What follows belongs to an exercise in optimizing a design on an open flow for small area and a short achievable clock period; a production flow would make more cautious choices. RTL that was checked went through simulation tests only; none was proved equivalent to the original. Some runs may be left out. An edit can pass the tests and still lose a function that they never use. Function not checked in runs 2 and 3: the RTL went through the layout flow alone.

$ cat flow/run.sh
#!/bin/bash
# synth_recipe.tcl (not shown) runs the flow's synth.tcl, then flattens the netlist and writes it again
# the make line also repeats each setting of config.mk as NAME=value (left out here)
make -C /OpenROAD-flow-scripts/flow DESIGN_CONFIG=/design/flow/config.mk WORK_HOME=/design/flow/orfs CLKGATE_MAP_FILE= SYNTH_SCRIPT=/design/flow/synth_recipe.tcl finish
$ cat flow/config.mk
export PLATFORM = sky130hd
export DESIGN_NAME = cpuDatapath
export DESIGN_NICKNAME = cpuDatapath
export VERILOG_FILES = /design/flow/design.v
export SDC_FILE = /design/flow/constraint.sdc
export NUM_CORES = 4
export LEC_CHECK = 0
export CAP_MARGIN = 20
export CORE_MARGIN = 2
export CORE_UTILIZATION = 45
export PLACE_DENSITY = 0.6
export SLEW_MARGIN = 20
$ cat flow/constraint.sdc
create_clock -name core_clock -period 10.0 [get_ports {clk}]
set_input_delay 2.0000 -clock core_clock [delete_from_list [all_inputs] [get_ports {clk}]]
set_output_delay 2.0000 -clock core_clock [all_outputs]
set_load 0.01 [all_outputs]
$ cat flow/design.v
`timescale 1ns / 1ps
module Mux16to1(r0, r1, r2, r3, r4, r5, r6, r7, r8, r9, r10, r11, r12, r13, r14, r15, ctrl, Bus_out);  
input [15:0] r0, r1, r2, r3, r4, r5, r6, r7, r8, r9, r10, r11, r12, r13, r14, r15; 
input [3:0]ctrl;
output reg [15:0]Bus_out;
	always @ (ctrl or r0 or r1 or r2 or r3 or r4 or r5 or r6 or r7 or r8 or r9 or r10 or r11 or r12 or r13 or r14 or r15)
	begin
		case(ctrl)
			4'b0000: Bus_out = r0;
			4'b0001: Bus_out = r1;
			4'b0010: Bus_out = r2;
			4'b0011: Bus_out = r3;
			4'b0100: Bus_out = r4;
			4'b0101: Bus_out = r5;
			4'b0110: Bus_out = r6;
			4'b0111: Bus_out = r7;
			4'b1000: Bus_out = r8;
			4'b1001: Bus_out = r9;
			4'b1010: Bus_out = r10;
			4'b1011: Bus_out = r11;
			4'b1100: Bus_out = r12;
			4'b1101: Bus_out = r13;
			4'b1110: Bus_out = r14;
			4'b1111: Bus_out = r15;	
		endcase
	end
endmodule
module regfile(D_in, wEnable, reset, clk, r);
	 input [15:0] D_in;
	 input clk, wEnable, reset;
	 output reg [15:0] r;
 always @( posedge clk )
	begin
	if (reset) r <= 4'b0000;
	else
		begin			
			if (wEnable)
			begin
				r <= D_in;
			end
			else
			begin
				r <= r;
			end
		end
	end
endmodule
module RegBank(ALUBus, r0, r1, r2, r3, r4, r5, r6, r7, r8, r9, r10, r11, r12, r13, r14, r15, regEnable, clk, reset);
	input clk, reset;
	input [15:0] ALUBus;
	input [15:0] regEnable;
	output [15:0] r0, r1, r2, r3, r4, r5, r6, r7, r8, r9, r10, r11, r12, r13, r14, r15;
	wire [15:0] in1 = 16'b0;							 
	wire [15:0] in2 = 16'b0000_0000_0000_0001;	 
regfile Inst0(
	.D_in(ALUBus),						 
	.wEnable(regEnable[0]),
	.reset(reset), 
	.clk(clk),
	.r(r0));
regfile Inst1(
	.D_in(ALUBus),						 
	.wEnable(regEnable[1]),
	.reset(reset), 
	.clk(clk),
	.r(r1));
regfile Inst2(
	.D_in(ALUBus),
	.wEnable(regEnable[2]),
	.reset(reset), 
	.clk(clk),
	.r(r2));
regfile Inst3(
	.D_in(ALUBus),
	.wEnable(regEnable[3]),
	.reset(reset), 
	.clk(clk),
	.r(r3));
regfile Inst4(
	.D_in(ALUBus),
	.wEnable(regEnable[4]),
	.reset(reset), 
	.clk(clk),
	.r(r4));
regfile Inst5(
	.D_in(ALUBus),
	.wEnable(regEnable[5]),
	.reset(reset), 
	.clk(clk),
	.r(r5));
regfile Inst6(
	.D_in(ALUBus),
	.wEnable(regEnable[6]),
	.reset(reset), 
	.clk(clk),
	.r(r6));
regfile Inst7(
	.D_in(ALUBus),
	.wEnable(regEnable[7]),
	.reset(reset), 
	.clk(clk),
	.r(r7));
regfile Inst8(
	.D_in(ALUBus),
	.wEnable(regEnable[8]),
	.reset(reset), 
	.clk(clk),
	.r(r8));
regfile Inst9(
	.D_in(ALUBus),
	.wEnable(regEnable[9]),
	.reset(reset), 
	.clk(clk),
	.r(r9));
regfile Inst10(
	.D_in(ALUBus),
	.wEnable(regEnable[10]),
	.reset(reset), 
	.clk(clk),
	.r(r10));
regfile Inst11(
	.D_in(ALUBus),
	.wEnable(regEnable[11]),
	.reset(reset), 
	.clk(clk),
	.r(r11));
regfile Inst12(
	.D_in(ALUBus),
	.wEnable(regEnable[12]),
	.reset(reset), 
	.clk(clk),
	.r(r12));
regfile Inst13(
	.D_in(ALUBus),
	.wEnable(regEnable[13]),
	.reset(reset), 
	.clk(clk),
	.r(r13));
regfile Inst14(
	.D_in(ALUBus),
	.wEnable(regEnable[14]),
	.reset(reset), 
	.clk(clk),
	.r(r14));
regfile Inst15(
	.D_in(ALUBus),
	.wEnable(regEnable[15]),
	.reset(reset), 
	.clk(clk),
	.r(r15));
endmodule
module flagsUpdate(clk, flagsOut, flagsIn);
	input [4:0] flagsIn;
	input clk;
	output reg [4:0] flagsOut;
	always @(posedge clk)
	begin
		flagsOut <= flagsIn;
	end
endmodule
module _3710alu(A, B, C, Cin, inst, Flags);
input [15:0] A, B, inst;
input Cin;
output reg [15:0] C;
output reg [4:0] Flags;
reg [7:0] Opcode;
reg [15:0] tempB;
parameter ADD = 8'b0000_0101;
parameter ADDU = 8'b0000_0110;
parameter ADDC = 8'b0000_0111;
parameter ADDCU = 8'b0000_0100;
parameter SUB = 8'b0000_1001;
parameter CMP = 8'b0000_1011;
parameter AND = 8'b0000_0001;
parameter OR = 8'b0000_0010;
parameter XOR = 8'b0000_0011;
parameter NOT = 8'b0000_1111;
parameter NOP_WAIT = 8'b0000_0000;  
parameter LSH = 8'b1000_0100;
parameter RSH = 8'b1000_1111;
parameter ADDI = 8'b0101_xxxx;
parameter ADDUI = 8'b0110_xxxx;
parameter ADDCI = 8'b0111_xxxx;
parameter SUBI = 8'b1001_xxxx;
parameter ADDCUI = 8'b1011_xxxx;
always@ (A, B, Cin, inst)
begin
  Opcode = {inst[15:12],inst[7:4]};
	C = 16'b0;
	Flags = 5'b0;
	casex(Opcode)
		ADD:
			begin
			C = $signed(A) + $signed(B);
			if (C == 16'b0) Flags[3] = 1'b1;
			else Flags[3] = 1'b0;
			if($signed(A) & $signed(B) & $signed(C)) Flags[2] = 1'b1;
			else Flags [2] = 1'b0;
			Flags[1:0] = 2'b00; Flags[4] = 1'b0;
			tempB = 16'b0;
			end
		ADDU:
			begin
			{Flags[0], C} = A + B;
			if ({Flags[0], C} == 17'b0) Flags[3] = 1'b1;
			else Flags[3] = 1'b0;
			Flags[2:1] = 2'b00; Flags[4] = 1'b0;
			tempB = 16'b0;
			end
		ADDC:
			begin
			C = $signed(A) + $signed(B) + {15'b0, Cin};
			if (C == 16'b0) Flags[3] = 1'b1;
			else Flags[3] = 1'b0;
			if($signed(A) & $signed(B) & $signed(C)) Flags[2] = 1'b1;
			else Flags[2] = 1'b0;
			Flags[1:0] = 2'b00; Flags[4] = 1'b0;
			tempB = 16'b0;
			end
		ADDCU:
			begin
			{Flags[0], C} = A + B + {15'b0, Cin};
			if ({Flags[0], C} == 17'b0) Flags[3] = 1'b1;
			else Flags[3] = 1'b0;
			Flags[2:1] = 2'b00; Flags[4] = 1'b0;
			tempB = 16'b0;
			end
		ADDCUI:
			begin
			if (inst[7] == 1'b1) tempB = {8'b1, inst[7:0]};
			else tempB = {8'b0, inst[7:0]};
			{Flags[0], C} = A + tempB + {15'b0, Cin};
			if ({Flags[0], C} == 17'b0) Flags[3] = 1'b1;
			else Flags[3] = 1'b0;
			Flags[2:1] = 2'b00; Flags[4] = 1'b0;
			end
		SUB:  
			begin
			C = $signed(A) - $signed(B);
			if (C == 16'b0) Flags[3] = 1'b1;
			else Flags[3] = 1'b0;
			if($signed(A) & $signed(B) & $signed(C)) Flags[2] = 1'b1;
			else Flags[2] = 1'b0;
			Flags[1:0] = 2'b00; Flags[4] = 1'b0;
			tempB = 16'b0;
			end
		CMP:
			begin
			if ($signed(A) < $signed(B)) begin Flags[4] = 1'b1; Flags[1] = 1'b1; end
			else begin Flags[4] = 1'b0; Flags[1] = 1'b0; end
			C = 16'b0;
			Flags[3:2] = 2'b00; Flags[0] = 1'b0;
			tempB = 16'b0;
			end
		AND:
			begin
			C = A & B;
			Flags = 5'b0;
			tempB = 16'b0;
			end
		OR:
			begin
			C = A | B;
			Flags = 5'b0;
			tempB = 16'b0;
			end
		XOR:
			begin
			C = A ^ B;
			Flags = 5'b0;
			tempB = 16'b0;
			end
		NOT:
			begin
			C = ~A;
			Flags = 5'b0;
			tempB = 16'b0;
			end
		NOP_WAIT:
			begin
			tempB = 16'b0;
			end
		LSH:
			begin
			C = A << B;
			Flags = 5'b0;
			tempB = 16'b0;
			end
		RSH:
			begin
			C = A >> B;
			Flags = 5'b0;
			tempB = 16'b0;
			end
		ADDI:
			begin
			if (inst[7] == 1'b1) tempB = {8'b1, inst[7:0]};
			else tempB = {8'b0, inst[7:0]};
			C = $signed(A) + tempB;
			if (C == 16'b0) Flags[3] = 1'b1;
			else Flags[3] = 1'b0;
			if ( $signed(A) & tempB & $signed(C) ) Flags[2] = 1'b1;
			else Flags[2] = 1'b0;
			Flags[4] = 1'b0; Flags[1:0] = 1'b0;
			end
		ADDUI:
			begin
			{Flags[0], C} = A + {inst[7:0]};
         if ({Flags[0], C} == 17'b0) Flags[3] = 1'b1;
         else Flags[3] = 1'b0;
         Flags[2:1] = 2'b00; Flags[4] = 1'b0;
         tempB = 16'b0;
			end
		ADDCI:
			begin
			if (inst[7] == 1'b1) tempB = {8'b1, inst[7:0]};
			else tempB = {8'b0, inst[7:0]};
			C = $signed(A) + tempB + {15'b0, Cin};
			if (C == 16'b0) Flags[3] = 1'b1;
         else Flags[3] = 1'b0;
         if($signed(A) & tempB & $signed(C)) Flags[2] = 1'b1;
         else Flags[2] = 1'b0;
         Flags[1:0] = 2'b00; Flags[4] = 1'b0;
			end
		SUBI:
			begin
			if (inst[7] == 1'b0) tempB = {8'b1, inst[7:0]};
			else tempB = {8'b0, inst[7:0]};
			C = $signed(A) - tempB;
			if (C == 16'b0) Flags[3] = 1'b1;
			else Flags[3] = 1'b0;
			if ( $signed(A) & $signed(tempB) & $signed(C) ) Flags[2] = 1'b1;
			else Flags[2] = 1'b0;
			Flags[4] = 1'b0; Flags[1:0] = 1'b0;
			end
		default:
			begin
				C = 16'b0;
				Flags = 5'b0;
				tempB = 16'b0;
			end
		endcase
	end
endmodule
module FSM (
	DOUT,
	clk,
	reset,
	LD_mux,
	LD_PC,
	PC_mux,
	opcode_out,
	Reg_en,
	Mux_A,
	Mux_B,
	Flag_en,
	PC_en,
	wen,
	uartSel
);
input clk, reset;
input [15:0] DOUT;
output reg LD_mux, PC_mux, PC_en, wen, LD_PC, uartSel;
output reg [15:0] Reg_en;
output reg [7:0] opcode_out;
output reg [4:0] Flag_en;
output reg [3:0] Mux_A, Mux_B;
reg [3:0] state;
reg [3:0] DOUT1;
parameter reset1 = 4'b1111;  
parameter first = 4'b0000;  
parameter r1 = 4'b0001;
parameter r2 = 4'b0010;
parameter store1 = 4'b0011;
parameter store2 = 4'b0100;
parameter store1int = 4'b1110;
parameter load1 = 4'b0101;
parameter load2 = 4'b0110;
parameter jump1 = 4'b0111;
parameter jump2 = 4'b1000;
parameter jal1 = 4'b1010;
parameter jal2 = 4'b1011;
parameter jal3 = 4'b1100;
parameter stop = 4'b1001;
always@ (posedge clk)
begin
	case(state)
	reset1:
		if (reset)
			state <= reset1;
		else
			state <= first;
	first:
		if (reset)
			state <= reset1;
		else
		begin
			if(DOUT[15:12] == 4'b0100)
			begin
				if(DOUT[7:4] == 4'b0000)
				begin
				  state <= load1;
				end
				else if(DOUT[7:4] == 4'b0100)
				begin
				  state <= store1;
				end
				else if(DOUT[7:4] == 4'b1100)
				begin
				  state <= jump1;
				end
				else if(DOUT[7:4] == 4'b1000)
				begin
				  state <= jal1;
				end
			end
			else  
			begin
				state <= r1;
			end
		end
	r1:
		if (reset)
			state <= reset1;
		else
			state <= r2;
	r2:
		if (reset)
			state <= reset1;
		else
			state <= reset1;
	store1:
		if (reset)
			state <= reset1;
		else
			state <= store1int;
	store1int:
		if (reset)
			state <= reset1;
		else
			state <= store2;
	store2:
		if (reset)
			state <= reset1;
		else
			state <= reset1;  
	load1:
		if (reset)
			state <= reset1;
		else
			state <= load2;
	load2:
		if (reset)
			state <= reset1;
		else
			state <= reset1;
	jump1:
		if (reset)
			state <= reset1;
		else
			state <= jump2;
	jump2:
		if (reset)
			state <= reset1;
		else
			state <= first;
	jal1:
		if (reset)
			state <= reset1;
		else
			state <= jal2;
	jal2:
		if (reset)
			state <= reset1;
		else
			state <= jal3;
	jal3:
		if (reset)
			state <= reset1;
		else
			state <= first;
	stop:
		if(reset)
			state <= reset1;
		else
			state <= stop;
	default:
		state <= reset1;
	endcase
end
always@ (posedge clk)
begin
	if (state == load1)
		DOUT1 <= DOUT[11:8];
end
always@(*)
begin
	case(state)
	reset1: begin
		PC_en = 1'b0;
		LD_mux = 1'b0;
		LD_PC = 1'b0;
		Reg_en = 16'b0000_0000_0000_0000;
		Flag_en = 5'b00000;
		PC_mux = 1'b1;
		wen = 1'b0;
		Mux_A = 4'b000;
		Mux_B = 4'b000;
		opcode_out = 8'b0000_0000;
		uartSel = 1'b0;
		end
    first: begin
	   PC_en = 1'b0;
	   Reg_en = 16'b0000_0000_0000_0000;
	   Flag_en = 4'b0000;
	   PC_mux = 1'b1;
		LD_mux = 1'b0;
		LD_PC = 1'b0;
		wen = 1'b0;
		Mux_A = 4'b000;
		Mux_B = 4'b000;
		opcode_out = 8'b0000_0000;
		uartSel = 1'b0;
	   end
    r1: begin
        Mux_A = 4'b000;
		  Mux_B = 4'b000;
		  Reg_en = 16'b0;
        opcode_out = {DOUT[15:12], DOUT[7:4]};  
		  PC_en = 1'b0;
		  LD_mux = 1'b0;
		  LD_PC = 1'b0;
		  Flag_en = 5'b00000;
		  PC_mux = 1'b1;
		  wen = 1'b0;
		  uartSel = 1'b0;
		  end
    r2: begin
		PC_en = 1'b1;  
		LD_mux = 1'b0;
		LD_PC = 1'b0;
		Mux_A = DOUT[11:8];  
      Mux_B = DOUT [3:0];
		  case(DOUT[11:8])
			4'b0000: Reg_en = 16'b0000_0000_0000_0001;
			4'b0001: Reg_en = 16'b0000_0000_0000_0010;
			4'b0010: Reg_en = 16'b0000_0000_0000_0100;
			4'b0011: Reg_en = 16'b0000_0000_0000_1000;
			4'b0100: Reg_en = 16'b0000_0000_0001_0000;
			4'b0101: Reg_en = 16'b0000_0000_0010_0000;
			4'b0110: Reg_en = 16'b0000_0000_0100_0000;
			4'b0111: Reg_en = 16'b0000_0000_1000_0000;
			4'b1000: Reg_en = 16'b0000_0001_0000_0000;
			4'b1001: Reg_en = 16'b0000_0010_0000_0000;
			4'b1010: Reg_en = 16'b0000_0100_0000_0000;
			4'b1011: Reg_en = 16'b0000_1000_0000_0000;
			4'b1100: Reg_en = 16'b0001_0000_0000_0000;
			4'b1101: Reg_en = 16'b0010_0000_0000_0000;
			4'b1110: Reg_en = 16'b0100_0000_0000_0000;
			4'b1111: Reg_en = 16'b1000_0000_0000_0000;
			default: Reg_en = 16'b0000_0000_0000_0000;
			endcase
		Flag_en = 5'b00000;
		PC_mux = 1'b1;
		wen = 1'b0;
		opcode_out = 8'b0000_0000;
		uartSel = 1'b0;
		end
    store1: begin
        PC_mux = 1'b0;
        Mux_A = DOUT[3:0];  
        Mux_B = DOUT[11:8];  
		  uartSel = 1'b1;
        wen = 1'b1;
        Reg_en = 16'b0000_0000_0000_0000;
        PC_en = 1'b0;
		  LD_mux = 1'b0;
		  LD_PC = 1'b0;
		  Flag_en = 5'b00000;
		  opcode_out = 8'b0000_0000;
 		  end
	 store1int: begin
        PC_mux = 1'b0;
        Mux_A = DOUT[3:0];  
        Mux_B = DOUT[11:8];  
		  uartSel = 1'b1;
        wen = 1'b1;
        Reg_en = 16'b0000_0000_0000_0000;
        PC_en = 1'b0;
		  LD_mux = 1'b0;
		  LD_PC = 1'b0;
		  Flag_en = 5'b00000;
		  opcode_out = 8'b0000_0000;
 		  end
    store2: begin
        PC_en = 1'b1;
        PC_mux = 1'b1;
		  uartSel = 1'b0;
        wen = 1'b0;
		  LD_mux = 1'b0;
		  LD_PC = 1'b0;
		  Reg_en = 16'b0000_0000_0000_0000;
		  Flag_en = 5'b00000;
		  Mux_A = 4'b000;
		  Mux_B = 4'b000;
		  opcode_out = 8'b0000_0000;
		  end
    load1: begin
        PC_en = 1'b0;
        Mux_A = DOUT[3:0];
        Mux_B = 4'b0000;  
        wen = 1'b0;
        LD_mux = 1'b1;
        PC_mux = 1'b0;
        Reg_en = 16'b0000_0000_0000_0000;
		  LD_PC = 1'b0;
	     Flag_en = 5'b00000;
		  opcode_out = 8'b0000_0000;
		  uartSel = 1'b0;
		  end
    load2: begin
		  LD_PC = 1'b0;
		  case(DOUT1[3:0])
		  4'b0000: Reg_en = 16'b0000_0000_0000_0001;
		  4'b0001: Reg_en = 16'b0000_0000_0000_0010;
		  4'b0010: Reg_en = 16'b0000_0000_0000_0100;
		  4'b0011: Reg_en = 16'b0000_0000_0000_1000;
		  4'b0100: Reg_en = 16'b0000_0000_0001_0000;
		  4'b0101: Reg_en = 16'b0000_0000_0010_0000;
	  	  4'b0110: Reg_en = 16'b0000_0000_0100_0000;
		  4'b0111: Reg_en = 16'b0000_0000_1000_0000;
		  4'b1000: Reg_en = 16'b0000_0001_0000_0000;
		  4'b1001: Reg_en = 16'b0000_0010_0000_0000;
		  4'b1010: Reg_en = 16'b0000_0100_0000_0000;
		  4'b1011: Reg_en = 16'b0000_1000_0000_0000;
		  4'b1100: Reg_en = 16'b0001_0000_0000_0000;
		  4'b1101: Reg_en = 16'b0010_0000_0000_0000;
		  4'b1110: Reg_en = 16'b0100_0000_0000_0000;
		  4'b1111: Reg_en = 16'b1000_0000_0000_0000;
		  default: Reg_en = 16'b0000_0000_0000_0000;
		  endcase
        PC_en = 1'b1;
        PC_mux = 1'b1;
		  LD_mux = 1'b1;
		  Flag_en = 5'b00000;
		  wen = 1'b0;
		  Mux_A = 4'b000;
		  Mux_B = 4'b000;
		  opcode_out = 8'b0000_0000;
		  uartSel = 1'b0;
	     end
    jump1: begin
		LD_mux = 1'b1;
      PC_en = 1'b1;
      PC_mux = 1'b1;
      Reg_en = 16'b0000_0000_0000_0000;
      Flag_en = 4'b0000;
      Mux_A = DOUT[3:0];
		LD_PC = 1'b1;
		wen = 1'b0;
		Mux_B = 4'b0;
		opcode_out = 8'b0000_0000;
		uartSel = 1'b0;
		end
    jump2: begin
        PC_en = 1'b0;
        PC_mux = 1'b1;
		  LD_PC = 1'b0;
		  LD_mux = 1'b0;
		  Reg_en = 16'b0000_0000_0000_0000;
		  Flag_en = 5'b00000;
		  wen = 1'b0;
		  Mux_A = 4'b000;
		  Mux_B = 4'b000;
		  opcode_out = 8'b0000_0000;
		  uartSel = 1'b0;
		  end
		jal1: 
		begin
		LD_mux = 1'b1;
        PC_en = 1'b1;
        PC_mux = 1'b1;
        Reg_en = 16'b1000_0000_0000_0000;
        Flag_en = 4'b0000;
        Mux_A = 4'b0000;
		Mux_B = 4'b0000;
		LD_PC = 1'b0;
		wen = 1'b0;
		opcode_out = 8'b0000_0000;
		uartSel = 1'b0;
		end
	    jal2: begin
        LD_mux = 1'b1;
        PC_en = 1'b1;
        PC_mux = 1'b1;
        Reg_en = 16'b0000_0000_0000_0000;
        Flag_en = 4'b0000;
        Mux_A = DOUT[3:0];
				LD_PC = 1'b0;
				wen = 1'b0;
		Mux_B = 4'b000;
				opcode_out = 8'b0000_0000;
				uartSel = 1'b0;
		  end
    	jal3: begin
        PC_en = 1'b0;
        PC_mux = 1'b1;
				LD_PC = 1'b0;
				LD_mux = 1'b0;
				Reg_en = 16'b0000_0000_0000_0000;
				Flag_en = 5'b00000;
				wen = 1'b0;
		Mux_A = 4'b0000;
		Mux_B = 4'b0000;
				opcode_out = 8'b0000_0000;
				uartSel = 1'b0;
		  end
		stop: begin
			PC_en = 1'b0;
			LD_mux = 1'b0;
			LD_PC = 1'b0;
			Reg_en = 16'b0000_0000_0000_0000;
			Flag_en = 5'b00000;
			PC_mux = 1'b1;
			wen = 1'b0;
			Mux_A = 4'b000;
			Mux_B = 4'b000;
			opcode_out = 8'b0000_0000;
			uartSel = 1'b0;
		end
		default: begin
		PC_en = 1'b0;
		LD_mux = 1'b0;
		LD_PC = 1'b0;
		Reg_en = 16'b0000_0000_0000_0000;
		Flag_en = 5'b00000;
		PC_mux = 1'b0;
		wen = 1'b0;
		Mux_A = 4'b000;
		Mux_B = 4'b000;
		opcode_out = 8'b0000_0000;
		uartSel = 1'b0;
		end
endcase
end
endmodule
`timescale 1ns / 1ps
module mux(
  a,
  b,
  sel,
  out
);
	output reg[15:0] out;
	input [15:0] a, b;
	input sel;
	always @(a or b or sel)
		if (sel == 1'b0) out = a;
		else out = b;
endmodule
module pc (clk, reset, PC_en, LD_pc_out, PC_out, LD_PC);
input clk, reset, PC_en, LD_PC;
input [15:0] LD_pc_out;
output reg [15:0] PC_out;
always @ ( posedge clk)
  begin
    if (reset) 
	 begin
	 PC_out <= 16'b0000_0000_0000_0000;
	 end
	 if(PC_en)
	 begin
	  if(LD_PC)
		 begin
			PC_out <= LD_pc_out;
		 end
	  else 
		 begin
			PC_out <= PC_out + 1'b1;
		 end
      end
	end
endmodule
module cpuDatapath(clk, reset, uart, mem_rdata, mem_addr, mem_wdata, mem_we);
input clk, reset;
input [7:0] uart;
input [15:0] mem_rdata;
output [15:0] mem_addr;
output [15:0] mem_wdata;
output mem_we;
wire [15:0] DOUT, regEnable, PC_out;
wire LD_mux, PC_mux, we_a, PC_en;
wire [7:0]  opcode_out;
wire [4:0] Flag_en;
wire LD_PC;
wire [15:0] LD_pc_out;
wire[15:0] memAddr;
wire [15:0] aluOut, regFileInput;
wire [4:0] ALUtoFlags, flags_output;
wire [15:0]r0, r1, r2, r3, r4, r5, r6, r7, r8, r9, r10, r11, r12, r13, r14, r15;
wire [15:0]muxtoALUA, muxtoALUB;
wire [3:0] ctrlA, ctrlB;
wire Cin = 1'b0;
wire uartSel;
wire [15:0] uarttoALU;
wire [15:0] trueUart = {8'b0, uart[7:0]};
assign DOUT = mem_rdata;
assign mem_addr = memAddr;
assign mem_wdata = uarttoALU;
assign mem_we = we_a;
mux ld_mux (
  .b(DOUT),
  .a(aluOut),
  .sel(LD_mux),
  .out(regFileInput)
);
mux pc_mux (
  .b(PC_out),
  .a(muxtoALUA),
  .sel(PC_mux),
  .out(memAddr)
);
mux ld_pc_mux (
  .b(muxtoALUA),
  .a(PC_out),
  .sel(LD_PC),
  .out(LD_pc_out)
);
pc programcounter (
    .clk(clk),
    .reset(reset),
    .PC_en(PC_en),
    .LD_pc_out(LD_pc_out),
    .PC_out(PC_out),
    .LD_PC(LD_PC)
  );
FSM mainFsm(
  .clk(clk),
  .reset(reset),
  .DOUT(DOUT),
  .LD_mux(LD_mux),
  .PC_mux(PC_mux),
  .PC_en(PC_en),
  .wen(we_a),  
  .Mux_A(ctrlA),
  .Mux_B(ctrlB),
  .Reg_en(regEnable),
  .opcode_out(opcode_out),
  .Flag_en(Flag_en),
  .LD_PC(LD_PC),
  .uartSel(uartSel)
);
RegBank reg_bank(
  .ALUBus(regFileInput),
  .regEnable(regEnable),
  .clk(clk),
  .reset(reset),
  .r0(r0),
  .r1(r1),
  .r2(r2),
  .r3(r3),
  .r4(r4),
  .r5(r5),
  .r6(r6),
  .r7(r7),
  .r8(r8),
  .r9(r9),
  .r10(r10),
  .r11(r11),
  .r12(r12),
  .r13(r13),
  .r14(r14),
  .r15(r15)
);
Mux16to1 muxA(
	.r0(r0),
	.r1(r1),
	.r2(r2),
	.r3(r3),
	.r4(r4),
	.r5(r5),
	.r6(r6),
	.r7(r7),
	.r8(r8),
	.r9(r9),
	.r10(r10),
	.r11(r11),
	.r12(r12),
	.r13(r13),
	.r14(r14),
	.r15(r15),
   .ctrl(ctrlA),
	.Bus_out(muxtoALUA)
);
Mux16to1 muxB(
	.r0(r0),
	.r1(r1),
	.r2(r2),
	.r3(r3),
	.r4(r4),
	.r5(r5),
	.r6(r6),
	.r7(r7),
	.r8(r8),
	.r9(r9),
	.r10(r10),
	.r11(r11),
	.r12(r12),
	.r13(r13),
	.r14(r14),
	.r15(r15),
   .ctrl(ctrlB),
	.Bus_out(muxtoALUB)
);
mux uartMux (
	.a(muxtoALUB),
	.b(trueUart),
	.sel(uartSel),
	.out(uarttoALU)
);
_3710alu alu(
	.A(muxtoALUA),
	.B(uarttoALU),
	.Cin(Cin),
	.inst(DOUT),
	.C(aluOut),  
	.Flags(ALUtoFlags)
);
flagsUpdate flags(
	.flagsIn(ALUtoFlags),
	.flagsOut(flags_output),
	.clk(clk)
);
endmodule
**Run 1: placement by cell class**

Drawn at 3 px/um. Fill, decap, tap and diode cells in gray.
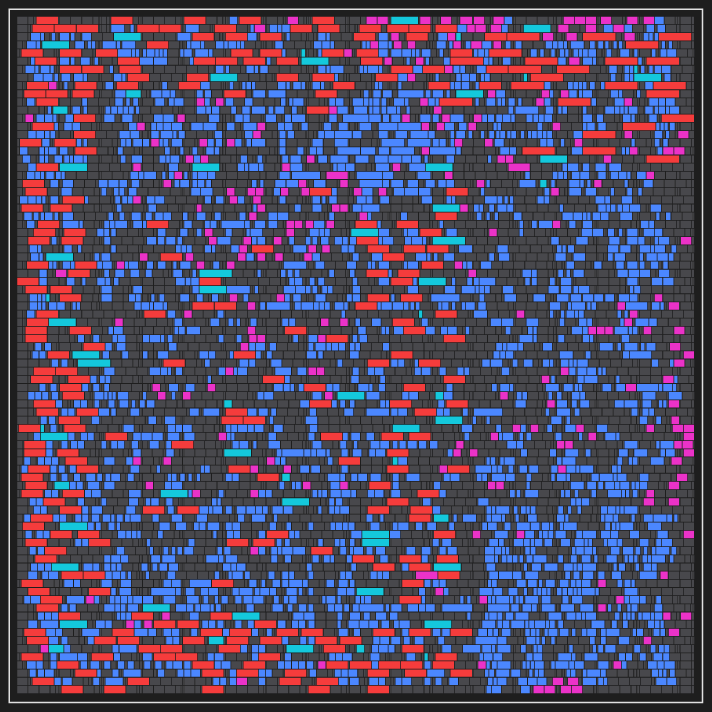
legend:
  cyan:
    class: clock drivers and dummy loads
    cells: 60
  red:
    class: flip-flops
    cells: 296
  magenta:
    class: other buffers and delay cells
    cells: 247
  blue:
    class: all other logic
    cells: 2270

**Run 1: wires after detailed routing**

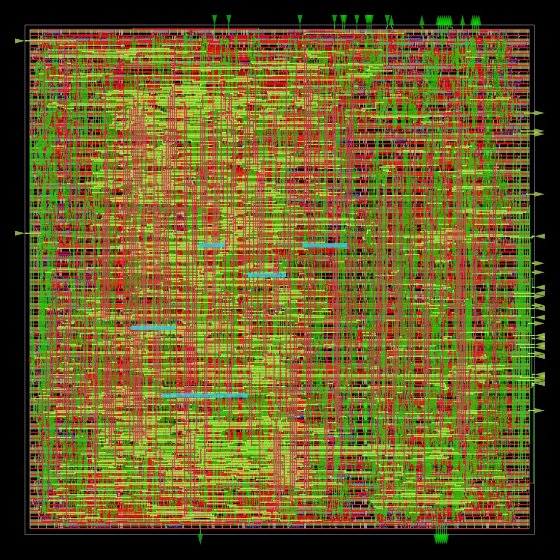
DRT met1 WL: 47860 um
WL met3: 17170 um

==> reports/metrics.yaml, run 1 <==
outcome: "no timing/DRC/antenna violations"
clock_skew_ns: 0.02545
grt_use_total: 0.4847
yosys.area.top_type: "dfxtp_1"
drt_iter0_markers: 4342
synth_area_leaders: "dfxtp_1 24%, nand2b_1 4.6%, mux2i_1 4.2%"
synth_edf_count: 24
cts_setup_buffers: 0
crit_type: "input port to output port"
cts.sinks: 296
clk_path_buf_depth: 3
h-tree-depth: 2
yosysWarningCount: 7
setup_ws_ns: 0.7445
fmax_mhz: 108.0
antenna_found_initial: 8
seq_area_frac_synth: 0.2669
hp-class: "flop to flop"
final_max_slew_viol_count: 0
dp_slack_ns: 0.7022
floorplan.initialDensity: 0.4531
cp-end-kind: "output port"
grt_pass1_vias: 24830
ant_nets: 0
dpl.cell_count: 3493
vias: 26620
post-route-period-util: 0.9256
hpwl_um: 95630
multi_input_area_mm2: 0.01553
worst_pin_slew_ns: 1.347
postSynthCellCount: 2836
viasPerCell: 7.483
cts_buffers: 36
drc: 0
final-instance-count-excl-fill: 3557
port_buffers: 58
relSlewSlack: 0.09482
synth_area_mm2: 0.02310
first_pass_iters: 9
gr-total-overflow: 0
die_h_um: 230.6
startpoint_type: "input port"
synthDistinctLibCells: 128
wl_um: 133400
clk-insertion-delay-late_ns: 0.57
drive_above_1_share: 0.1472
wl_per_cell_um: 37.51
grt_first_pass_wirelength_um: 185800
io_pins: 59
die_area_mm2: 0.05317
maxCapViolCount: 0
**Run 1: metal layers overlaid**

Drawn at 1.5 px/um.
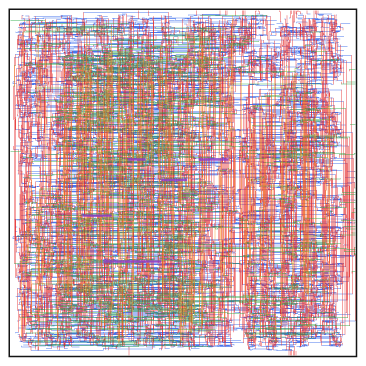
legend:
  red:
    layer: met2
    wire_length: 54.9 mm
  purple:
    layer: met5
    wire_length: 98.9 um
  blue:
    layer: met1
    wire_length: 47.9 mm
  green:
    layer: met3
    wire_length: 17200 um
  orange:
    layer: met4
    wire_length: 13400 um

**Run 1: logic cells by family**

Drawn at 2 px/um.
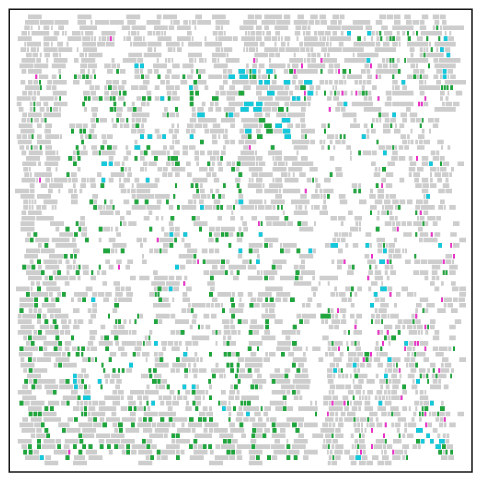
legend:
  cyan:
    family: AND and OR gates
    cells: 100
    where: all over the die
  green:
    family: NAND gates
    cells: 516
    where: all over the die
  magenta:
    family: inverters
    cells: 69

-- run 1: path summary, 6_finish.rpt --
kind | startpoint | to | slack (ns) | depth (start not counted)
worst min register to register | reg_bank.Inst14.r[9] | reg_bank.Inst14.r[9] | 0.50 | 2
worst min-delay path | reg_bank.Inst14.r[9] | reg_bank.Inst14.r[9] | 0.50 | 2
worst max register to register | mainFsm.state[0] | reg_bank.Inst10.r[14] | 1.70 | 23
worst max-delay path | mem_rdata[8] | mem_addr[14] | 0.74 | 12
-- run 1: area by class of cell --
class | count | area share
clock buffer | 50 | 0.03976
timing repair buffer | 247 | 0.07822
inverter | 69 | 0.009952
sequential | 296 | 0.2369
multi-input combinational | 2201 | 0.5968
antenna | 4 | 0.0003846
tap | 680 | 0.03269
clock inverter | 10 | 0.005241
-- run 1: critical path, stage by stage --
cell,delay (ns)
clkdlybuf4s50_1,0.53
buf_4,0.30
nand2_1,0.52
a211oi_2,1.04
buf_4,0.38
nand2_1,0.08
o21ai_0,0.08
a211oi_1,0.14
nor3_2,0.91
inv_2,0.35
o21ai_0,0.30
clkdlybuf4s50_1,0.58
-- run 1: logic make-up after synthesis --
group,Yosys count,synth area share
and+or+nand+nor,999,0.2343
adders and majority gates,67,0.03694
buffers and inverters,339,0.06710
xor gates and xnor gates,61,0.02313
muxes,119,0.05378
DFF,296,0.2669
AOI/OAI and AO/OA,955,0.3179
-- run 1: Yosys cell counts, drive strengths merged (15+ instances only) --
master	number
a211oi	111
or3	18
o2111ai	19
clkbuf	135
nor3b	26
xnor2	49
nand2b	169
a22o	24
edfxtp	24
a22oi	30
buf	135
a32oi	17
a2111oi	16
nor2	250
nand4	42
mux2i	96
o31ai	26
o32ai	80
ha	65
nand2	165
o21ai	150
dfxtp	272
a221oi	30
nand3	121
o22ai	95
nor3	70
a31oi	37
a222oi	15
o211ai	20
a21oi	116
and3	29
mux2	21
a311oi	19
inv	69
nor4	16
-- run 1: routing by layer --
layer,up-vias,share of wire,global-route usage
li1,10910,-,-
met1,12650,0.36,0.5773
met2,2334,0.41,0.7170
met3,720,0.13,0.1593
met4,10,0.10,0.3810
met5,-,0.00073,0
## Run 2: files that changed since run 1, shown whole
==> flow/design.v <==
module regfile(clk, reset, wen, wsel, wdata, rsel, rdata);
input clk, reset, wen;
input [3:0] wsel, rsel;
input [15:0] wdata;
output [15:0] rdata;
wire [255:0] all;
wire [15:0] wd = reset ? 16'b0 : wdata;
genvar i;
generate for (i = 0; i < 16; i = i + 1) begin : regs
	reg [15:0] q;
	always @(posedge clk)
		if (reset | (wen & (wsel == i)))
			q <= wd;
	assign all[16*i +: 16] = q;
end endgenerate
assign rdata = all[16*rsel +: 16];
endmodule
module aluPre(B, inst, OPB, SUB);
input [15:0] B, inst;
output [15:0] OPB;
output SUB;
wire [3:0] hi = inst[15:12];
wire [3:0] lo = inst[7:4];
wire [7:0] imm = inst[7:0];
wire immadd = (hi == 4'b0101) | (hi == 4'b0111) | (hi == 4'b1011) | (hi == 4'b0110);
wire immsub = (hi == 4'b1001);
wire b8     = (hi == 4'b0110) ? 1'b0 : (imm[7] ^ immsub);
assign SUB  = immsub | ((hi == 4'b0000) & (lo == 4'b1001));
assign OPB  = ((immadd | immsub) ? {7'b0, b8, imm} : B) ^ {16{SUB}};
endmodule
module _3710alu(A, OPB, CIN, inst, C);
input [15:0] A, OPB, inst;
input CIN;
output reg [15:0] C;
wire [3:0] hi = inst[15:12];
wire [3:0] lo = inst[7:4];
wire rform  = (hi == 4'b0000);
wire immop  = (hi == 4'b0101) | (hi == 4'b0111) | (hi == 4'b1011) |
              (hi == 4'b0110) | (hi == 4'b1001);
wire [15:0] B = OPB;    
wire [15:0] sum = A + OPB + {15'b0, CIN};
wire right = lo[0];
wire [15:0] ar, sl, shres;
genvar i;
generate for (i = 0; i < 16; i = i + 1) begin : rev
	assign ar[i] = right ? A[15-i] : A[i];
	assign shres[i] = right ? sl[15-i] : sl[i];
end endgenerate
assign sl = (|B[15:4]) ? 16'b0 : (ar << B[3:0]);
always @(*)
begin
	C = 16'b0;
	if (immop)
		C = sum;
	else if (rform)
		case (lo)
		4'b0101, 4'b0110, 4'b0111, 4'b0100, 4'b1001: C = sum;
		4'b0001: C = A & B;
		4'b0010: C = A | B;
		4'b0011: C = A ^ B;
		4'b1111: C = ~A;
		default: C = 16'b0;
		endcase
	else if (hi == 4'b1000 && (lo == 4'b0100 || lo == 4'b1111))
		C = shres;
end
endmodule
module FSM (clk, reset, rdata, state);
input clk, reset;
input [15:0] rdata;
output reg [3:0] state;
localparam RST   = 4'd0,  FIRST = 4'd1,  R1   = 4'd2,  R2   = 4'd3,
           L1    = 4'd4,  L2    = 4'd5,  J1   = 4'd6,  J2   = 4'd7,
           S1    = 4'd8,  S1I   = 4'd9,  S2   = 4'd10, WB   = 4'd11,
           JAL1  = 4'd12, JAL2  = 4'd13, JAL3 = 4'd14;
always @(posedge clk)
begin
	if (reset)
		state <= RST;
	else
		case (state)
		RST, WB: state <= FIRST;
		FIRST:
			if (rdata[15:12] == 4'b0100)
				case (rdata[7:4])
				4'b0000: state <= L1;
				4'b0100: state <= S1;
				4'b1100: state <= J1;
				4'b1000: state <= JAL1;
				default: state <= FIRST;
				endcase
			else
				state <= R1;
		R1:    state <= R2;
		R2:    state <= WB;
		S1:    state <= S1I;
		S1I:   state <= S2;
		S2:    state <= RST;
		L1:    state <= L2;
		L2:    state <= RST;
		J1:    state <= J2;
		J2:    state <= FIRST;
		JAL1:  state <= JAL2;
		JAL2:  state <= JAL3;
		JAL3:  state <= FIRST;
		default: state <= RST;
		endcase
end
endmodule
module cpuDatapath(clk, reset, uart, mem_rdata, mem_addr, mem_wdata, mem_we);
input clk, reset;
input [7:0] uart;
input [15:0] mem_rdata;
output [15:0] mem_addr;
output [15:0] mem_wdata;
output mem_we;
localparam RST   = 4'd0,  FIRST = 4'd1,  R1   = 4'd2,  R2   = 4'd3,
           L1    = 4'd4,  L2    = 4'd5,  J1   = 4'd6,  J2   = 4'd7,
           S1    = 4'd8,  S1I   = 4'd9,  S2   = 4'd10, WB   = 4'd11,
           JAL1  = 4'd12, JAL2  = 4'd13, JAL3 = 4'd14;
wire [3:0] state;
reg [15:0] pc, ir, p1, p2;
reg cin;
wire [15:0] rd, alu, opb;
wire sub;
FSM mainFsm(.clk(clk), .reset(reset), .rdata(mem_rdata), .state(state));
wire st_wb   = (state == WB);
wire st_jal1 = (state == JAL1);
wire addr_r  = (state == S1) | (state == S1I) | (state == L1);
wire pc_en   = (state == R2) | (state == S2) | (state == L2) | (state == J1) |
               st_jal1 | (state == JAL2);
wire wen     = st_wb | (state == L2) | st_jal1;
wire [3:0] rsel = (state == S1) ? uart[3:0] :
                  (state == R1) ? mem_rdata[11:8] : mem_rdata[3:0];
wire [3:0] wsel = st_jal1 ? 4'b1111 : ir[11:8];
regfile reg_bank(.clk(clk), .reset(reset), .wen(wen), .wsel(wsel),
	.wdata(st_wb ? p2 : mem_rdata), .rsel(rsel), .rdata(rd));
aluPre alu_pre(.B(p1), .inst(ir), .OPB(opb), .SUB(sub));
_3710alu alu0(.A(p1), .OPB(p2), .CIN(cin), .inst(ir), .C(alu));
always @(posedge clk)
begin
	ir <= mem_rdata;
	p1 <= rd;
	p2 <= (state == R2) ? alu : opb;
	cin <= sub;
	if (pc_en)
		pc <= (state == J1) ? p1 : pc + 16'd1;
	else if (reset)
		pc <= 16'b0;
end
assign mem_addr  = addr_r ? p1 : pc;
assign mem_we    = (state == S1) | (state == S1I);
assign mem_wdata = {8'b0, uart};
endmodule
==> run 2 against run 1 <==
  * Critical endpoint is now mem_wdata[0]
  * Sequential cell count rose by 29
  * Final cell count decreased by 49%
  * Synthesized cell count shrank 56%
  * Worst hold slack better by 0.13 ns
  * Global-route usage is 26 points lower
==> reports/metrics.yaml, run 2 <==
antennaDiodeCount: 0  # -4
yosysWarningCount: 4  # -3
synth_area_leaders: "edfxtp_1 48%, mux4_2 8.3%, dfxtp_1 6.2%"
cp-end-kind: "output port"
die_area_mm2: 0.03935  # -26%
h-tree-depth: 2  # unchanged
seq_area_frac_synth: 0.5429  # +0.2760
cts.sinks: 325  # +9.8%
port_buffers: 42  # -28%
yosys.area.top_type: "edfxtp_1"
clock_skew_ns: 0.04072  # +0.01527 ns
drt_iter0_markers: 902  # -79%
synth_area_mm2: 0.01700  # -26%
yosys-top-cells-count: "272 x edfxtp_1, 94 x nand2_1, 74 x mux2i_1"
ant_nets: 0  # unchanged
worstPathCellList: "clkdlybuf4s50_1 > clkdlybuf4s50_1"
outcome: "no timing/DRC/antenna violations"
cts_setup_buffers: 0  # unchanged
hpwl_um: 27660  # -71%
floorplan.initialDensity: 0.4546  # +0.001481
grt_pass1_vias: 10750  # -57%
startpoint_type: "input port"
yosysMostFrequentCell: "edfxtp_1"
relSlewSlack: 0.2365  # +0.1417
grt_first_pass_wirelength_um: 66890  # -64%
drive_above_1_share: 0.1797  # +0.03251
dpl.cell_count: 1758  # -50%
wl_per_cell_um: 24.51  # -35%
drc: 0  # unchanged
crit_buf_inv: 2  # -3
final_max_slew_viol_count: 0  # unchanged
worst_pin_slew_ns: 1.145  # -0.2021 ns
grt_use_total: 0.2292  # -0.2555
io_pins: 59  # unchanged
crit_type: "input port to output port"
post-route-period-util: 0.5089  # -0.4166
fmax_mhz: 196.5  # +82%
setup_ws_ns: 4.911  # +4.166 ns
cpMostUsedCell: "clkdlybuf4s50_1"
viasPerCell: 5.993  # -20%
first_pass_iters: 5  # -4
die_h_um: 198.4  # -14%
maxCapViolCount: 0  # unchanged
[run 2: changes by cell type in the layout (fill, tap and decap cells not counted), sizes merged, moves of 48 or more]
cell / previous run / this run
edfxtp: 24 / 272
dfxtp: 272 / 53
nor2: 250 / 69
nand2b: 169 / 7
buf: 190 / 47
nand3: 121 / 19
o21ai: 150 / 53
a211oi: 111 / 19
mux4: 2 / 94
o22ai: 95 / 6
o32ai: 80 / 2
nand2: 165 / 94
a21oi: 116 / 58
nor3: 70 / 22
[run 2: layer usage]
metal / wire length (um) / vias up / GRT usage
met2: 21770 / 355 / 0.3778
met1: 18830 / 5532 / 0.3087
li1: - / 4949 / -
met4: 1621 / 0 / 0.09329
met3: 2492 / 96 / 0.02930
met5: 0 / - / 0
[run 2: area by class of cell]
cell class / instances / area (um^2)
inverters: 45 / 168.9
fillers: 3152 / 18130
clock buffers: 41 / 949.7
repair buffers: 88 / 760.7
multi-input cells: 789 / 7211
clock inverters: 25 / 306.5
well taps: 511 / 639.4
flip-flops and latches: 325 / 9230
[run 2: kinds of logic after synthesis]
group / synth area share
flip-flops: 0.5429
AND/OR/NAND/NOR: 0.07919
AO/OA/AOI/OAI: 0.09502
multiplexers: 0.1889
buffers and inverters: 0.04556
XOR/XNOR: 0.02164
adder cells (fa/ha/maj): 0.02664
other: 0.0002206
[run 2: path summary, 6_finish.rpt]
| path | slack (ns) | cells after the start | end | startpoint |
|---|---|---|---|---|
| min reg2reg | 0.63 | 3 | p2[2] | ir[2] |
| max | 4.91 | 2 | mem_wdata[0] | uart[0] |
| min | 0.63 | 3 | p2[2] | ir[2] |
| max reg2reg | 6.24 | 10 | p2[13] | p2[1] |
**Run 2: metal layers overlaid**

Drawn at 2 px/um.
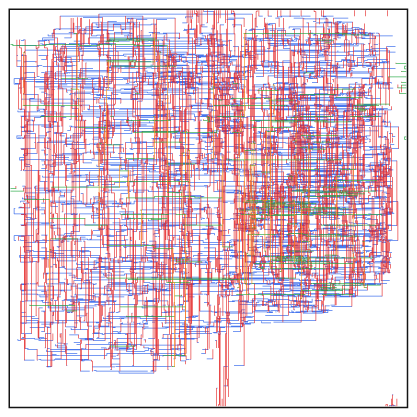
via count: 10930
total wire length: 44710 um

**Run 2: logic cells by family**

Drawn at 3 px/um.
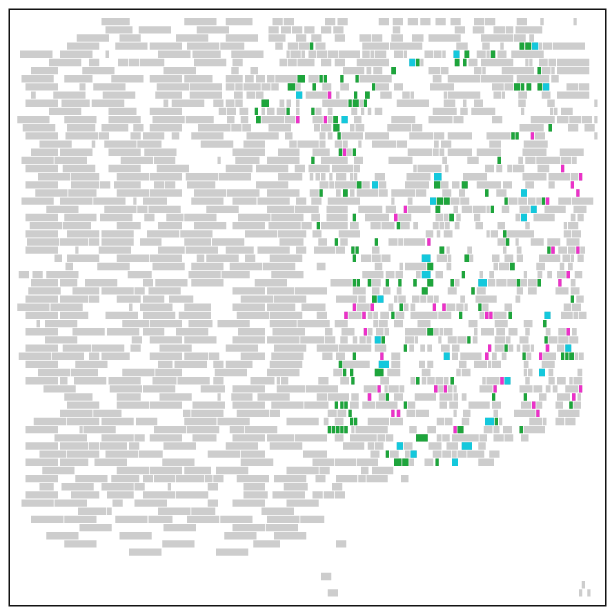
multi-input combinational area share: 0.3743
fin cells: 1824
commonest non-fill, non-tap cell in the layout: edfxtp_1

**Run 2: nets reached from selected ports**

Drawn at 2 px/um.
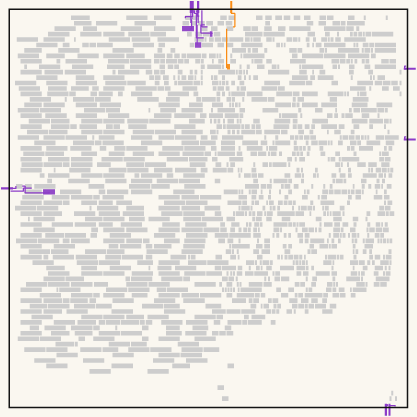
legend:
  orange:
    port: mem_we
    bits: 1
    direction: output
    edge: north
    end_cells: 1
    buffers: 1
    wire: 30.8 um
  purple:
    port: uart
    bits: 8
    direction: input
    edge: 3 north, 2 south, 2 east, 1 west
    end_cells: 4
    buffers: 8
    wire: 124 um

==> inputs of run 3 (changes only) <==
--- a/flow/config.mk
+++ b/flow/config.mk
@@ -10,3 +10,4 @@
 export CORE_UTILIZATION = 45
 export PLACE_DENSITY = 0.6
+export SETUP_SLACK_MARGIN = 5
 export SLEW_MARGIN = 20
**Run 3: wires after detailed routing**

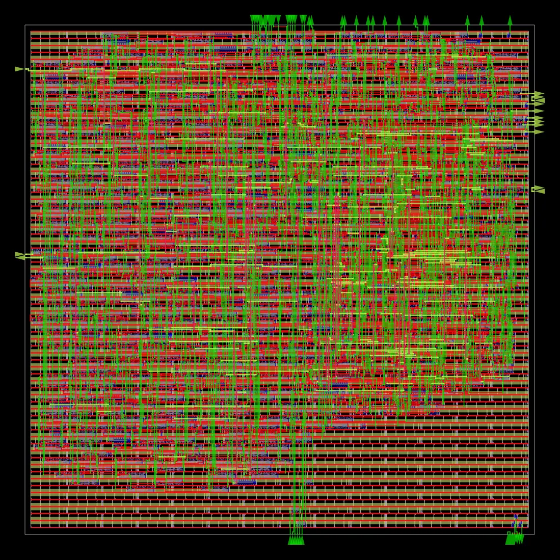
met2 WL: 21830 um
via count: 10900
GRT Overall Usage: 0.2292
DRT met1 WL: 18960 um

**Run 3: placement by cell class**

Drawn at 3 px/um. Fill, decap, tap and diode cells in gray.
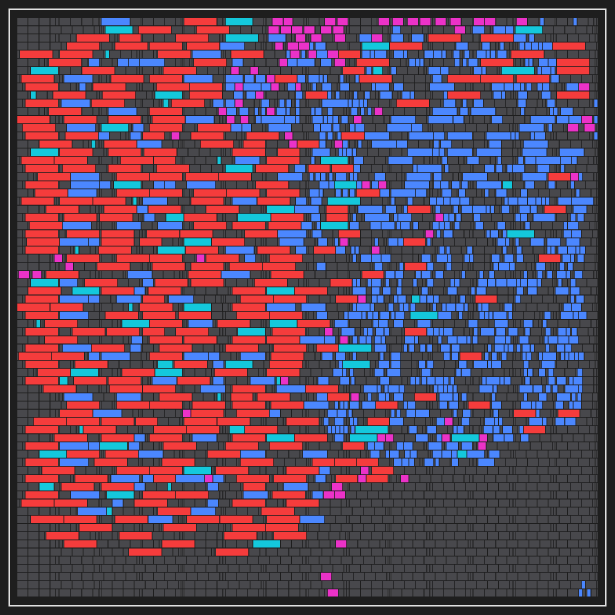
legend:
  blue:
    class: all other logic
    cells: 834
  red:
    class: flip-flops
    cells: 325
  magenta:
    class: other buffers and delay cells
    cells: 88
  cyan:
    class: clock drivers and dummy loads
    cells: 66

**Run 3: metal layers overlaid**

Drawn at 2 px/um.
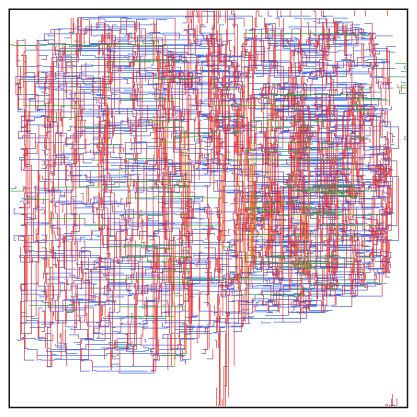
legend:
  red:
    layer: met2
    wire_length: 21.8 mm
  orange:
    layer: met4
    wire_length: 1620 um
  green:
    layer: met3
    wire_length: 2180 um
  blue:
    layer: met1
    wire_length: 19000 um

==> run 3 against run 2 <==
  * Still clean on timing, DRC and antenna
  * Global-route usage barely moved
  * Via count down 0.28%
  * Die area stayed put
  * Worst hold slack got worse by 0.030 ns
  * Critical path type unchanged
  * Non-clock buffer count is the same
  * Register-to-register slack is essentially flat
  * Area after synthesis stayed put
==> reports/metrics.yaml, run 3 <==
outcome: "no timing/DRC/antenna violations"
cts_setup_buffers: 0  # unchanged
multi_input_area_mm2: 0.007211  # unchanged
synth-xor-area-share: 0.02164  # unchanged
yosys-top-cells-count: "272 x edfxtp_1, 94 x nand2_1, 74 x mux2i_1"
port_buffers: 42  # unchanged
maxCapViolCount: 0  # unchanged
synth_compound_area_frac: 0.09502  # unchanged
antennaDiodeCount: 0  # unchanged
gr-usage-met2: 0.3778  # unchanged
cp-end-kind: "output port"
drive_above_1_share: 0.1813  # +0.001523
yosys.area.top_type: "edfxtp_1"
die_area_mm2: 0.03935  # unchanged
drt_iter0_markers: 889  # -1.4%
h-tree-depth: 2  # unchanged
register_area_mm2: 0.009233  # about the same
cts.sinks: 325  # unchanged
grt_first_pass_wirelength_um: 66870  # about the same
first_pass_iters: 5  # unchanged
final_max_slew_viol_count: 0  # unchanged
yosysWarningCount: 4  # unchanged
relSlewSlack: 0.2400  # +0.003521
wl_per_cell_um: 24.45  # -0.24%
io_pins: 59  # unchanged
final_common_cell: "edfxtp_1"
post-route-period-util: 0.4813  # -0.02759
synth.area.mux_share: 0.1889  # unchanged
synth_area_mm2: 0.01700  # unchanged
hpwl_um: 27660  # unchanged
seq_area_frac_synth: 0.5429  # unchanged
use_met1: 0.3086  # about the same
startpoint_type: "input port"
synth_area_leaders: "edfxtp_1 48%, mux4_2 8.3%, dfxtp_1 6.2%"
fmax_mhz: 207.8  # +5.7%
worst_pin_slew_ns: 1.140  # -0.005282 ns
viasPerCell: 5.976  # -0.28%
worstPathCellList: "clkdlybuf4s50_1 > dlygate4sd2_1"
synth_top_family_by_area: "multiplexers"
grt_pass1_vias: 10740  # -0.0093%
[run 3: final timing paths]
path | from | slack [ns] | to | depth (start not counted)
max | uart[0] | 5.19 | mem_wdata[0] | 2
max reg2reg | p2[1] | 6.25 | p2[13] | 10
min | mainFsm.state[2] | 0.60 | mainFsm.state[2] | 2
min reg2reg | mainFsm.state[2] | 0.60 | mainFsm.state[2] | 2
[run 3: per-stage QoR]
step | utilization | cell area, um^2 | setup WS, ns | instances
3_5_place_dp | 0.4804 | 17970 | 4.898 | 1758
2_1_floorplan | - | 17030 | 5.881 | 1264
5_1_grt | 0.5151 | 19260 | 5.053 | 1824
6_report | 0.5151 | 19260 | 5.187 | 1824
3_3_place_gp | 0.4802 | 17960 | 4.905 | 1758
4_1_cts | 0.5138 | 19220 | 5.116 | 1824
[run 3: worst register-to-register path, delay by kind of cell, from the launching register on]
kind	cells	cell delay, ns
buffers and inverters	2	0.57
muxes	1	0.42
adders and majority gates	1	0.36
AOI/OAI and AO/OA	5	1.73
DFF	1	0.31
and+or+nand+nor	1	0.20
[run 3: layer usage]
metal / vias up / wire length [um]
met5: - / 0
met4: 0 / 1623
met2: 333 / 21830
met3: 100 / 2180
met1: 5516 / 18960
li1: 4952 / -
[run 3: repair_timing]
item | 4_1_cts | 5_1_grt
resized for setup | 4 | 2
pin swaps | 0 | 0
setup endpoints to repair | 4 | 16
[run 3: logic make-up after synthesis]
logic type | Yosys count
and+or+nand+nor | 274
buffers and inverters | 150
xor gates and xnor gates | 42
adders and majority gates | 35
muxes | 189
AOI/OAI and AO/OA | 241
other | 1
DFF | 325
[run 3: area by class of cell]
class	count	area share
Clock inverter	25	0.01591
Inverter	45	0.008769
Sequential cell	325	0.4793
Multi-Input combinational cell	789	0.3743
Timing Repair Buffer	88	0.03923
Tap cell	511	0.03319
Clock buffer	41	0.04930
--- run 4 (changed files replaced; the others as in run 3) ---
==> flow/design.v <==
module regfile(clk, reset, wen, wsel, wdata, rsel, rdata);
input clk, reset, wen;
input [3:0] wsel, rsel;
input [15:0] wdata;
output [15:0] rdata;
wire [255:0] all;
wire [15:0] wd = reset ? 16'b0 : wdata;
genvar i;
generate for (i = 0; i < 16; i = i + 1) begin : regs
	reg [15:0] q;
	always @(posedge clk)
		if (reset | (wen & (wsel == i)))
			q <= wd;
	assign all[16*i +: 16] = q;
end endgenerate
assign rdata = all[16*rsel +: 16];
endmodule
module _3710alu(A, B, inst, C);
input [15:0] A, B, inst;
output reg [15:0] C;
wire [3:0] hi = inst[15:12];
wire [3:0] lo = inst[7:4];
wire [7:0] imm = inst[7:0];
wire rform  = (hi == 4'b0000);
wire immadd = (hi == 4'b0101) | (hi == 4'b0111) | (hi == 4'b1011) | (hi == 4'b0110);
wire immsub = (hi == 4'b1001);
wire sub    = immsub | (rform & (lo == 4'b1001));
wire b8     = (hi == 4'b0110) ? 1'b0 : (imm[7] ^ immsub);
wire [15:0] opb = (immadd | immsub) ? {7'b0, b8, imm} : B;
wire [15:0] sum = A + (opb ^ {16{sub}}) + {15'b0, sub};
wire right = lo[0];
wire [15:0] ar;
wire [15:0] sl;
genvar i;
generate for (i = 0; i < 16; i = i + 1) begin : rev
	assign ar[i] = right ? A[15-i] : A[i];
end endgenerate
assign sl = (|B[15:4]) ? 16'b0 : (ar << B[3:0]);
wire [15:0] shres;
generate for (i = 0; i < 16; i = i + 1) begin : rev2
	assign shres[i] = right ? sl[15-i] : sl[i];
end endgenerate
always @(*)
begin
	C = 16'b0;
	if (immadd | immsub)
		C = sum;
	else if (rform)
		case (lo)
		4'b0101, 4'b0110, 4'b0111, 4'b0100, 4'b1001: C = sum;
		4'b0001: C = A & B;
		4'b0010: C = A | B;
		4'b0011: C = A ^ B;
		4'b1111: C = ~A;
		default: C = 16'b0;
		endcase
	else if (hi == 4'b1000 && (lo == 4'b0100 || lo == 4'b1111))
		C = shres;
end
endmodule
module FSM (clk, reset, rdata, state);
input clk, reset;
input [15:0] rdata;
output reg [3:0] state;
localparam RST   = 4'd0,  FIRST = 4'd1,  R1   = 4'd2,  R2   = 4'd3,
           L1    = 4'd4,  L2    = 4'd5,  J1   = 4'd6,  J2   = 4'd7,
           S1    = 4'd8,  S1I   = 4'd9,  S2   = 4'd10, JAL1 = 4'd12,
           JAL2  = 4'd13, JAL3  = 4'd14;
always @(posedge clk)
begin
	if (reset)
		state <= RST;
	else
		case (state)
		RST:   state <= FIRST;
		FIRST:
			if (rdata[15:12] == 4'b0100)
				case (rdata[7:4])
				4'b0000: state <= L1;
				4'b0100: state <= S1;
				4'b1100: state <= J1;
				4'b1000: state <= JAL1;
				default: state <= FIRST;
				endcase
			else
				state <= R1;
		R1:    state <= R2;
		R2:    state <= RST;
		S1:    state <= S1I;
		S1I:   state <= S2;
		S2:    state <= RST;
		L1:    state <= L2;
		L2:    state <= RST;
		J1:    state <= J2;
		J2:    state <= FIRST;
		JAL1:  state <= JAL2;
		JAL2:  state <= JAL3;
		JAL3:  state <= FIRST;
		default: state <= RST;
		endcase
end
endmodule
module cpuDatapath(clk, reset, uart, mem_rdata, mem_addr, mem_wdata, mem_we);
input clk, reset;
input [7:0] uart;
input [15:0] mem_rdata;
output [15:0] mem_addr;
output [15:0] mem_wdata;
output mem_we;
localparam RST   = 4'd0,  FIRST = 4'd1,  R1   = 4'd2,  R2   = 4'd3,
           L1    = 4'd4,  L2    = 4'd5,  J1   = 4'd6,  J2   = 4'd7,
           S1    = 4'd8,  S1I   = 4'd9,  S2   = 4'd10, JAL1 = 4'd12,
           JAL2  = 4'd13, JAL3  = 4'd14;
wire [3:0] state;
reg [15:0] pc, ir, p1, p2;
wire [15:0] rd, alu;
FSM mainFsm(.clk(clk), .reset(reset), .rdata(mem_rdata), .state(state));
wire st_r2   = (state == R2);
wire st_jal1 = (state == JAL1);
wire addr_r  = (state == S1) | (state == S1I) | (state == L1);
wire pc_en   = st_r2 | (state == S2) | (state == L2) | (state == J1) |
               st_jal1 | (state == JAL2);
wire wen     = st_r2 | (state == L2) | st_jal1;
wire [3:0] rsel = (state == S1) ? uart[3:0] :
                  (state == R1) ? mem_rdata[11:8] : mem_rdata[3:0];
wire [3:0] wsel = st_jal1 ? 4'b1111 : ir[11:8];
regfile reg_bank(.clk(clk), .reset(reset), .wen(wen), .wsel(wsel),
	.wdata(st_r2 ? alu : mem_rdata), .rsel(rsel), .rdata(rd));
_3710alu alu0(.A(p1), .B(p2), .inst(ir), .C(alu));
always @(posedge clk)
begin
	ir <= mem_rdata;
	p1 <= rd;
	p2 <= p1;
	if (pc_en)
		pc <= (state == J1) ? p1 : pc + 16'd1;
	else if (reset)
		pc <= 16'b0;
end
assign mem_addr  = addr_r ? p1 : pc;
assign mem_we    = (state == S1) | (state == S1I);
assign mem_wdata = {8'b0, uart};
endmodule
==> flow/config.mk <==
export PLATFORM = sky130hd
export DESIGN_NAME = cpuDatapath
export DESIGN_NICKNAME = cpuDatapath
export VERILOG_FILES = /design/flow/design.v
export SDC_FILE = /design/flow/constraint.sdc
export NUM_CORES = 4
export LEC_CHECK = 0
export CAP_MARGIN = 20
export CORE_MARGIN = 2
export CORE_UTILIZATION = 45
export PLACE_DENSITY = 0.6
export SLEW_MARGIN = 20
**Run 4: placement by cell class**

Drawn at 3 px/um. Fill, decap, tap and diode cells in gray.
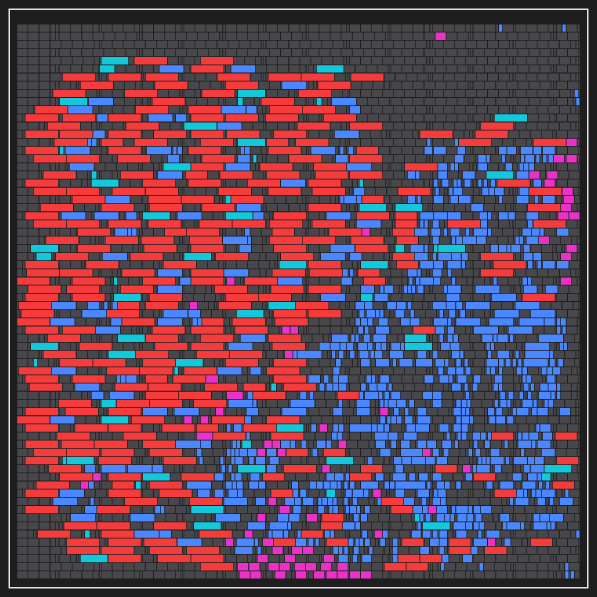
legend:
  cyan:
    class: clock drivers and dummy loads
    cells: 63
  blue:
    class: all other logic
    cells: 765
  red:
    class: flip-flops
    cells: 324
  magenta:
    class: other buffers and delay cells
    cells: 74

**Run 4: wires after detailed routing**

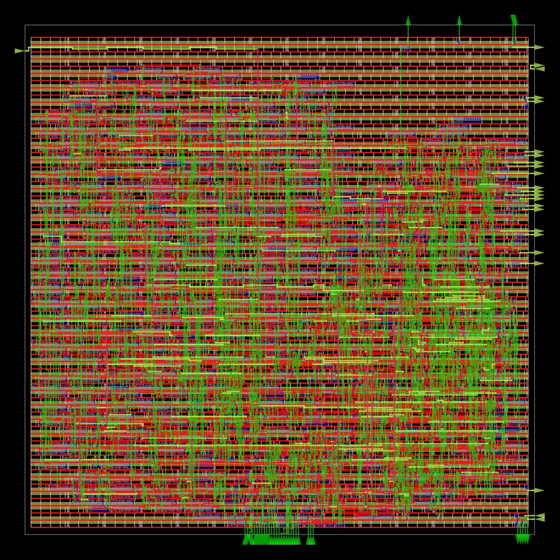
GRT Overall Usage: 0.2235
via count: 9944

==> run 4 against run 3 <==
  * Global-route usage is 0.57 points lower
  * Highest routed layer unchanged
  * Critical path depth stayed put
  * Cell area is 6.2% lower
  * Register-to-register slack worse by 1.3 ns
  * Area after synthesis is 6.1% lower
  * Final cell count is 7.8% lower
  * Core utilization is 0.54 points higher
==> reports/metrics.yaml, run 4 <==
final_common_cell: "edfxtp_1"
seq_share: 0.5097  # +0.03038
cts.sinks: 324  # -0.31%
cts_setup_buffers: 0  # unchanged
yosys.area.top_type: "edfxtp_1"
drt_iter0_markers: 1009  # +13%
drive_above_1_share: 0.1933  # +0.01205
synth_area_leaders: "edfxtp_1 51%, mux4_2 11%, dfxtp_1 6.5%"
r2r-end: "reg_bank.regs[2].q[12]"
n_all_buffers: 74  # -16%
largest_class: "flip-flops and latches"
hold_start: "p1[15]"
post-route-period-util: 0.5090  # +0.02768
port_buffers: 42  # unchanged
synth_area_mm2: 0.01597  # -6.1%
taps: 455  # -11%
register_area_mm2: 0.009209  # -0.26%
nMultiInputCombCells: 724  # -8.2%
fmax_mhz: 196.5  # -5.4%
worstPathCellList: "clkdlybuf4s50_1 > clkdlybuf4s50_1"
first_pass_iters: 5  # unchanged
die_area_mm2: 0.03700  # -6.0%
design.seq.count: 324  # -0.31%
area_share_clock_buf_inv: 0.06329  # -0.001920
clkbuf_count: 43  # +4.9%
synth-xor-area-share: 0.02578  # +0.004143
multi_input_area_share: 0.3494  # -0.02490
h-tree-depth: 2  # unchanged
dpl.cell_count: 1617  # -8.0%
yosys-top-cells-count: "272 x edfxtp_1, 94 x nand2_1, 79 x mux4_2"
fin_area_mm2: 0.01807  # -6.2%
ctsResizeCount: 0  # -4
grt_first_pass_wirelength_um: 60860  # -9.0%
viasPerCell: 5.916  # -1.0%
final-instance-count-excl-fill: 1681  # -7.8%
synth_compound_area_frac: 0.09192  # -0.003097
wl_per_cell_um: 23.99  # -1.9%
r2r_slack_ns: 4.94  # -1.31 ns
outcome: "no timing/DRC/antenna violations"
yosysWarningCount: 4  # unchanged
startpoint_type: "input port"
relSlewSlack: 0.2901  # +0.05007
hpwl_um: 25360  # -8.3%
holdPathEnd: "p2[15]"
seq_area_frac_synth: 0.5768  # +0.03389
min_delay_path_depth: 0  # -2
inverters_excl_clock: 41  # -8.9%
reg2reg_depth: 15  # +5
**Run 4: logic cells by family**

Drawn at 3 px/um.
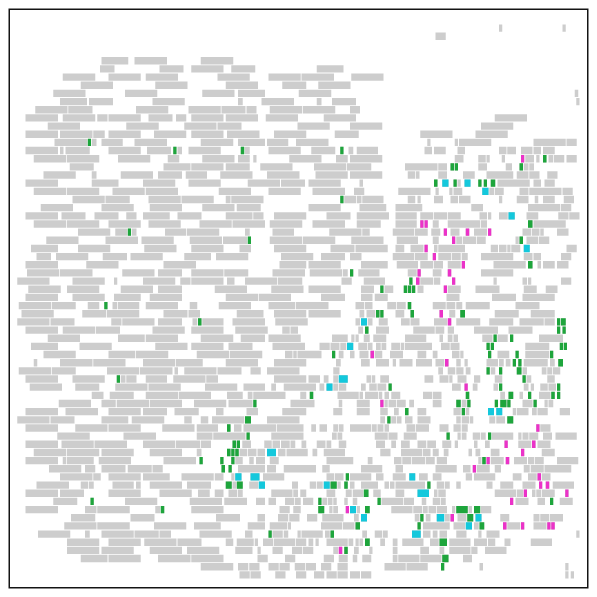
legend:
  magenta:
    family: inverters
    cells: 41
  cyan:
    family: AND and OR gates
    cells: 24
  green:
    family: NAND gates
    cells: 119

==> run 4: worst register-to-register path: cells and delay by family, from the launching register on <==
family / cells / cell delay, ns
buffers and inverters: 1 / 0.27
flip-flops: 1 / 0.30
AO/OA/AOI/OAI: 9 / 2.35
XOR/XNOR: 1 / 0.16
AND/OR/NAND/NOR: 3 / 1.20
adder cells (fa/ha/maj): 1 / 0.42
==> run 4: cells by family after synthesis <==
kind of cell             count (synthesis)
adder cells (fa/ha/maj)                 50
AO/OA/AOI/OAI                          224
multiplexers                           146
XOR/XNOR                                47
buffers and inverters                  120
other                                    1
flip-flops                             324
AND/OR/NAND/NOR                        249
==> run 4: worst max path at each step <==
| stage | slack [ns] | startpoint | cells past startpoint | to |
|---|---|---|---|---|
| 2_1_floorplan | 5.75 | ir[14] | 16 | reg_bank.regs[0].q[14] |
| 3_3_place_gp | 4.72 | mem_rdata[0] | 10 | p1[6] |
| 3_5_place_dp | 4.68 | mem_rdata[0] | 10 | p1[2] |
| 4_1_cts | 4.78 | ir[4] | 15 | reg_bank.regs[10].q[14] |
| 5_1_grt | 4.57 | ir[4] | 15 | reg_bank.regs[5].q[12] |
| 6_report | 4.91 | uart[2] | 2 | mem_wdata[2] |
==> run 4: through the flow <==
stage               utilization  worst slack, ns
finish                   0.5205            4.910
global route             0.5205            4.573
CTS                      0.5196            4.783
detailed placement       0.4867            4.679
global placement         0.4853            4.721
floorplan                     -            5.750
==> run 4: layer usage <==
| metal | part of all wire | up-vias | global-route usage | wire (um) |
|---|---|---|---|---|
| met5 | 0 | - | 0 | 0 |
| met4 | 0.022 | 0 | 0.06753 | 906 |
| met3 | 0.060 | 62 | 0.04092 | 2428 |
| met2 | 0.47 | 310 | 0.3538 | 18990 |
| met1 | 0.45 | 5023 | 0.3154 | 18000 |
| li1 | - | 4549 | - | - |
--- run 5 (changed files replaced; the others as in run 4) ---
removed: flow/run.sh
==> flow/design.v <==
module regfile(clk, reset, wen, wsel, wdata, rsel, rdata);
input clk, reset, wen;
input [3:0] wsel, rsel;
input [15:0] wdata;
output [15:0] rdata;
wire [255:0] all;
wire [15:0] wd = reset ? 16'b0 : wdata;
genvar i;
generate for (i = 0; i < 16; i = i + 1) begin : regs
	reg [15:0] q;
	always @(posedge clk)
		if (reset | (wen & (wsel == i)))
			q <= wd;
	assign all[16*i +: 16] = q;
end endgenerate
wire [15:0] oh = 16'b1 << rsel;
reg [15:0] acc;
integer j;
always @(*) begin
	acc = 16'b0;
	for (j = 0; j < 16; j = j + 1)
		acc = acc | (all[16*j +: 16] & {16{oh[j]}});
end
assign rdata = acc;
endmodule
module aluPre(B, inst, OPB, SUB);
input [15:0] B, inst;
output [15:0] OPB;
output SUB;
wire [3:0] hi = inst[15:12];
wire [3:0] lo = inst[7:4];
wire [7:0] imm = inst[7:0];
wire immadd = (hi == 4'b0101) | (hi == 4'b0111) | (hi == 4'b1011) | (hi == 4'b0110);
wire immsub = (hi == 4'b1001);
wire b8     = (hi == 4'b0110) ? 1'b0 : (imm[7] ^ immsub);
assign SUB  = immsub | ((hi == 4'b0000) & (lo == 4'b1001));
assign OPB  = ((immadd | immsub) ? {7'b0, b8, imm} : B) ^ {16{SUB}};
endmodule
module _3710alu(A, OPB, CIN, RIGHT, inst, C);
input [15:0] A, OPB, inst;
input CIN, RIGHT;
output reg [15:0] C;
wire [3:0] hi = inst[15:12];
wire [3:0] lo = inst[7:4];
wire rform  = (hi == 4'b0000);
wire immop  = (hi == 4'b0101) | (hi == 4'b0111) | (hi == 4'b1011) |
              (hi == 4'b0110) | (hi == 4'b1001);
wire [15:0] B = OPB;    
wire [15:0] sum = A + OPB + {15'b0, CIN};
wire [15:0] ar, sl, shres;
genvar i;
generate for (i = 0; i < 16; i = i + 1) begin : rev
	assign ar[i] = RIGHT ? A[15-i] : A[i];
	assign shres[i] = RIGHT ? sl[15-i] : sl[i];
end endgenerate
assign sl = (|B[15:4]) ? 16'b0 : (ar << B[3:0]);
always @(*)
begin
	C = 16'b0;
	if (immop)
		C = sum;
	else if (rform)
		case (lo)
		4'b0101, 4'b0110, 4'b0111, 4'b0100, 4'b1001: C = sum;
		4'b0001: C = A & B;
		4'b0010: C = A | B;
		4'b0011: C = A ^ B;
		4'b1111: C = ~A;
		default: C = 16'b0;
		endcase
	else if (hi == 4'b1000 && (lo == 4'b0100 || lo == 4'b1111))
		C = shres;
end
endmodule
module FSM (clk, reset, rdata, state, addr_r, we);
input clk, reset;
input [15:0] rdata;
output reg [3:0] state;
output reg addr_r, we;
localparam RST   = 4'd0,  FIRST = 4'd1,  R1   = 4'd2,  R2   = 4'd3,
           L1    = 4'd4,  L2    = 4'd5,  J1   = 4'd6,  J2   = 4'd7,
           S1    = 4'd8,  S1I   = 4'd9,  S2   = 4'd10, WB   = 4'd11,
           JAL1  = 4'd12, JAL2  = 4'd13, JAL3 = 4'd14;
reg [3:0] nstate;
always @(*)
begin
	if (reset)
		nstate = RST;
	else
		case (state)
		RST, WB: nstate = FIRST;
		FIRST:
			if (rdata[15:12] == 4'b0100)
				case (rdata[7:4])
				4'b0000: nstate = L1;
				4'b0100: nstate = S1;
				4'b1100: nstate = J1;
				4'b1000: nstate = JAL1;
				default: nstate = FIRST;
				endcase
			else
				nstate = R1;
		R1:    nstate = R2;
		R2:    nstate = WB;
		S1:    nstate = S1I;
		S1I:   nstate = S2;
		S2:    nstate = RST;
		L1:    nstate = L2;
		L2:    nstate = RST;
		J1:    nstate = J2;
		J2:    nstate = FIRST;
		JAL1:  nstate = JAL2;
		JAL2:  nstate = JAL3;
		JAL3:  nstate = FIRST;
		default: nstate = RST;
		endcase
end
always @(posedge clk)
begin
	state  <= nstate;
	addr_r <= (nstate == S1) | (nstate == S1I) | (nstate == L1);
	we     <= (nstate == S1) | (nstate == S1I);
end
endmodule
module cpuDatapath(clk, reset, uart, mem_rdata, mem_addr, mem_wdata, mem_we);
input clk, reset;
input [7:0] uart;
input [15:0] mem_rdata;
output [15:0] mem_addr;
output [15:0] mem_wdata;
output mem_we;
localparam RST   = 4'd0,  FIRST = 4'd1,  R1   = 4'd2,  R2   = 4'd3,
           L1    = 4'd4,  L2    = 4'd5,  J1   = 4'd6,  J2   = 4'd7,
           S1    = 4'd8,  S1I   = 4'd9,  S2   = 4'd10, WB   = 4'd11,
           JAL1  = 4'd12, JAL2  = 4'd13, JAL3 = 4'd14;
wire [3:0] state;
wire addr_r;
reg [15:0] pc, p1, p2;
reg [3:0] dreg;
reg cin, right;
wire [15:0] rd, alu, opb;
wire sub;
FSM mainFsm(.clk(clk), .reset(reset), .rdata(mem_rdata), .state(state),
	.addr_r(addr_r), .we(mem_we));
wire st_wb   = (state == WB);
wire st_jal1 = (state == JAL1);
wire pc_en   = (state == R2) | (state == S2) | (state == L2) | (state == J1) |
               st_jal1 | (state == JAL2);
wire wen     = st_wb | (state == L2) | st_jal1;
wire [3:0] rsel = (state == S1) ? uart[3:0] :
                  (state == R1) ? mem_rdata[11:8] : mem_rdata[3:0];
wire [3:0] wsel = st_jal1 ? 4'b1111 : dreg;
regfile reg_bank(.clk(clk), .reset(reset), .wen(wen), .wsel(wsel),
	.wdata(st_wb ? p2 : mem_rdata), .rsel(rsel), .rdata(rd));
aluPre alu_pre(.B(p1), .inst(mem_rdata), .OPB(opb), .SUB(sub));
_3710alu alu0(.A(p1), .OPB(p2), .CIN(cin), .RIGHT(right), .inst(mem_rdata),
	.C(alu));
always @(posedge clk)
begin
	dreg <= mem_rdata[11:8];
	right <= mem_rdata[4];
	cin <= sub;
	p1 <= rd;
	p2 <= (state == R2) ? alu : opb;
	if (pc_en)
		pc <= (state == J1) ? p1 : pc + 16'd1;
	else if (reset)
		pc <= 16'b0;
end
assign mem_addr  = addr_r ? p1 : pc;
assign mem_wdata = {8'b0, uart};
endmodule
==> flow/flow/run.sh <==
#!/bin/bash
# Standard layout with two changes to how it is made:
# - the port buffers that buffer_ports inserts are buf_4 instead of the
#   library's slow default, so the uart to mem_wdata feed-through is fast;
# - the clock tree's leaf clusters and buffers are set below.
export BUFFER_PORTS_ARGS="-buffer_cell sky130_fd_sc_hd__buf_4"
export CTS_ARGS="-sink_clustering_enable -repair_clock_nets -dont_use_dummy_load -buf_list sky130_fd_sc_hd__clkbuf_16 -sink_clustering_size 30 -sink_clustering_max_diameter 120"
bash standard.sh > standard.log 2>&1
==> flow/standard.sh <==
#!/bin/bash
# synth_recipe.tcl (not shown) runs the flow's synth.tcl, then flattens the netlist and writes it again
# the make line also repeats each setting of config.mk as NAME=value (left out here)
make -C /OpenROAD-flow-scripts/flow DESIGN_CONFIG=/design/flow/config.mk WORK_HOME=/design/flow/orfs CLKGATE_MAP_FILE= SYNTH_SCRIPT=/design/flow/synth_recipe.tcl "${@:-finish}"
==> run 5 against run 4 <==
  * First-iteration DRC count rose by 48%
  * Register-to-register slack improved by 1.1 ns
  * Die area barely moved
  * Area after synthesis barely moved
  * Critical path depth did not move
  * Worst hold slack got worse by 0.086 ns
  * Non-clock buffer count rose by 8
  * Critical path type unchanged
  * Highest routed layer unchanged
==> reports/metrics.yaml, run 5 <==
synth_area_mm2: 0.01598  # about the same
synth_seq_cells: 316
cts_hold_buf: 0
holdPathEnd: "p1[15]"
slowest_delay_ns: 0.14
reg2reg_depth: 7  # -8
cts_setup_buffers: 0  # unchanged
io_pins: 59
die_w_um: 192.4
h-tree-depth: 1  # -1
antennaDiodeCount: 0
synth_area_leaders: "edfxtp_1 51%, dfxtp_1 5.5%, nand2_1 4.0%"
fmax_mhz: 234.4  # +19%
drt_iter0_markers: 1497  # +48%
worstPathCellList: "buf_4 > buf_4"
final_common_cell: "edfxtp_1"
hp-class: "flop to flop"
port_buffers: 42  # unchanged
wl_um: 48390
setup-violations-final: 0
cts.sinks: 316  # -2.5%
vias: 11560  # +16%
outcome: "no timing/DRC/antenna violations"
wl_per_cell_um: 26.51  # +11%
synth_edf_count: 272
holdWs_ns: 0.4734
critPathArrivalTime_ns: 2.27
yosysMostFrequentCell: "edfxtp_1"
hold_start: "reg_bank.regs[9].q[15]"
grt_first_pass_wirelength_um: 71080  # +17%
hpwl_um: 30610  # +21%
synth_compound_area_frac: 0.1578  # +0.06585
crit_family: "buffers and inverters"
viasPerCell: 6.335  # +7.1%
yosys.area.top_type: "edfxtp_1"
core-area_mm2: 0.03531
floorplan.initialDensity: 0.4526
first_pass_iters: 8  # +3
grt_setup_unrepaired: "false"
synth_top_family_by_area: "compound AO/OA/AOI/OAI gates"
relSlewSlack: 0.2320  # -0.05807
die_area_mm2: 0.03704  # about the same
synthArstFlopShare: 0
worst_pin_slew_ns: 1.152
yosys-top-cells-count: "272 x edfxtp_1, 170 x nand2_1, 80 x nor2_1"
r2r_slack_ns: 6.05  # +1.11 ns
synth-xor-area-share: 0.02357  # -0.002215
yosysWarningCount: 4  # unchanged
syn_area_per_cell_um2: 11.70
synth.area.mux_share: 0.06741
cts_buffers: 15
seq_area_frac_synth: 0.5662  # -0.01052
drive_above_1_share: 0.1430  # -0.05035
min_delay_path_depth: 2  # +2
post-route-period-util: 0.4266  # -0.08237
r2r-end: "p1[13]"
startpoint_type: "input port"
ctsResizeCount: 0  # unchanged
[run 5: cell count changes after synthesis, sizes merged, moves of 16 or more]
cell	delta
clkbuf	+16
a22oi	+37
mux4	-58
a22o	+18
a21oi	+22
ha	-16
nand2	+76
nand3	+20
[run 5: worst max path at each step]
| stage | end | start | depth (start not counted) |
|---|---|---|---|
| 2_1_floorplan | mem_wdata[0] | uart[0] | 1 |
| 3_3_place_gp | p1[13] | mem_rdata[8] | 7 |
| 3_5_place_dp | p1[15] | mem_rdata[8] | 9 |
| 4_1_cts | p1[13] | mainFsm.state[1] | 7 |
| 5_1_grt | mem_wdata[2] | uart[2] | 2 |
| 6_report | mem_wdata[2] | uart[2] | 2 |
[run 5: kinds of logic (layout without fill, tap and decap cells)]
kind of cell               count (synthesis)  count (layout)
AOI/OAI and AO/OA                        355             355
xor gates and xnor gates                  43              43
adders and majority gates                 35              35
buffers and inverters                    154             145
DFF                                      316             316
muxes                                     78              78
other                                      1               8
and+or+nand+nor                          384             384
[run 5: stage by stage]
stage	instances	area (um^2)	utilization	setup slack (ns)
after global routing	1825	17200	0.4870	5.728
after global placement	1809	16760	0.4748	5.447
after CTS	1824	17150	0.4858	5.710
after floorplan	1373	16010	-	5.881
final	1825	17200	0.4870	5.734
after detailed placement	1809	16780	0.4752	5.367
[run 5: layer usage]
| layer | global-route usage | share of wire |
|---|---|---|
| met1 | 0.3647 | 0.43 |
| met2 | 0.4220 | 0.47 |
| met3 | 0.02473 | 0.062 |
| met4 | 0.1060 | 0.043 |
| met5 | 0 | 0 |
[run 5: final cells by class]
class	count	area, um^2	area share
repair buffers	82	619.3	0.03602
multi-input cells	903	6396	0.3719
inverters	48	180.2	0.01048
clock buffers	15	375.4	0.02183
flip-flops and latches	316	9049	0.5262
well taps	461	576.8	0.03354
**Run 5: nets reached from selected ports**

Drawn at 2 px/um.
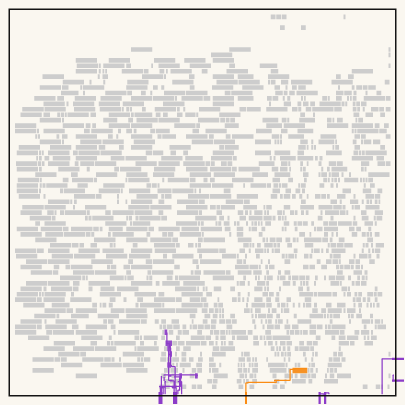
legend:
  orange:
    port: mem_we
    bits: 1
    direction: output
    edge: south
    end_cells: 1
    buffers: 1
    wire: 43.7 um
  purple:
    port: uart
    bits: 8
    direction: input
    edge: 6 south, 2 east
    end_cells: 8
    buffers: 8
    wire: 179 um

**Run 5: metal layers overlaid**

Drawn at 2 px/um.
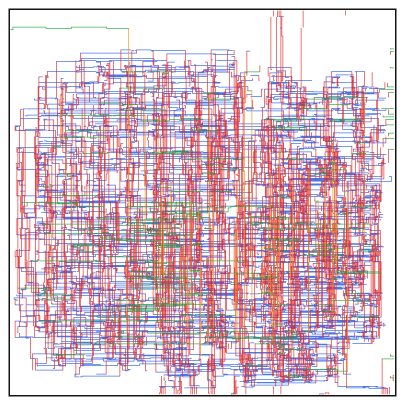
legend:
  green:
    layer: met3
    wire_length: 3000 um
  orange:
    layer: met4
    wire_length: 2090 um
  red:
    layer: met2
    wire_length: 22.6 mm
  blue:
    layer: met1
    wire_length: 20.7 mm

**Run 5: wires after detailed routing**

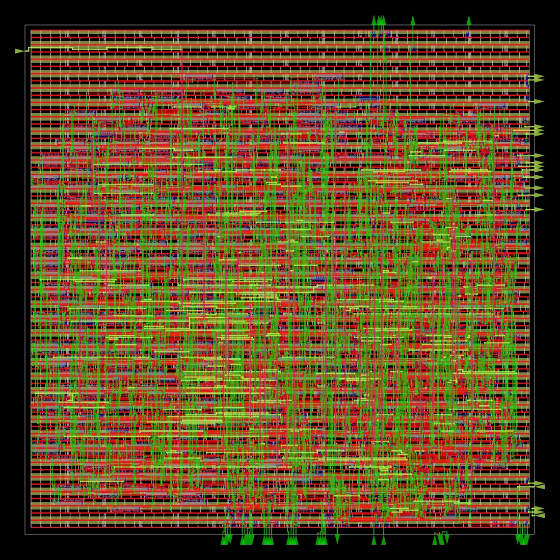
met2 WL: 22620 um
DRT met1 WL: 20670 um
DR top layer: met4
WL met3: 2995 um
GRT Overall Usage: 0.2616

==> inputs of run 6 (changes only) <==
==> flow/flow/run.sh (replaced) <==
#!/bin/bash
# Standard layout with two changes to how it is made:
# - the port buffers that buffer_ports inserts are buf_4 instead of the
#   library's slow default, so the uart to mem_wdata feed-through is fast;
# - the clock tree's leaf clusters and buffers are set below.
export BUFFER_PORTS_ARGS="-buffer_cell sky130_fd_sc_hd__buf_4"
export CTS_ARGS="-sink_clustering_enable -repair_clock_nets -dont_use_dummy_load -buf_list sky130_fd_sc_hd__clkbuf_8 -sink_clustering_size 16 -sink_clustering_max_diameter 80"
bash standard.sh > standard.log 2>&1
**Run 6: nets reached from selected ports**

Drawn at 2 px/um.
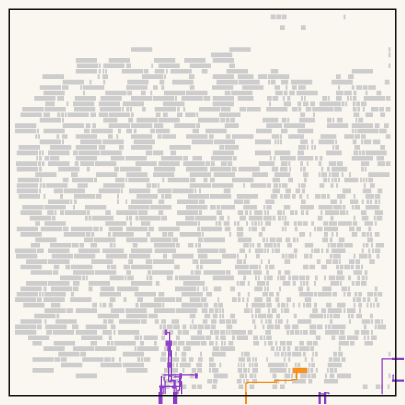
legend:
  orange:
    port: mem_we
    bits: 1
    direction: output
    edge: south
    end_cells: 1
    buffers: 1
    wire: 43.7 um
  purple:
    port: uart
    bits: 8
    direction: input
    edge: 6 south, 2 east
    end_cells: 8
    buffers: 8
    wire: 182 um

**Run 6: metal layers overlaid**

Drawn at 2 px/um.
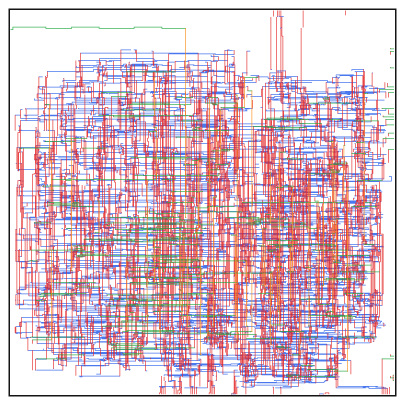
legend:
  blue:
    layer: met1
    wire_length: 20.5 mm
  green:
    layer: met3
    wire_length: 3200 um
  red:
    layer: met2
    wire_length: 22.6 mm
  orange:
    layer: met4
    wire_length: 2080 um

==> run 6 against run 5 <==
  * Critical path type unchanged
  * Register-to-register slack worse by 0.02 ns
  * First-iteration DRC count is 3.1% lower
  * Sequential share of layout area is 0.096 points higher
  * Critical path depth stayed put
  * Fmax hardly changed
  * Count of clock-buffer cells in the layout is 10 higher
  * Clock skew is 0.015 ns higher
  * Cell area is 0.18% lower
==> reports/metrics.yaml, run 6 <==
first_pass_iters: 5  # -3
synth_area_leaders: "edfxtp_1 51%, dfxtp_1 5.5%, nand2_1 4.0%"
reg2reg_depth: 7  # unchanged
setup_ws_ns: 5.733  # -0.0009200 ns
yosysWarningCount: 4  # unchanged
final-instance-count-excl-fill: 1835  # +0.55%
cts_setup_buffers: 0  # unchanged
hp-class: "flop to flop"
floorplan.initialDensity: 0.4526  # unchanged
hold_start: "reg_bank.regs[9].q[10]"
synth_compound_area_frac: 0.1578  # unchanged
crit_family: "buffers and inverters"
die_w_um: 192.4  # unchanged
dp_slack_ns: 5.367  # unchanged
multi_input_area_mm2: 0.006396  # unchanged
drive_above_1_share: 0.1492  # +0.006238
h-tree-depth: 1  # unchanged
outcome: "no timing/DRC/antenna violations"
core-area_mm2: 0.03531  # unchanged
synth_seq_cells: 316  # unchanged
synth.area.mux_share: 0.06741  # unchanged
viasPerCell: 6.318  # -0.27%
cts_buffers: 25  # +10
port_buffers: 42  # unchanged
startpoint_type: "input port"
relSlewSlack: 0.2432  # +0.01121
grt_setup_unrepaired: "false"
cts.sinks: 316  # unchanged
antennaDiodeCount: 0  # unchanged
synth_edf_count: 272  # unchanged
**Run 6: wires after detailed routing**

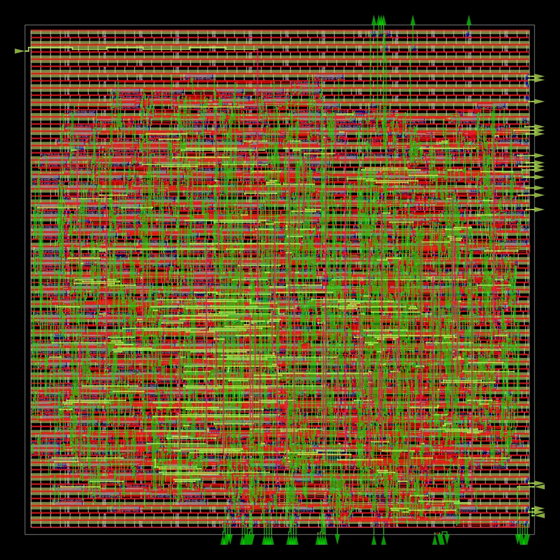
met2 WL: 22630 um
WL met3: 3197 um
DRT met1 WL: 20500 um
total wire length: 48410 um
wire per inst: 26.38 um

## run 6: cell counts after synthesis
No cell type changed its count.
## run 6: metrics by stage
| stage | cell area (um^2) | hold WS, ns | utilization |
|---|---|---|---|
| detailed placement | 16780 | 0.4631 | 0.4752 |
| global placement | 16760 | 0.4556 | 0.4748 |
| finish | 17170 | 0.4762 | 0.4861 |
| global route | 17170 | 0.5103 | 0.4861 |
| CTS | 17120 | 0.4769 | 0.4849 |
| floorplan | 16010 | 0.4368 | - |
## run 6: logic make-up (layout without fill, tap and decap cells)
logic type,after synthesis,in the layout
AOI/OAI and AO/OA,355,355
xor gates and xnor gates,43,43
adders and majority gates,35,35
buffers and inverters,154,155
DFF,316,316
muxes,78,78
other,1,8
and+or+nand+nor,384,384
## run 6: worst max path at each step
| stage | endpoint | cells past startpoint | start | slack (ns) |
|---|---|---|---|---|
| floorplan | mem_wdata[0] | 1 | uart[0] | 5.88 |
| global placement | p1[13] | 7 | mem_rdata[8] | 5.45 |
| detailed placement | p1[15] | 9 | mem_rdata[8] | 5.37 |
| CTS | p1[15] | 9 | mainFsm.state[1] | 5.67 |
| global route | mem_wdata[2] | 2 | uart[2] | 5.73 |
| finish | mem_wdata[2] | 2 | uart[2] | 5.73 |
## run 6: layer usage
| layer | GRT usage | part of all wire | vias to the layer above | wire length (um) |
|---|---|---|---|---|
| met5 | 0 | 0 | - | 0 |
| met4 | 0.1072 | 0.043 | 0 | 2082 |
| met3 | 0.02546 | 0.066 | 112 | 3197 |
| met2 | 0.4250 | 0.47 | 531 | 22630 |
| met1 | 0.3627 | 0.42 | 5763 | 20500 |
| li1 | - | - | 5187 | - |
## run 6: area by class of cell
| cell class | count | share of cell area |
|---|---|---|
| Sequential cell | 316 | 0.5272 |
| Multi-Input combinational cell | 903 | 0.3726 |
| Timing Repair Buffer | 82 | 0.03608 |
| Tap cell | 461 | 0.03360 |
| Clock buffer | 25 | 0.02005 |
| Inverter | 48 | 0.01050 |
==> inputs of run 7 (changes only) <==
==> flow/flow/run.sh (replaced) <==
#!/bin/bash
# The standard layout (standard.sh, all steps) with three changes to how
# it is made; the design, clock, constraints and checks are untouched:
# - ABC maps the logic with an area-recovering script (abc_map.script here,
#   used through a copy of ORFS's scripts folder in which only
#   abc_speed.script is replaced);
# - the port buffers that buffer_ports inserts are buf_4 instead of the
#   library's slow default, so the uart to mem_wdata feed-through is fast;
# - the clock tree uses clkbuf_8 leaf clusters of up to 16 flip-flops and no
#   dummy loads.
set -e
rm -rf scripts_mod
cp -r "$FLOW_HOME/scripts" scripts_mod
cp flow/abc_map.script scripts_mod/abc_speed.script
export BUFFER_PORTS_ARGS="-buffer_cell sky130_fd_sc_hd__buf_4"
export CTS_ARGS="-sink_clustering_enable -repair_clock_nets -dont_use_dummy_load -buf_list sky130_fd_sc_hd__clkbuf_8 -sink_clustering_size 16 -sink_clustering_max_diameter 80"
bash standard.sh SCRIPTS_DIR="$PWD/scripts_mod" SETUP_SLACK_MARGIN=5.75 finish > standard.log 2>&1
==> flow/flow/abc_map.script (new file) <==
&get -n
&st
&dch
&nf -R 1000 -p
&put
topo
stime -c
dnsize -c
**Run 7: logic cells by family**

Drawn at 3 px/um.
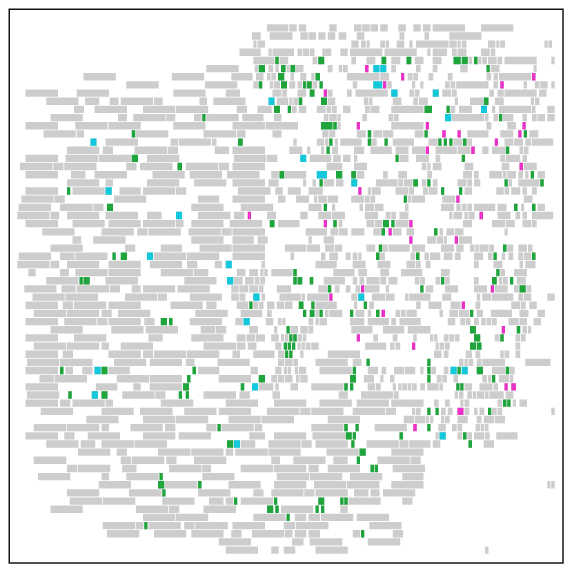
legend:
  green:
    family: NAND gates
    cells: 179
  magenta:
    family: inverters
    cells: 37
  cyan:
    family: AND and OR gates
    cells: 27

**Run 7: wires after detailed routing**

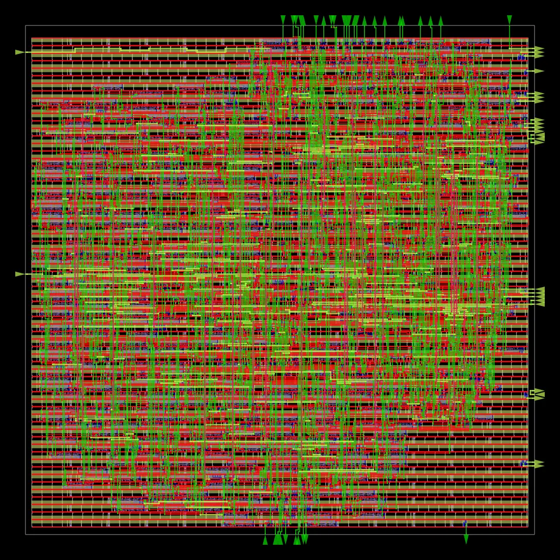
met2 WL: 20900 um
DRT met1 WL: 18310 um
via count: 10770
GRT Overall Usage: 0.2593

==> run 7 against run 6 <==
  * Final cell count fell by 6.9%
  * Sequential cell count did not move
  * Sequential share of layout area rose by 3.5 points
  * Synthesized cell count down 11%
  * Clock skew decreased by 0.0016 ns
  * Fmax increased by 0.48%
  * Still clean on timing, DRC and antenna
  * Setup slack better by 0.020 ns
  * Cell area fell by 6.1%
==> reports/metrics.yaml, run 7 <==
cts_buffers: 25  # unchanged
hp-class: "flop to flop"
floorplan.initialDensity: 0.4602  # +0.007626
yosys-top-cells-count: "272 x edfxtp_1, 127 x nand2_1, 127 x nor2_1"
wl_per_cell_um: 25.82  # -2.1%
seq_area_frac_synth: 0.6199
wl_um: 44110  # -8.9%
first_pass_iters: 6  # +1
synth_seq_cells: 316  # unchanged
gr-usage-met2: 0.4269  # +0.001854
grt.busiest_layer: "met2"
fin_area_mm2: 0.01612  # -6.1%
maxCapViolCount: 0
groute.layer.met3.usage: 0.02786  # +0.002401
synth_edf_count: 272  # unchanged
cts_tree: "built"
h-tree-depth: 1  # unchanged
startpoint_type: "input port"
setup_ws_ns: 5.753  # +0.02045 ns
cp-end-kind: "output port"
synth_area_leaders: "edfxtp_1 56%, dfxtp_1 6.0%, a21oi_1 3.7%"
reg2reg_depth: 17  # +10
grt_setup_unrepaired: "true"
viasPerCell: 6.305  # -0.20%
use_met1: 0.3502  # -0.01248
fin_util: 0.5082  # +0.02212
drive_above_1_share: 0.1004  # -0.04882
port_buffers: 42  # unchanged
holdWs_ns: 0.4883  # +0.01213 ns
yosysWarningCount: 4  # unchanged
cts_setup_buffers: 0  # unchanged
cts.sinks: 316  # unchanged
outcome: "no timing/DRC/antenna violations"
final-instance-count-excl-fill: 1708  # -6.9%
die_w_um: 184.1  # -4.3%
relSlewSlack: 0.2509  # +0.007727
crit_family: "buffers and inverters"
**Run 7: nets reached from selected ports**

Drawn at 2 px/um.
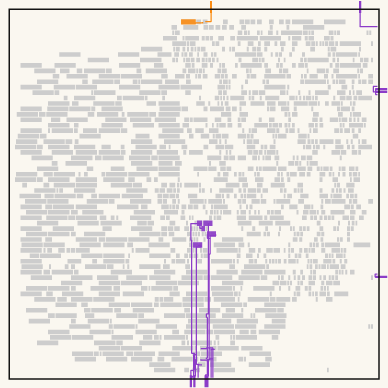
legend:
  orange:
    port: mem_we
    bits: 1
    direction: output
    edge: north
    end_cells: 1
    buffers: 1
    wire: 12.7 um
  purple:
    port: uart
    bits: 8
    direction: input
    edge: 4 south, 3 east, 1 north
    end_cells: 8
    buffers: 8
    wire: 419 um

## run 7: tightest hold or removal path, cell delays in order (launching register included)
cell      delay, ns
edfxtp_1       0.33
a221oi_1       0.07
nand2_1        0.06
## run 7: logic make-up after synthesis
kind of cell / share of synthesized area
xor+xnor: 0.02520
mux: 0.01517
simple gates: 0.1107
other cells: 0.0002569
compound gates: 0.1799
fa+ha+maj: 0.03103
buf+inv: 0.01774
flops: 0.6199
## run 7: worst max-delay path by stage
stage | to | startpoint | cells past startpoint
floorplan | p2[4] | mem_rdata[5] | 7
global placement | p2[13] | p2[2] | 17
detailed placement | p2[13] | p2[2] | 17
CTS | mem_wdata[3] | uart[3] | 2
global route | p2[13] | p2[2] | 17
finish | mem_wdata[3] | uart[3] | 2
## run 7: final cells by class
type / count / area [um^2]
inverter: 37 / 142.6
tap: 402 / 503.0
timing repair buffer: 71 / 566.8
sequential: 316 / 9056
clock buffer: 25 / 344.1
antenna: 1 / 2.502
fill: 2784 / 15600
multi-input combinational: 856 / 5505
## run 7: routing by layer
| layer | share of wire | wire length, um |
|---|---|---|
| met1 | 0.42 | 18310 |
| met2 | 0.47 | 20900 |
| met3 | 0.066 | 2910 |
| met4 | 0.045 | 1975 |
| met5 | 0 | 0 |
## run 7: what timing repair did
action / in CTS / in global routing
endpoints found under the setup margin: 7 / 4
gates cloned: 0 / 0
hold endpoints to repair: 0 / 0
resized for setup: 11 / 5
==> inputs of run 8 (changes only) <==
--- a/flow/flow/run.sh
+++ b/flow/flow/run.sh
@@ -15,3 +15,3 @@
 export BUFFER_PORTS_ARGS="-buffer_cell sky130_fd_sc_hd__buf_4"
 export CTS_ARGS="-sink_clustering_enable -repair_clock_nets -dont_use_dummy_load -buf_list sky130_fd_sc_hd__clkbuf_8 -sink_clustering_size 16 -sink_clustering_max_diameter 80"
-bash standard.sh SCRIPTS_DIR="$PWD/scripts_mod" SETUP_SLACK_MARGIN=5.75 finish > standard.log 2>&1
+bash standard.sh SCRIPTS_DIR="$PWD/scripts_mod" SETUP_SLACK_MARGIN=5.9 finish > standard.log 2>&1
**Run 8: metal layers overlaid**

Drawn at 2 px/um.
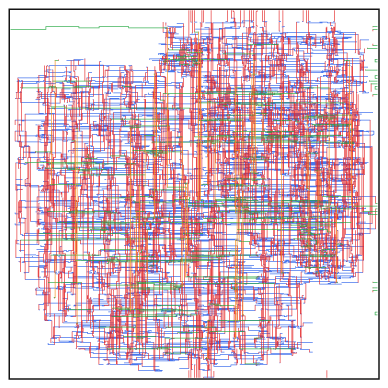
legend:
  blue:
    layer: met1
    wire_length: 18700 um
  red:
    layer: met2
    wire_length: 20.8 mm
  green:
    layer: met3
    wire_length: 3480 um
  orange:
    layer: met4
    wire_length: 1980 um

**Run 8: nets reached from selected ports**

Drawn at 2 px/um.
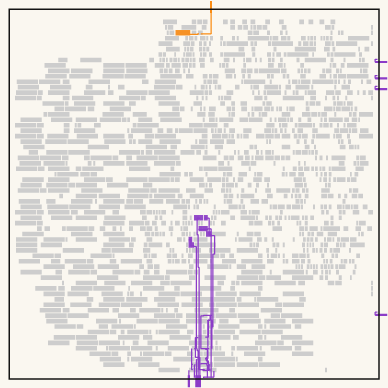
legend:
  purple:
    port: uart
    bits: 8
    direction: input
    edge: 4 south, 4 east
    end_cells: 8
    buffers: 14
    wire: 483 um
  orange:
    port: mem_we
    bits: 1
    direction: output
    edge: north
    end_cells: 1
    buffers: 1
    wire: 21.6 um

**Run 8: logic cells by family**

Drawn at 3 px/um.
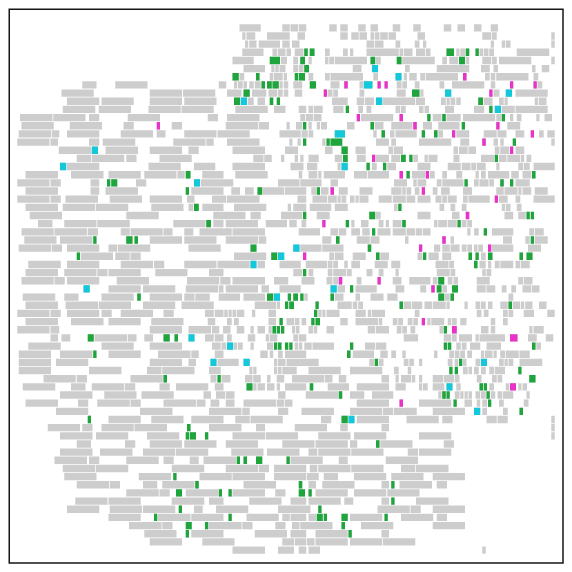
legend:
  green:
    family: NAND gates
    cells: 179
  magenta:
    family: inverters
    cells: 37
  cyan:
    family: AND and OR gates
    cells: 27

==> run 8 against run 7 <==
  * Still clean
  * Wire length up 1.8%
  * Setup slack improved by 0.038 ns
  * Sequential share of layout area shrank 0.32 points
  * Core utilization rose by 0.30 points
  * Critical path depth did not move
  * Non-clock buffer count grew 11
  * Count of clock-buffer cells in the layout rose by 1
  * Global-route usage grew 0.45 points
  * Fmax grew 0.91%
  * Register-to-register slack better by 0.02 ns
==> reports/metrics.yaml, run 8 <==
outcome: "no timing/DRC/antenna violations"
synth_edf_count: 272  # unchanged
cts_setup_buffers: 4  # +4
wl_um: 44910  # +1.8%
cp-end-kind: "output port"
grt_use_total: 0.2638  # +0.004483
drive_above_1_share: 0.1086  # +0.008197
die_w_um: 184.1  # unchanged
yosys-top-cells-count: "272 x edfxtp_1, 127 x nand2_1, 127 x nor2_1"
setup_ws_ns: 5.792  # +0.03825 ns
maxCapViolCount: 0  # unchanged
vias: 10880  # +1.0%
cts_buffers: 26  # +4.0%
cts_tree: "built"
reg2reg_depth: 17  # unchanged
synth_seq_cells: 316  # unchanged
yosysWarningCount: 4  # unchanged
crit_family: "buffers and inverters"
ctsResizeCount: 19  # +8
port_buffers: 42  # unchanged
hp-class: "flop to flop"
wl_per_cell_um: 26.11  # +1.1%
seq_area_frac_synth: 0.6199  # unchanged
relSlewSlack: 0.2296  # -0.02129
startpoint_type: "input port"
min_delay_path_depth: 2
grt_setup_unrepaired: "true"
first_pass_iters: 6  # unchanged
worst-path-stages: 2  # unchanged
==> run 8: cell types whose count changed in the layout (fill, tap and decap cells not counted), sizes merged <==
cell / previous run / this run
buf: 71 / 82
clkbuf: 25 / 26
clkinv: 36 / 35
clkinvlp: 0 / 1
==> run 8: per-stage QoR <==
stage          instances  hold slack, ns
6_report            1720          0.4798
5_1_grt             1719          0.5202
4_1_cts             1717          0.4811
3_5_place_dp        1687          0.4538
3_3_place_gp        1687          0.4521
2_1_floorplan       1225          0.4349
==> run 8: kinds of logic after synthesis <==
| logic type | share of synthesized area |
|---|---|
| compound gates | 0.1799 |
| xor+xnor | 0.02520 |
| fa+ha+maj | 0.03103 |
| buf+inv | 0.01774 |
| flops | 0.6199 |
| mux | 0.01517 |
| other cells | 0.0002569 |
| simple gates | 0.1107 |
==> run 8: worst paths after layout <==
| check | start | to | slack [ns] |
|---|---|---|---|
| max | uart[0] | mem_wdata[0] | 5.79 |
| min | reg_bank.regs[12].q[14] | p1[14] | 0.48 |
| max reg2reg | p1[1] | p2[13] | 6.14 |
| min reg2reg | reg_bank.regs[12].q[14] | p1[14] | 0.48 |
==> run 8: final cells by class <==
type / instances / area [um^2]
fillers: 2792 / 15500
multi-input cells: 856 / 5488
clock buffers: 26 / 357.8
well taps: 402 / 503.0
repair buffers: 82 / 660.6
inverters: 37 / 146.4
diodes: 1 / 2.502
flip-flops and latches: 316 / 9059
==> run 8: worst register-to-register path, delay by kind of cell (launching register included) <==
family                     cells  cell delay (ns)
DFF                            1             0.54
xor gates and xnor gates       1             0.17
buffers and inverters          1             0.29
adders and majority gates      1             0.35
and+or+nand+nor                6             0.50
AOI/OAI and AO/OA              8             1.86
==> run 8: per-layer routing <==
metal / wire (um) / vias up / share of wire / global-route usage
met5: 0 / - / 0 / 0
met4: 1976 / 0 / 0.044 / 0.1056
met3: 3483 / 93 / 0.078 / 0.04169
met2: 20790 / 475 / 0.46 / 0.4189
met1: 18670 / 5352 / 0.42 / 0.3646
li1: - / 4960 / - / -
==> inputs of run 9 (changes only) <==
--- a/flow/flow/run.sh
+++ b/flow/flow/run.sh
@@ -13,5 +13,5 @@
 cp -r "$FLOW_HOME/scripts" scripts_mod
 cp flow/abc_map.script scripts_mod/abc_speed.script
-export BUFFER_PORTS_ARGS="-buffer_cell sky130_fd_sc_hd__buf_4"
+export BUFFER_PORTS_ARGS="-buffer_cell sky130_fd_sc_hd__buf_1"
 export CTS_ARGS="-sink_clustering_enable -repair_clock_nets -dont_use_dummy_load -buf_list sky130_fd_sc_hd__clkbuf_8 -sink_clustering_size 16 -sink_clustering_max_diameter 80"
 bash standard.sh SCRIPTS_DIR="$PWD/scripts_mod" SETUP_SLACK_MARGIN=5.9 finish > standard.log 2>&1
==> run 9 against run 8 <==
  * Largest cell class unchanged
  * Die area stayed put
  * Global-route usage is 0.11 points higher
  * First-iteration DRC count is 1.6% lower
  * Highest routed layer unchanged
==> reports/metrics.yaml, run 9 <==
clk_pin_slew_ns: 0.10
drt_iter0_markers: 1288
holdWs_ns: 0.4629  # -0.01697 ns
cts_tree: "built"
fmax_mhz: 237.5
worstPathCellList: "buf_8 > buf_6"
seq_area_frac_synth: 0.6199  # unchanged
postSynthCellCount: 1218
port_buffers: 42  # unchanged
grt_pass1_vias: 10330
relSlewSlack: 0.2310  # +0.001327
ant_nets: 0
slowest_stage: "buf_6"
setup_tns_ns: 0
startpoint_type: "input port"
synth_area_leaders: "edfxtp_1 56%, dfxtp_1 6.0%, a21oi_1 3.7%"
setup-violations-final: 0
drive_above_1_share: 0.08371  # -0.02487
area.growth.synth_to_final_pct: 10.23
die_w_um: 184.1  # unchanged
ys.flop_type: "edfxtp_1"
yosysTopAreaCellShare: 0.5596
antennaDiodeCount: 0  # -1
cp-end-kind: "output port"
largest_register: "reg_bank.regs.q"
yosysWarningCount: 4  # unchanged
clock_skew_ns: 0.1030
yosys.area.top_type: "edfxtp_1"
final_common_cell: "edfxtp_1"
final-instance-count-excl-fill: 1716  # -0.23%
synth_edf_count: 272  # unchanged
hp-class: "flop to flop"
clk_path_buf_depth: 3
floorplan.initialDensity: 0.4602
nFillCells: 2825  # +1.2%
hold_start: "reg_bank.regs[12].q[12]"
crit_family: "buffers and inverters"
first_pass_iters: 9  # +3
dpl.cell_count: 1682  # -0.30%
r2r-start: "p1[0]"
grt_setup_unrepaired: "true"
maxCapViolCount: 0  # unchanged
cts_buffers: 26  # unchanged
drc: 0
crit_type: "input port to output port"
synth_seq_cells: 316  # unchanged
viasPerCell: 6.396
yosys-top-cells-count: "272 x edfxtp_1, 127 x nand2_1, 127 x nor2_1"
outcome: "no timing/DRC/antenna violations"
critPathMaxFanout: 2
startpoint: "uart[0]"
final_max_slew_viol_count: 0
h-tree-depth: 1
syn_area_per_cell_um2: 11.98
largest_reg_flops: 256
std_cell_rows: 65
run 9: changes by cell type in the layout (fill, tap and decap cells not counted), sizes merged:
cell,delta
clkinv,+1
clkinvlp,-1
diode,-1
buf,-3
run 9: cell type report:
type                            count  area (um^2)  area share
Tap cell                          402        503.0     0.03126
Timing Repair Buffer               79        511.7     0.03180
Multi-Input combinational cell    856         5517      0.3428
Inverter                           37        143.9    0.008942
Sequential cell                   316         9057      0.5629
Clock buffer                       26        357.8     0.02224
run 9: metal layers:
layer  vias to the layer above  GRT usage  wire (um)
li1                       4940          -          -
met1                      5358     0.3534      17810
met2                       577     0.4376      21320
met3                       101    0.03853       3781
met4                         0     0.1062       1984
met5                         -          0          0
run 9: worst paths after layout:
path | endpoint | slack [ns] | cells past startpoint
max | mem_wdata[0] | 5.79 | 2
min | p1[12] | 0.46 | 2
max reg2reg | p2[14] | 6.11 | 15
min reg2reg | p1[12] | 0.46 | 2
run 9: kinds of logic (layout without fill, tap and decap cells):
logic type      count (synthesis)  count (layout)  share of synthesized area
compound gates                385             385                     0.1799
other cells                     1               8                  0.0002569
mux                            22              22                    0.01517
buf+inv                        53             142                    0.01774
fa+ha+maj                      35              35                    0.03103
flops                         316             316                     0.6199
simple gates                  364             364                     0.1107
xor+xnor                       42              42                    0.02520
run 9: repair_timing:
item	CTS	global route
setup endpoints to repair	21	9
hold endpoints to repair	0	0
resized for setup	31	6
setup buffers	5	3
pin swaps	1	0
hold buffers	0	0
run 9: metrics by stage:
stage               setup WS (ns)  area, um^2  utilization
floorplan                   5.904       14660            -
global placement            5.372       15500       0.4888
detailed placement          5.273       15520       0.4892
CTS                         5.798       16000       0.5045
global route                5.788       16090       0.5073
finish                      5.790       16090       0.5073
**Run 9: nets reached from selected ports**

Drawn at 2 px/um.
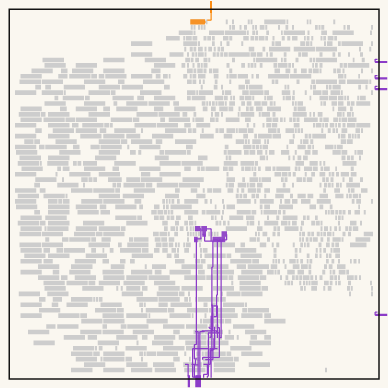
legend:
  orange:
    port: mem_we
    bits: 1
    direction: output
    edge: north
    end_cells: 1
    buffers: 1
    wire: 7.90 um
  purple:
    port: uart
    bits: 8
    direction: input
    edge: 4 south, 4 east
    end_cells: 8
    buffers: 15
    wire: 524 um

**Run 9: logic cells by family**

Drawn at 3 px/um.
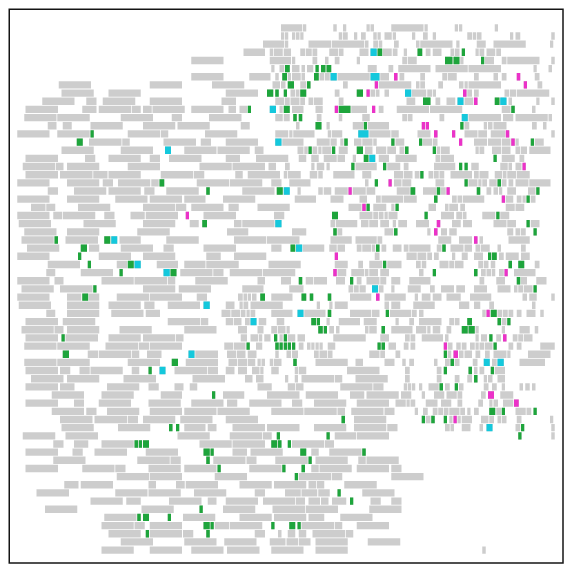
legend:
  green:
    family: NAND gates
    cells: 179
    where: all over the die
  magenta:
    family: inverters
    cells: 37
  cyan:
    family: AND and OR gates
    cells: 27

**Run 9: metal layers overlaid**

Drawn at 2 px/um.
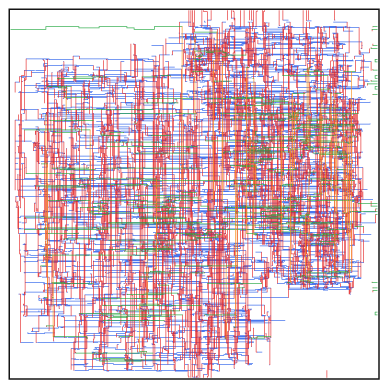
via count: 10980
total wire length: 44900 um
wire per inst: 26.16 um
GRT Overall Usage: 0.2649

**Run 9: wires after detailed routing**

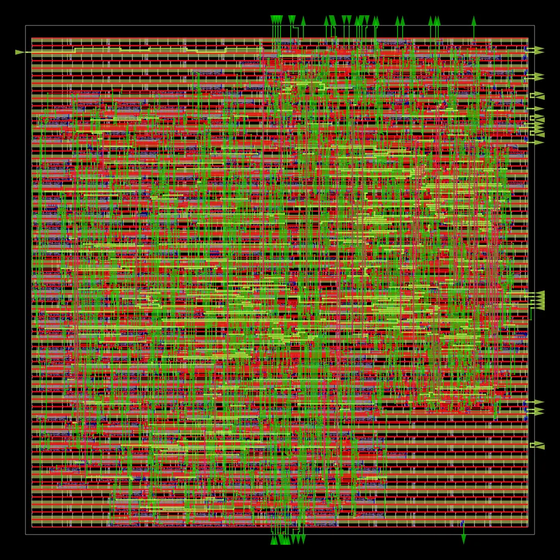

==> inputs of run 10 (changes only) <==
--- a/flow/flow/run.sh
+++ b/flow/flow/run.sh
@@ -13,5 +13,5 @@
 cp -r "$FLOW_HOME/scripts" scripts_mod
 cp flow/abc_map.script scripts_mod/abc_speed.script
-export BUFFER_PORTS_ARGS="-buffer_cell sky130_fd_sc_hd__buf_1"
+export BUFFER_PORTS_ARGS="-buffer_cell sky130_fd_sc_hd__buf_4"
 export CTS_ARGS="-sink_clustering_enable -repair_clock_nets -dont_use_dummy_load -buf_list sky130_fd_sc_hd__clkbuf_8 -sink_clustering_size 16 -sink_clustering_max_diameter 80"
 bash standard.sh SCRIPTS_DIR="$PWD/scripts_mod" SETUP_SLACK_MARGIN=5.9 finish > standard.log 2>&1
--- a/flow/config.mk
+++ b/flow/config.mk
@@ -8,5 +8,5 @@
 export CAP_MARGIN = 20
 export CORE_MARGIN = 2
-export CORE_UTILIZATION = 45
-export PLACE_DENSITY = 0.6
+export CORE_UTILIZATION = 65
+export PLACE_DENSITY = 0.75
 export SLEW_MARGIN = 20
**Run 10: wires after detailed routing**

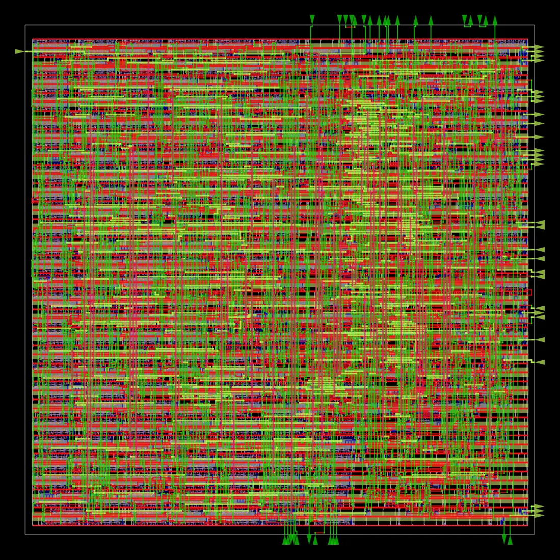
GRT Overall Usage: 0.3650
via count: 11160

**Run 10: logic cells by family**

Drawn at 4 px/um.
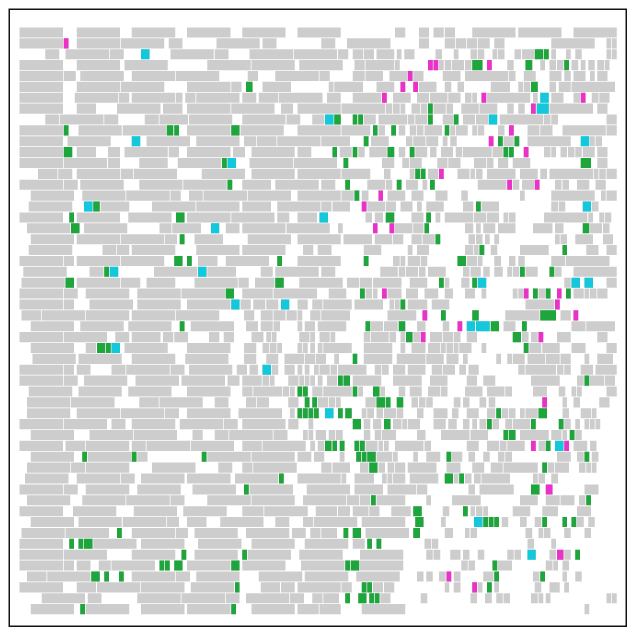
fin cells: 1589
multi-input combinational area share: 0.3443

==> run 10 against run 9 <==
  * Clock skew down 0.062 ns
  * Global-route usage increased by 10 points
  * Final cell count fell by 7.4%
  * Synthesized cell count did not move
  * Non-clock buffer count down 3
  * Sequential cell count unchanged
  * Core utilization up 22 points
  * Setup slack improved by 0.0021 ns
  * Via count increased by 1.7%
  * Die area decreased by 30%
==> reports/metrics.yaml, run 10 <==
yosys.area.top_type: "edfxtp_1"
drt_iter0_markers: 1639  # +27%
grt_pass1_vias: 10510  # +1.7%
yosys-top-cells-count: "272 x edfxtp_1, 127 x nand2_1, 127 x nor2_1"
ys.flop_type: "edfxtp_1"
seq_area_frac_synth: 0.6199  # unchanged
floorplan.initialDensity: 0.6647  # +0.2045
synth_seq_cells: 316  # unchanged
yosysWarningCount: 4  # unchanged
first_pass_iters: 6  # -3
yosys.area_share.simple: 0.1107  # unchanged
r2r-start: "p1[3]"
synth_adder_area_share: 0.03103  # unchanged
area.growth.synth_to_final_pct: 9.806
hp-class: "flop to flop"
dp_slack_ns: 5.355  # +0.08243 ns
worstPathCellList: "buf_8 > buf_6"
outcome: "no timing/DRC/antenna violations"
startpoint_type: "input port"
synth-xor-area-share: 0.02520  # unchanged
setup-violations-final: 0  # unchanged
r2r-end: "p2[14]"
cts_hold_buf: 0  # unchanged
viasPerCell: 7.022  # +9.8%
min_delay_path_depth: 2  # unchanged
crit_type: "input port to output port"
placed_cell_area_mm2: 0.01547  # -0.33%
port_buffers: 42  # unchanged
clock_skew_ns: 0.04073  # -0.06232 ns
relSlewSlack: 0.2148  # -0.01620
yosysTopAreaCellShare: 0.5596  # unchanged
std_cell_rows: 54  # -17%
**Run 10: nets reached from selected ports**

Drawn at 3 px/um.
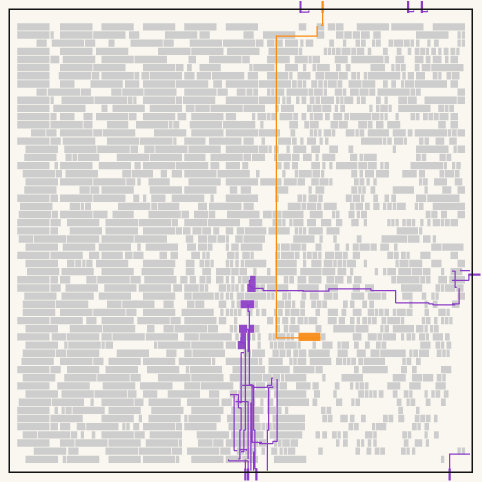
legend:
  orange:
    port: mem_we
    bits: 1
    direction: output
    edge: north
    end_cells: 1
    buffers: 1
    wire: 137 um
  purple:
    port: uart
    bits: 8
    direction: input
    edge: 4 south, 3 north, 1 east
    end_cells: 8
    buffers: 16
    wire: 456 um

## run 10: cell type report
cell class | instances | area (um^2) | share of cell area
Multi-Input combinational cell | 856 | 5519 | 0.3443
Clock buffer | 24 | 330.3 | 0.02061
Tap cell | 280 | 350.3 | 0.02186
Timing Repair Buffer | 76 | 628.1 | 0.03919
Inverter | 37 | 141.4 | 0.008821
Sequential cell | 316 | 9059 | 0.5652
## run 10: routing by layer
layer / wire length, um / vias up / GRT usage
met5: 0 / - / 0
met4: 3052 / 0 / 0.2145
met3: 4737 / 153 / 0.04651
met2: 20210 / 751 / 0.5905
met1: 15380 / 5318 / 0.4810
li1: - / 4936 / -
## run 10: metrics by stage
stage / hold WS (ns) / instances / util
after floorplan: 0.4349 / 1225 / -
after global placement: 0.4678 / 1556 / 0.7040
after detailed placement: 0.4774 / 1556 / 0.7043
after CTS: 0.4948 / 1584 / 0.7232
after global routing: 0.5296 / 1589 / 0.7299
final: 0.4862 / 1589 / 0.7299
## run 10: repair_timing
| item | in CTS | in global routing |
|---|---|---|
| resized for setup | 18 | 8 |
| cloned | 0 | 0 |
| setup endpoints to repair | 10 | 10 |
| buffers inserted | 4 | 4 |
| pin swaps | 0 | 0 |
## run 10: worst max-delay path by stage
stage | start | to | slack, ns | cells after the start
floorplan | uart[0] | mem_wdata[0] | 5.90 | 1
global placement | p2[2] | p2[13] | 5.39 | 17
detailed placement | p2[2] | p2[13] | 5.36 | 17
CTS | uart[1] | mem_wdata[1] | 5.79 | 2
global route | uart[1] | mem_wdata[1] | 5.79 | 2
finish | uart[2] | mem_wdata[2] | 5.79 | 2
## run 10: tightest hold or removal path, stage by stage, from the launching register on
cell      delay (ns)
edfxtp_1        0.33
a221oi_1        0.07
nand3_1         0.08

## Gallery

Placement by cell class.
shot_01.png
Drawn at 4 px/um. Fill, decap, tap and diode cells in gray.
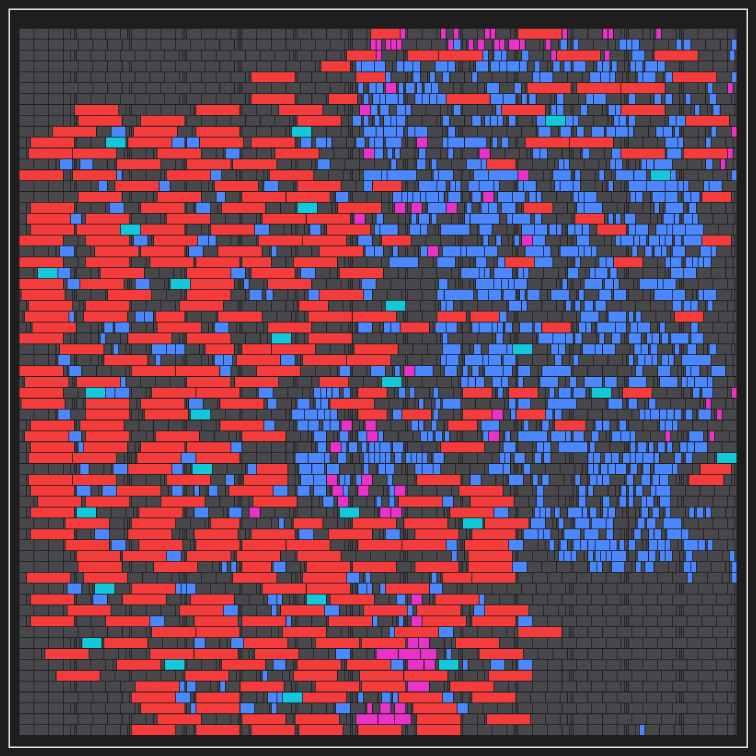
shot_02.png
Drawn at 3 px/um. Fill, decap, tap and diode cells in gray.
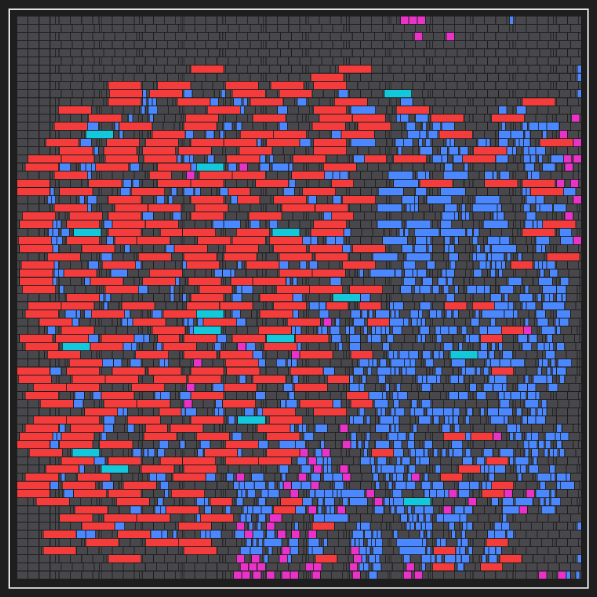
shot_03.png
Drawn at 4 px/um. Fill, decap, tap and diode cells in gray.
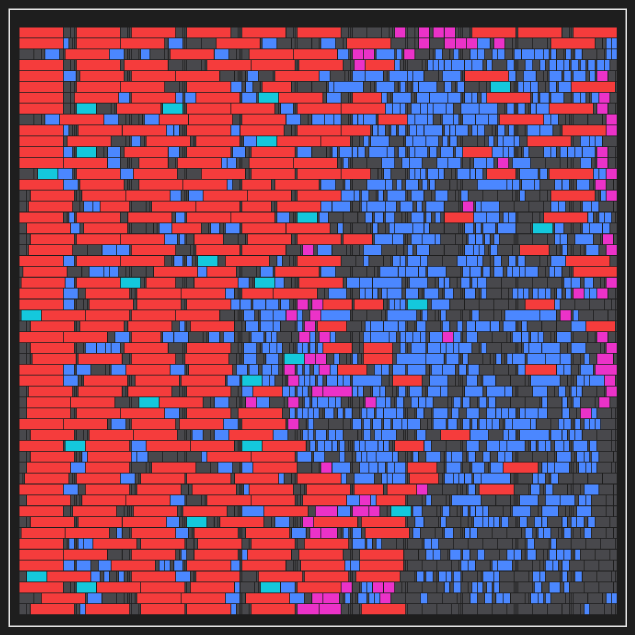
shot_04.png
Drawn at 3 px/um. Fill, decap, tap and diode cells in gray.
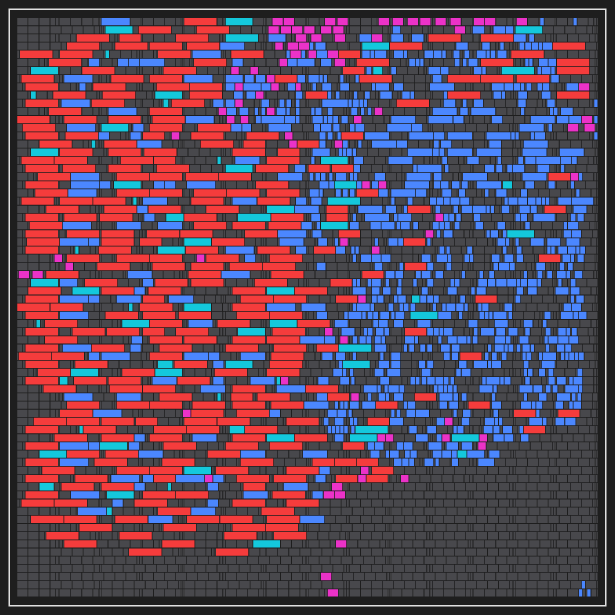
run 5 -> shot_02.png
run 10 -> shot_03.png
run 9 -> shot_01.png
run 2 -> shot_04.png
Of these, smallest die: shot_03.png
Of these, highest utilization: shot_03.png

Key to shot_02.png:
legend:
  red:
    class: flip-flops
    cells: 316
  cyan:
    class: cells driving clock nets
    cells: 15
  magenta:
    class: other buffers and delay cells
    cells: 82
  blue:
    class: all other logic
    cells: 951


==> screenshots <==
Logic cells by family.
Drawn at 3 px/um.
picture 1
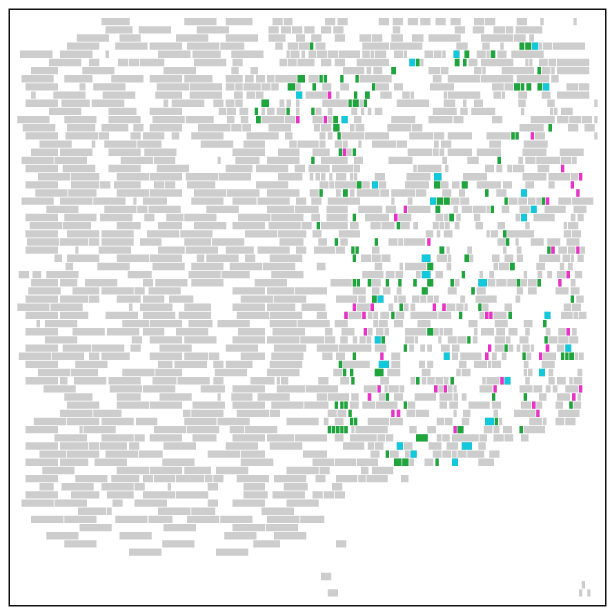
picture 2
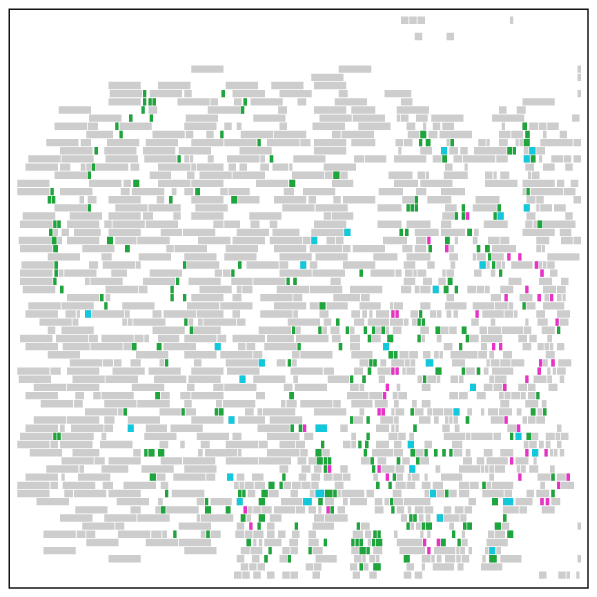
Picture 2 is run 5.
Picture 1 is run 3.

-- separate check: timing with driven ports --
How much do the figures lean on ideal ports? The routed layouts below were timed once more, with nothing changed but the port constraints.
Step 1 (the two cells are an assumption about what drives the block):
set clk [get_ports {clk}]
set_driving_cell -lib_cell sky130_fd_sc_hd__clkbuf_16 $clk
set_driving_cell -lib_cell sky130_fd_sc_hd__buf_2 [delete_from_list [all_inputs] $clk]
Step 2, shift: input delay + t, output delay - t, t = (earliest + latest rising clock arrival at the registers) / 2. This alone moves slack from input paths to output paths.
Slacks: ideal ports / drivers / drivers and shift; pairs: ideal ports / drivers.
| run | shift t [ns] | slack for setup (ns) | latest minus earliest clock arrival (ns) | worst register clock-pin slew, ns | cell pins on the clock port's net |
|---|---|---|---|---|---|
| run 1 | 0.622 | 0.744 / 0.701 / 0.297 | 0.025 / 0.026 | 0.07 / 0.07 | 1 |
| run 2 | 0.576 | 4.911 / 4.889 / 4.889 | 0.042 / 0.042 | 0.07 / 0.07 | 1 |
| run 3 | 0.576 | 5.187 / 5.164 / 5.165 | 0.044 / 0.043 | 0.07 / 0.07 | 1 |
| run 4 | 0.578 | 4.910 / 4.885 / 4.752 | 0.023 / 0.022 | 0.06 / 0.06 | 1 |
| run 5 | 0.552 | 5.734 / 5.712 / 5.399 | 0.052 / 0.052 | 0.12 / 0.12 | 1 |
| run 6 | 0.617 | 5.733 / 5.711 / 5.383 | 0.067 / 0.067 | 0.10 / 0.10 | 1 |
| run 7 | 0.617 | 5.753 / 5.728 / 5.459 | 0.067 / 0.067 | 0.11 / 0.11 | 1 |
| run 8 | 0.596 | 5.792 / 5.744 / 5.477 | 0.105 / 0.104 | 0.11 / 0.11 | 1 |
| run 9 | 0.619 | 5.790 / 5.740 / 5.374 | 0.104 / 0.104 | 0.11 / 0.11 | 1 |
| run 10 | 0.589 | 5.792 / 5.740 / 5.536 | 0.041 / 0.041 | 0.11 / 0.11 | 1 |
After both steps every run listed still meets setup and hold. For run 1, which loses most, drivers alone change the setup slack by -0.043 ns; drivers and shift together by -0.447 ns.
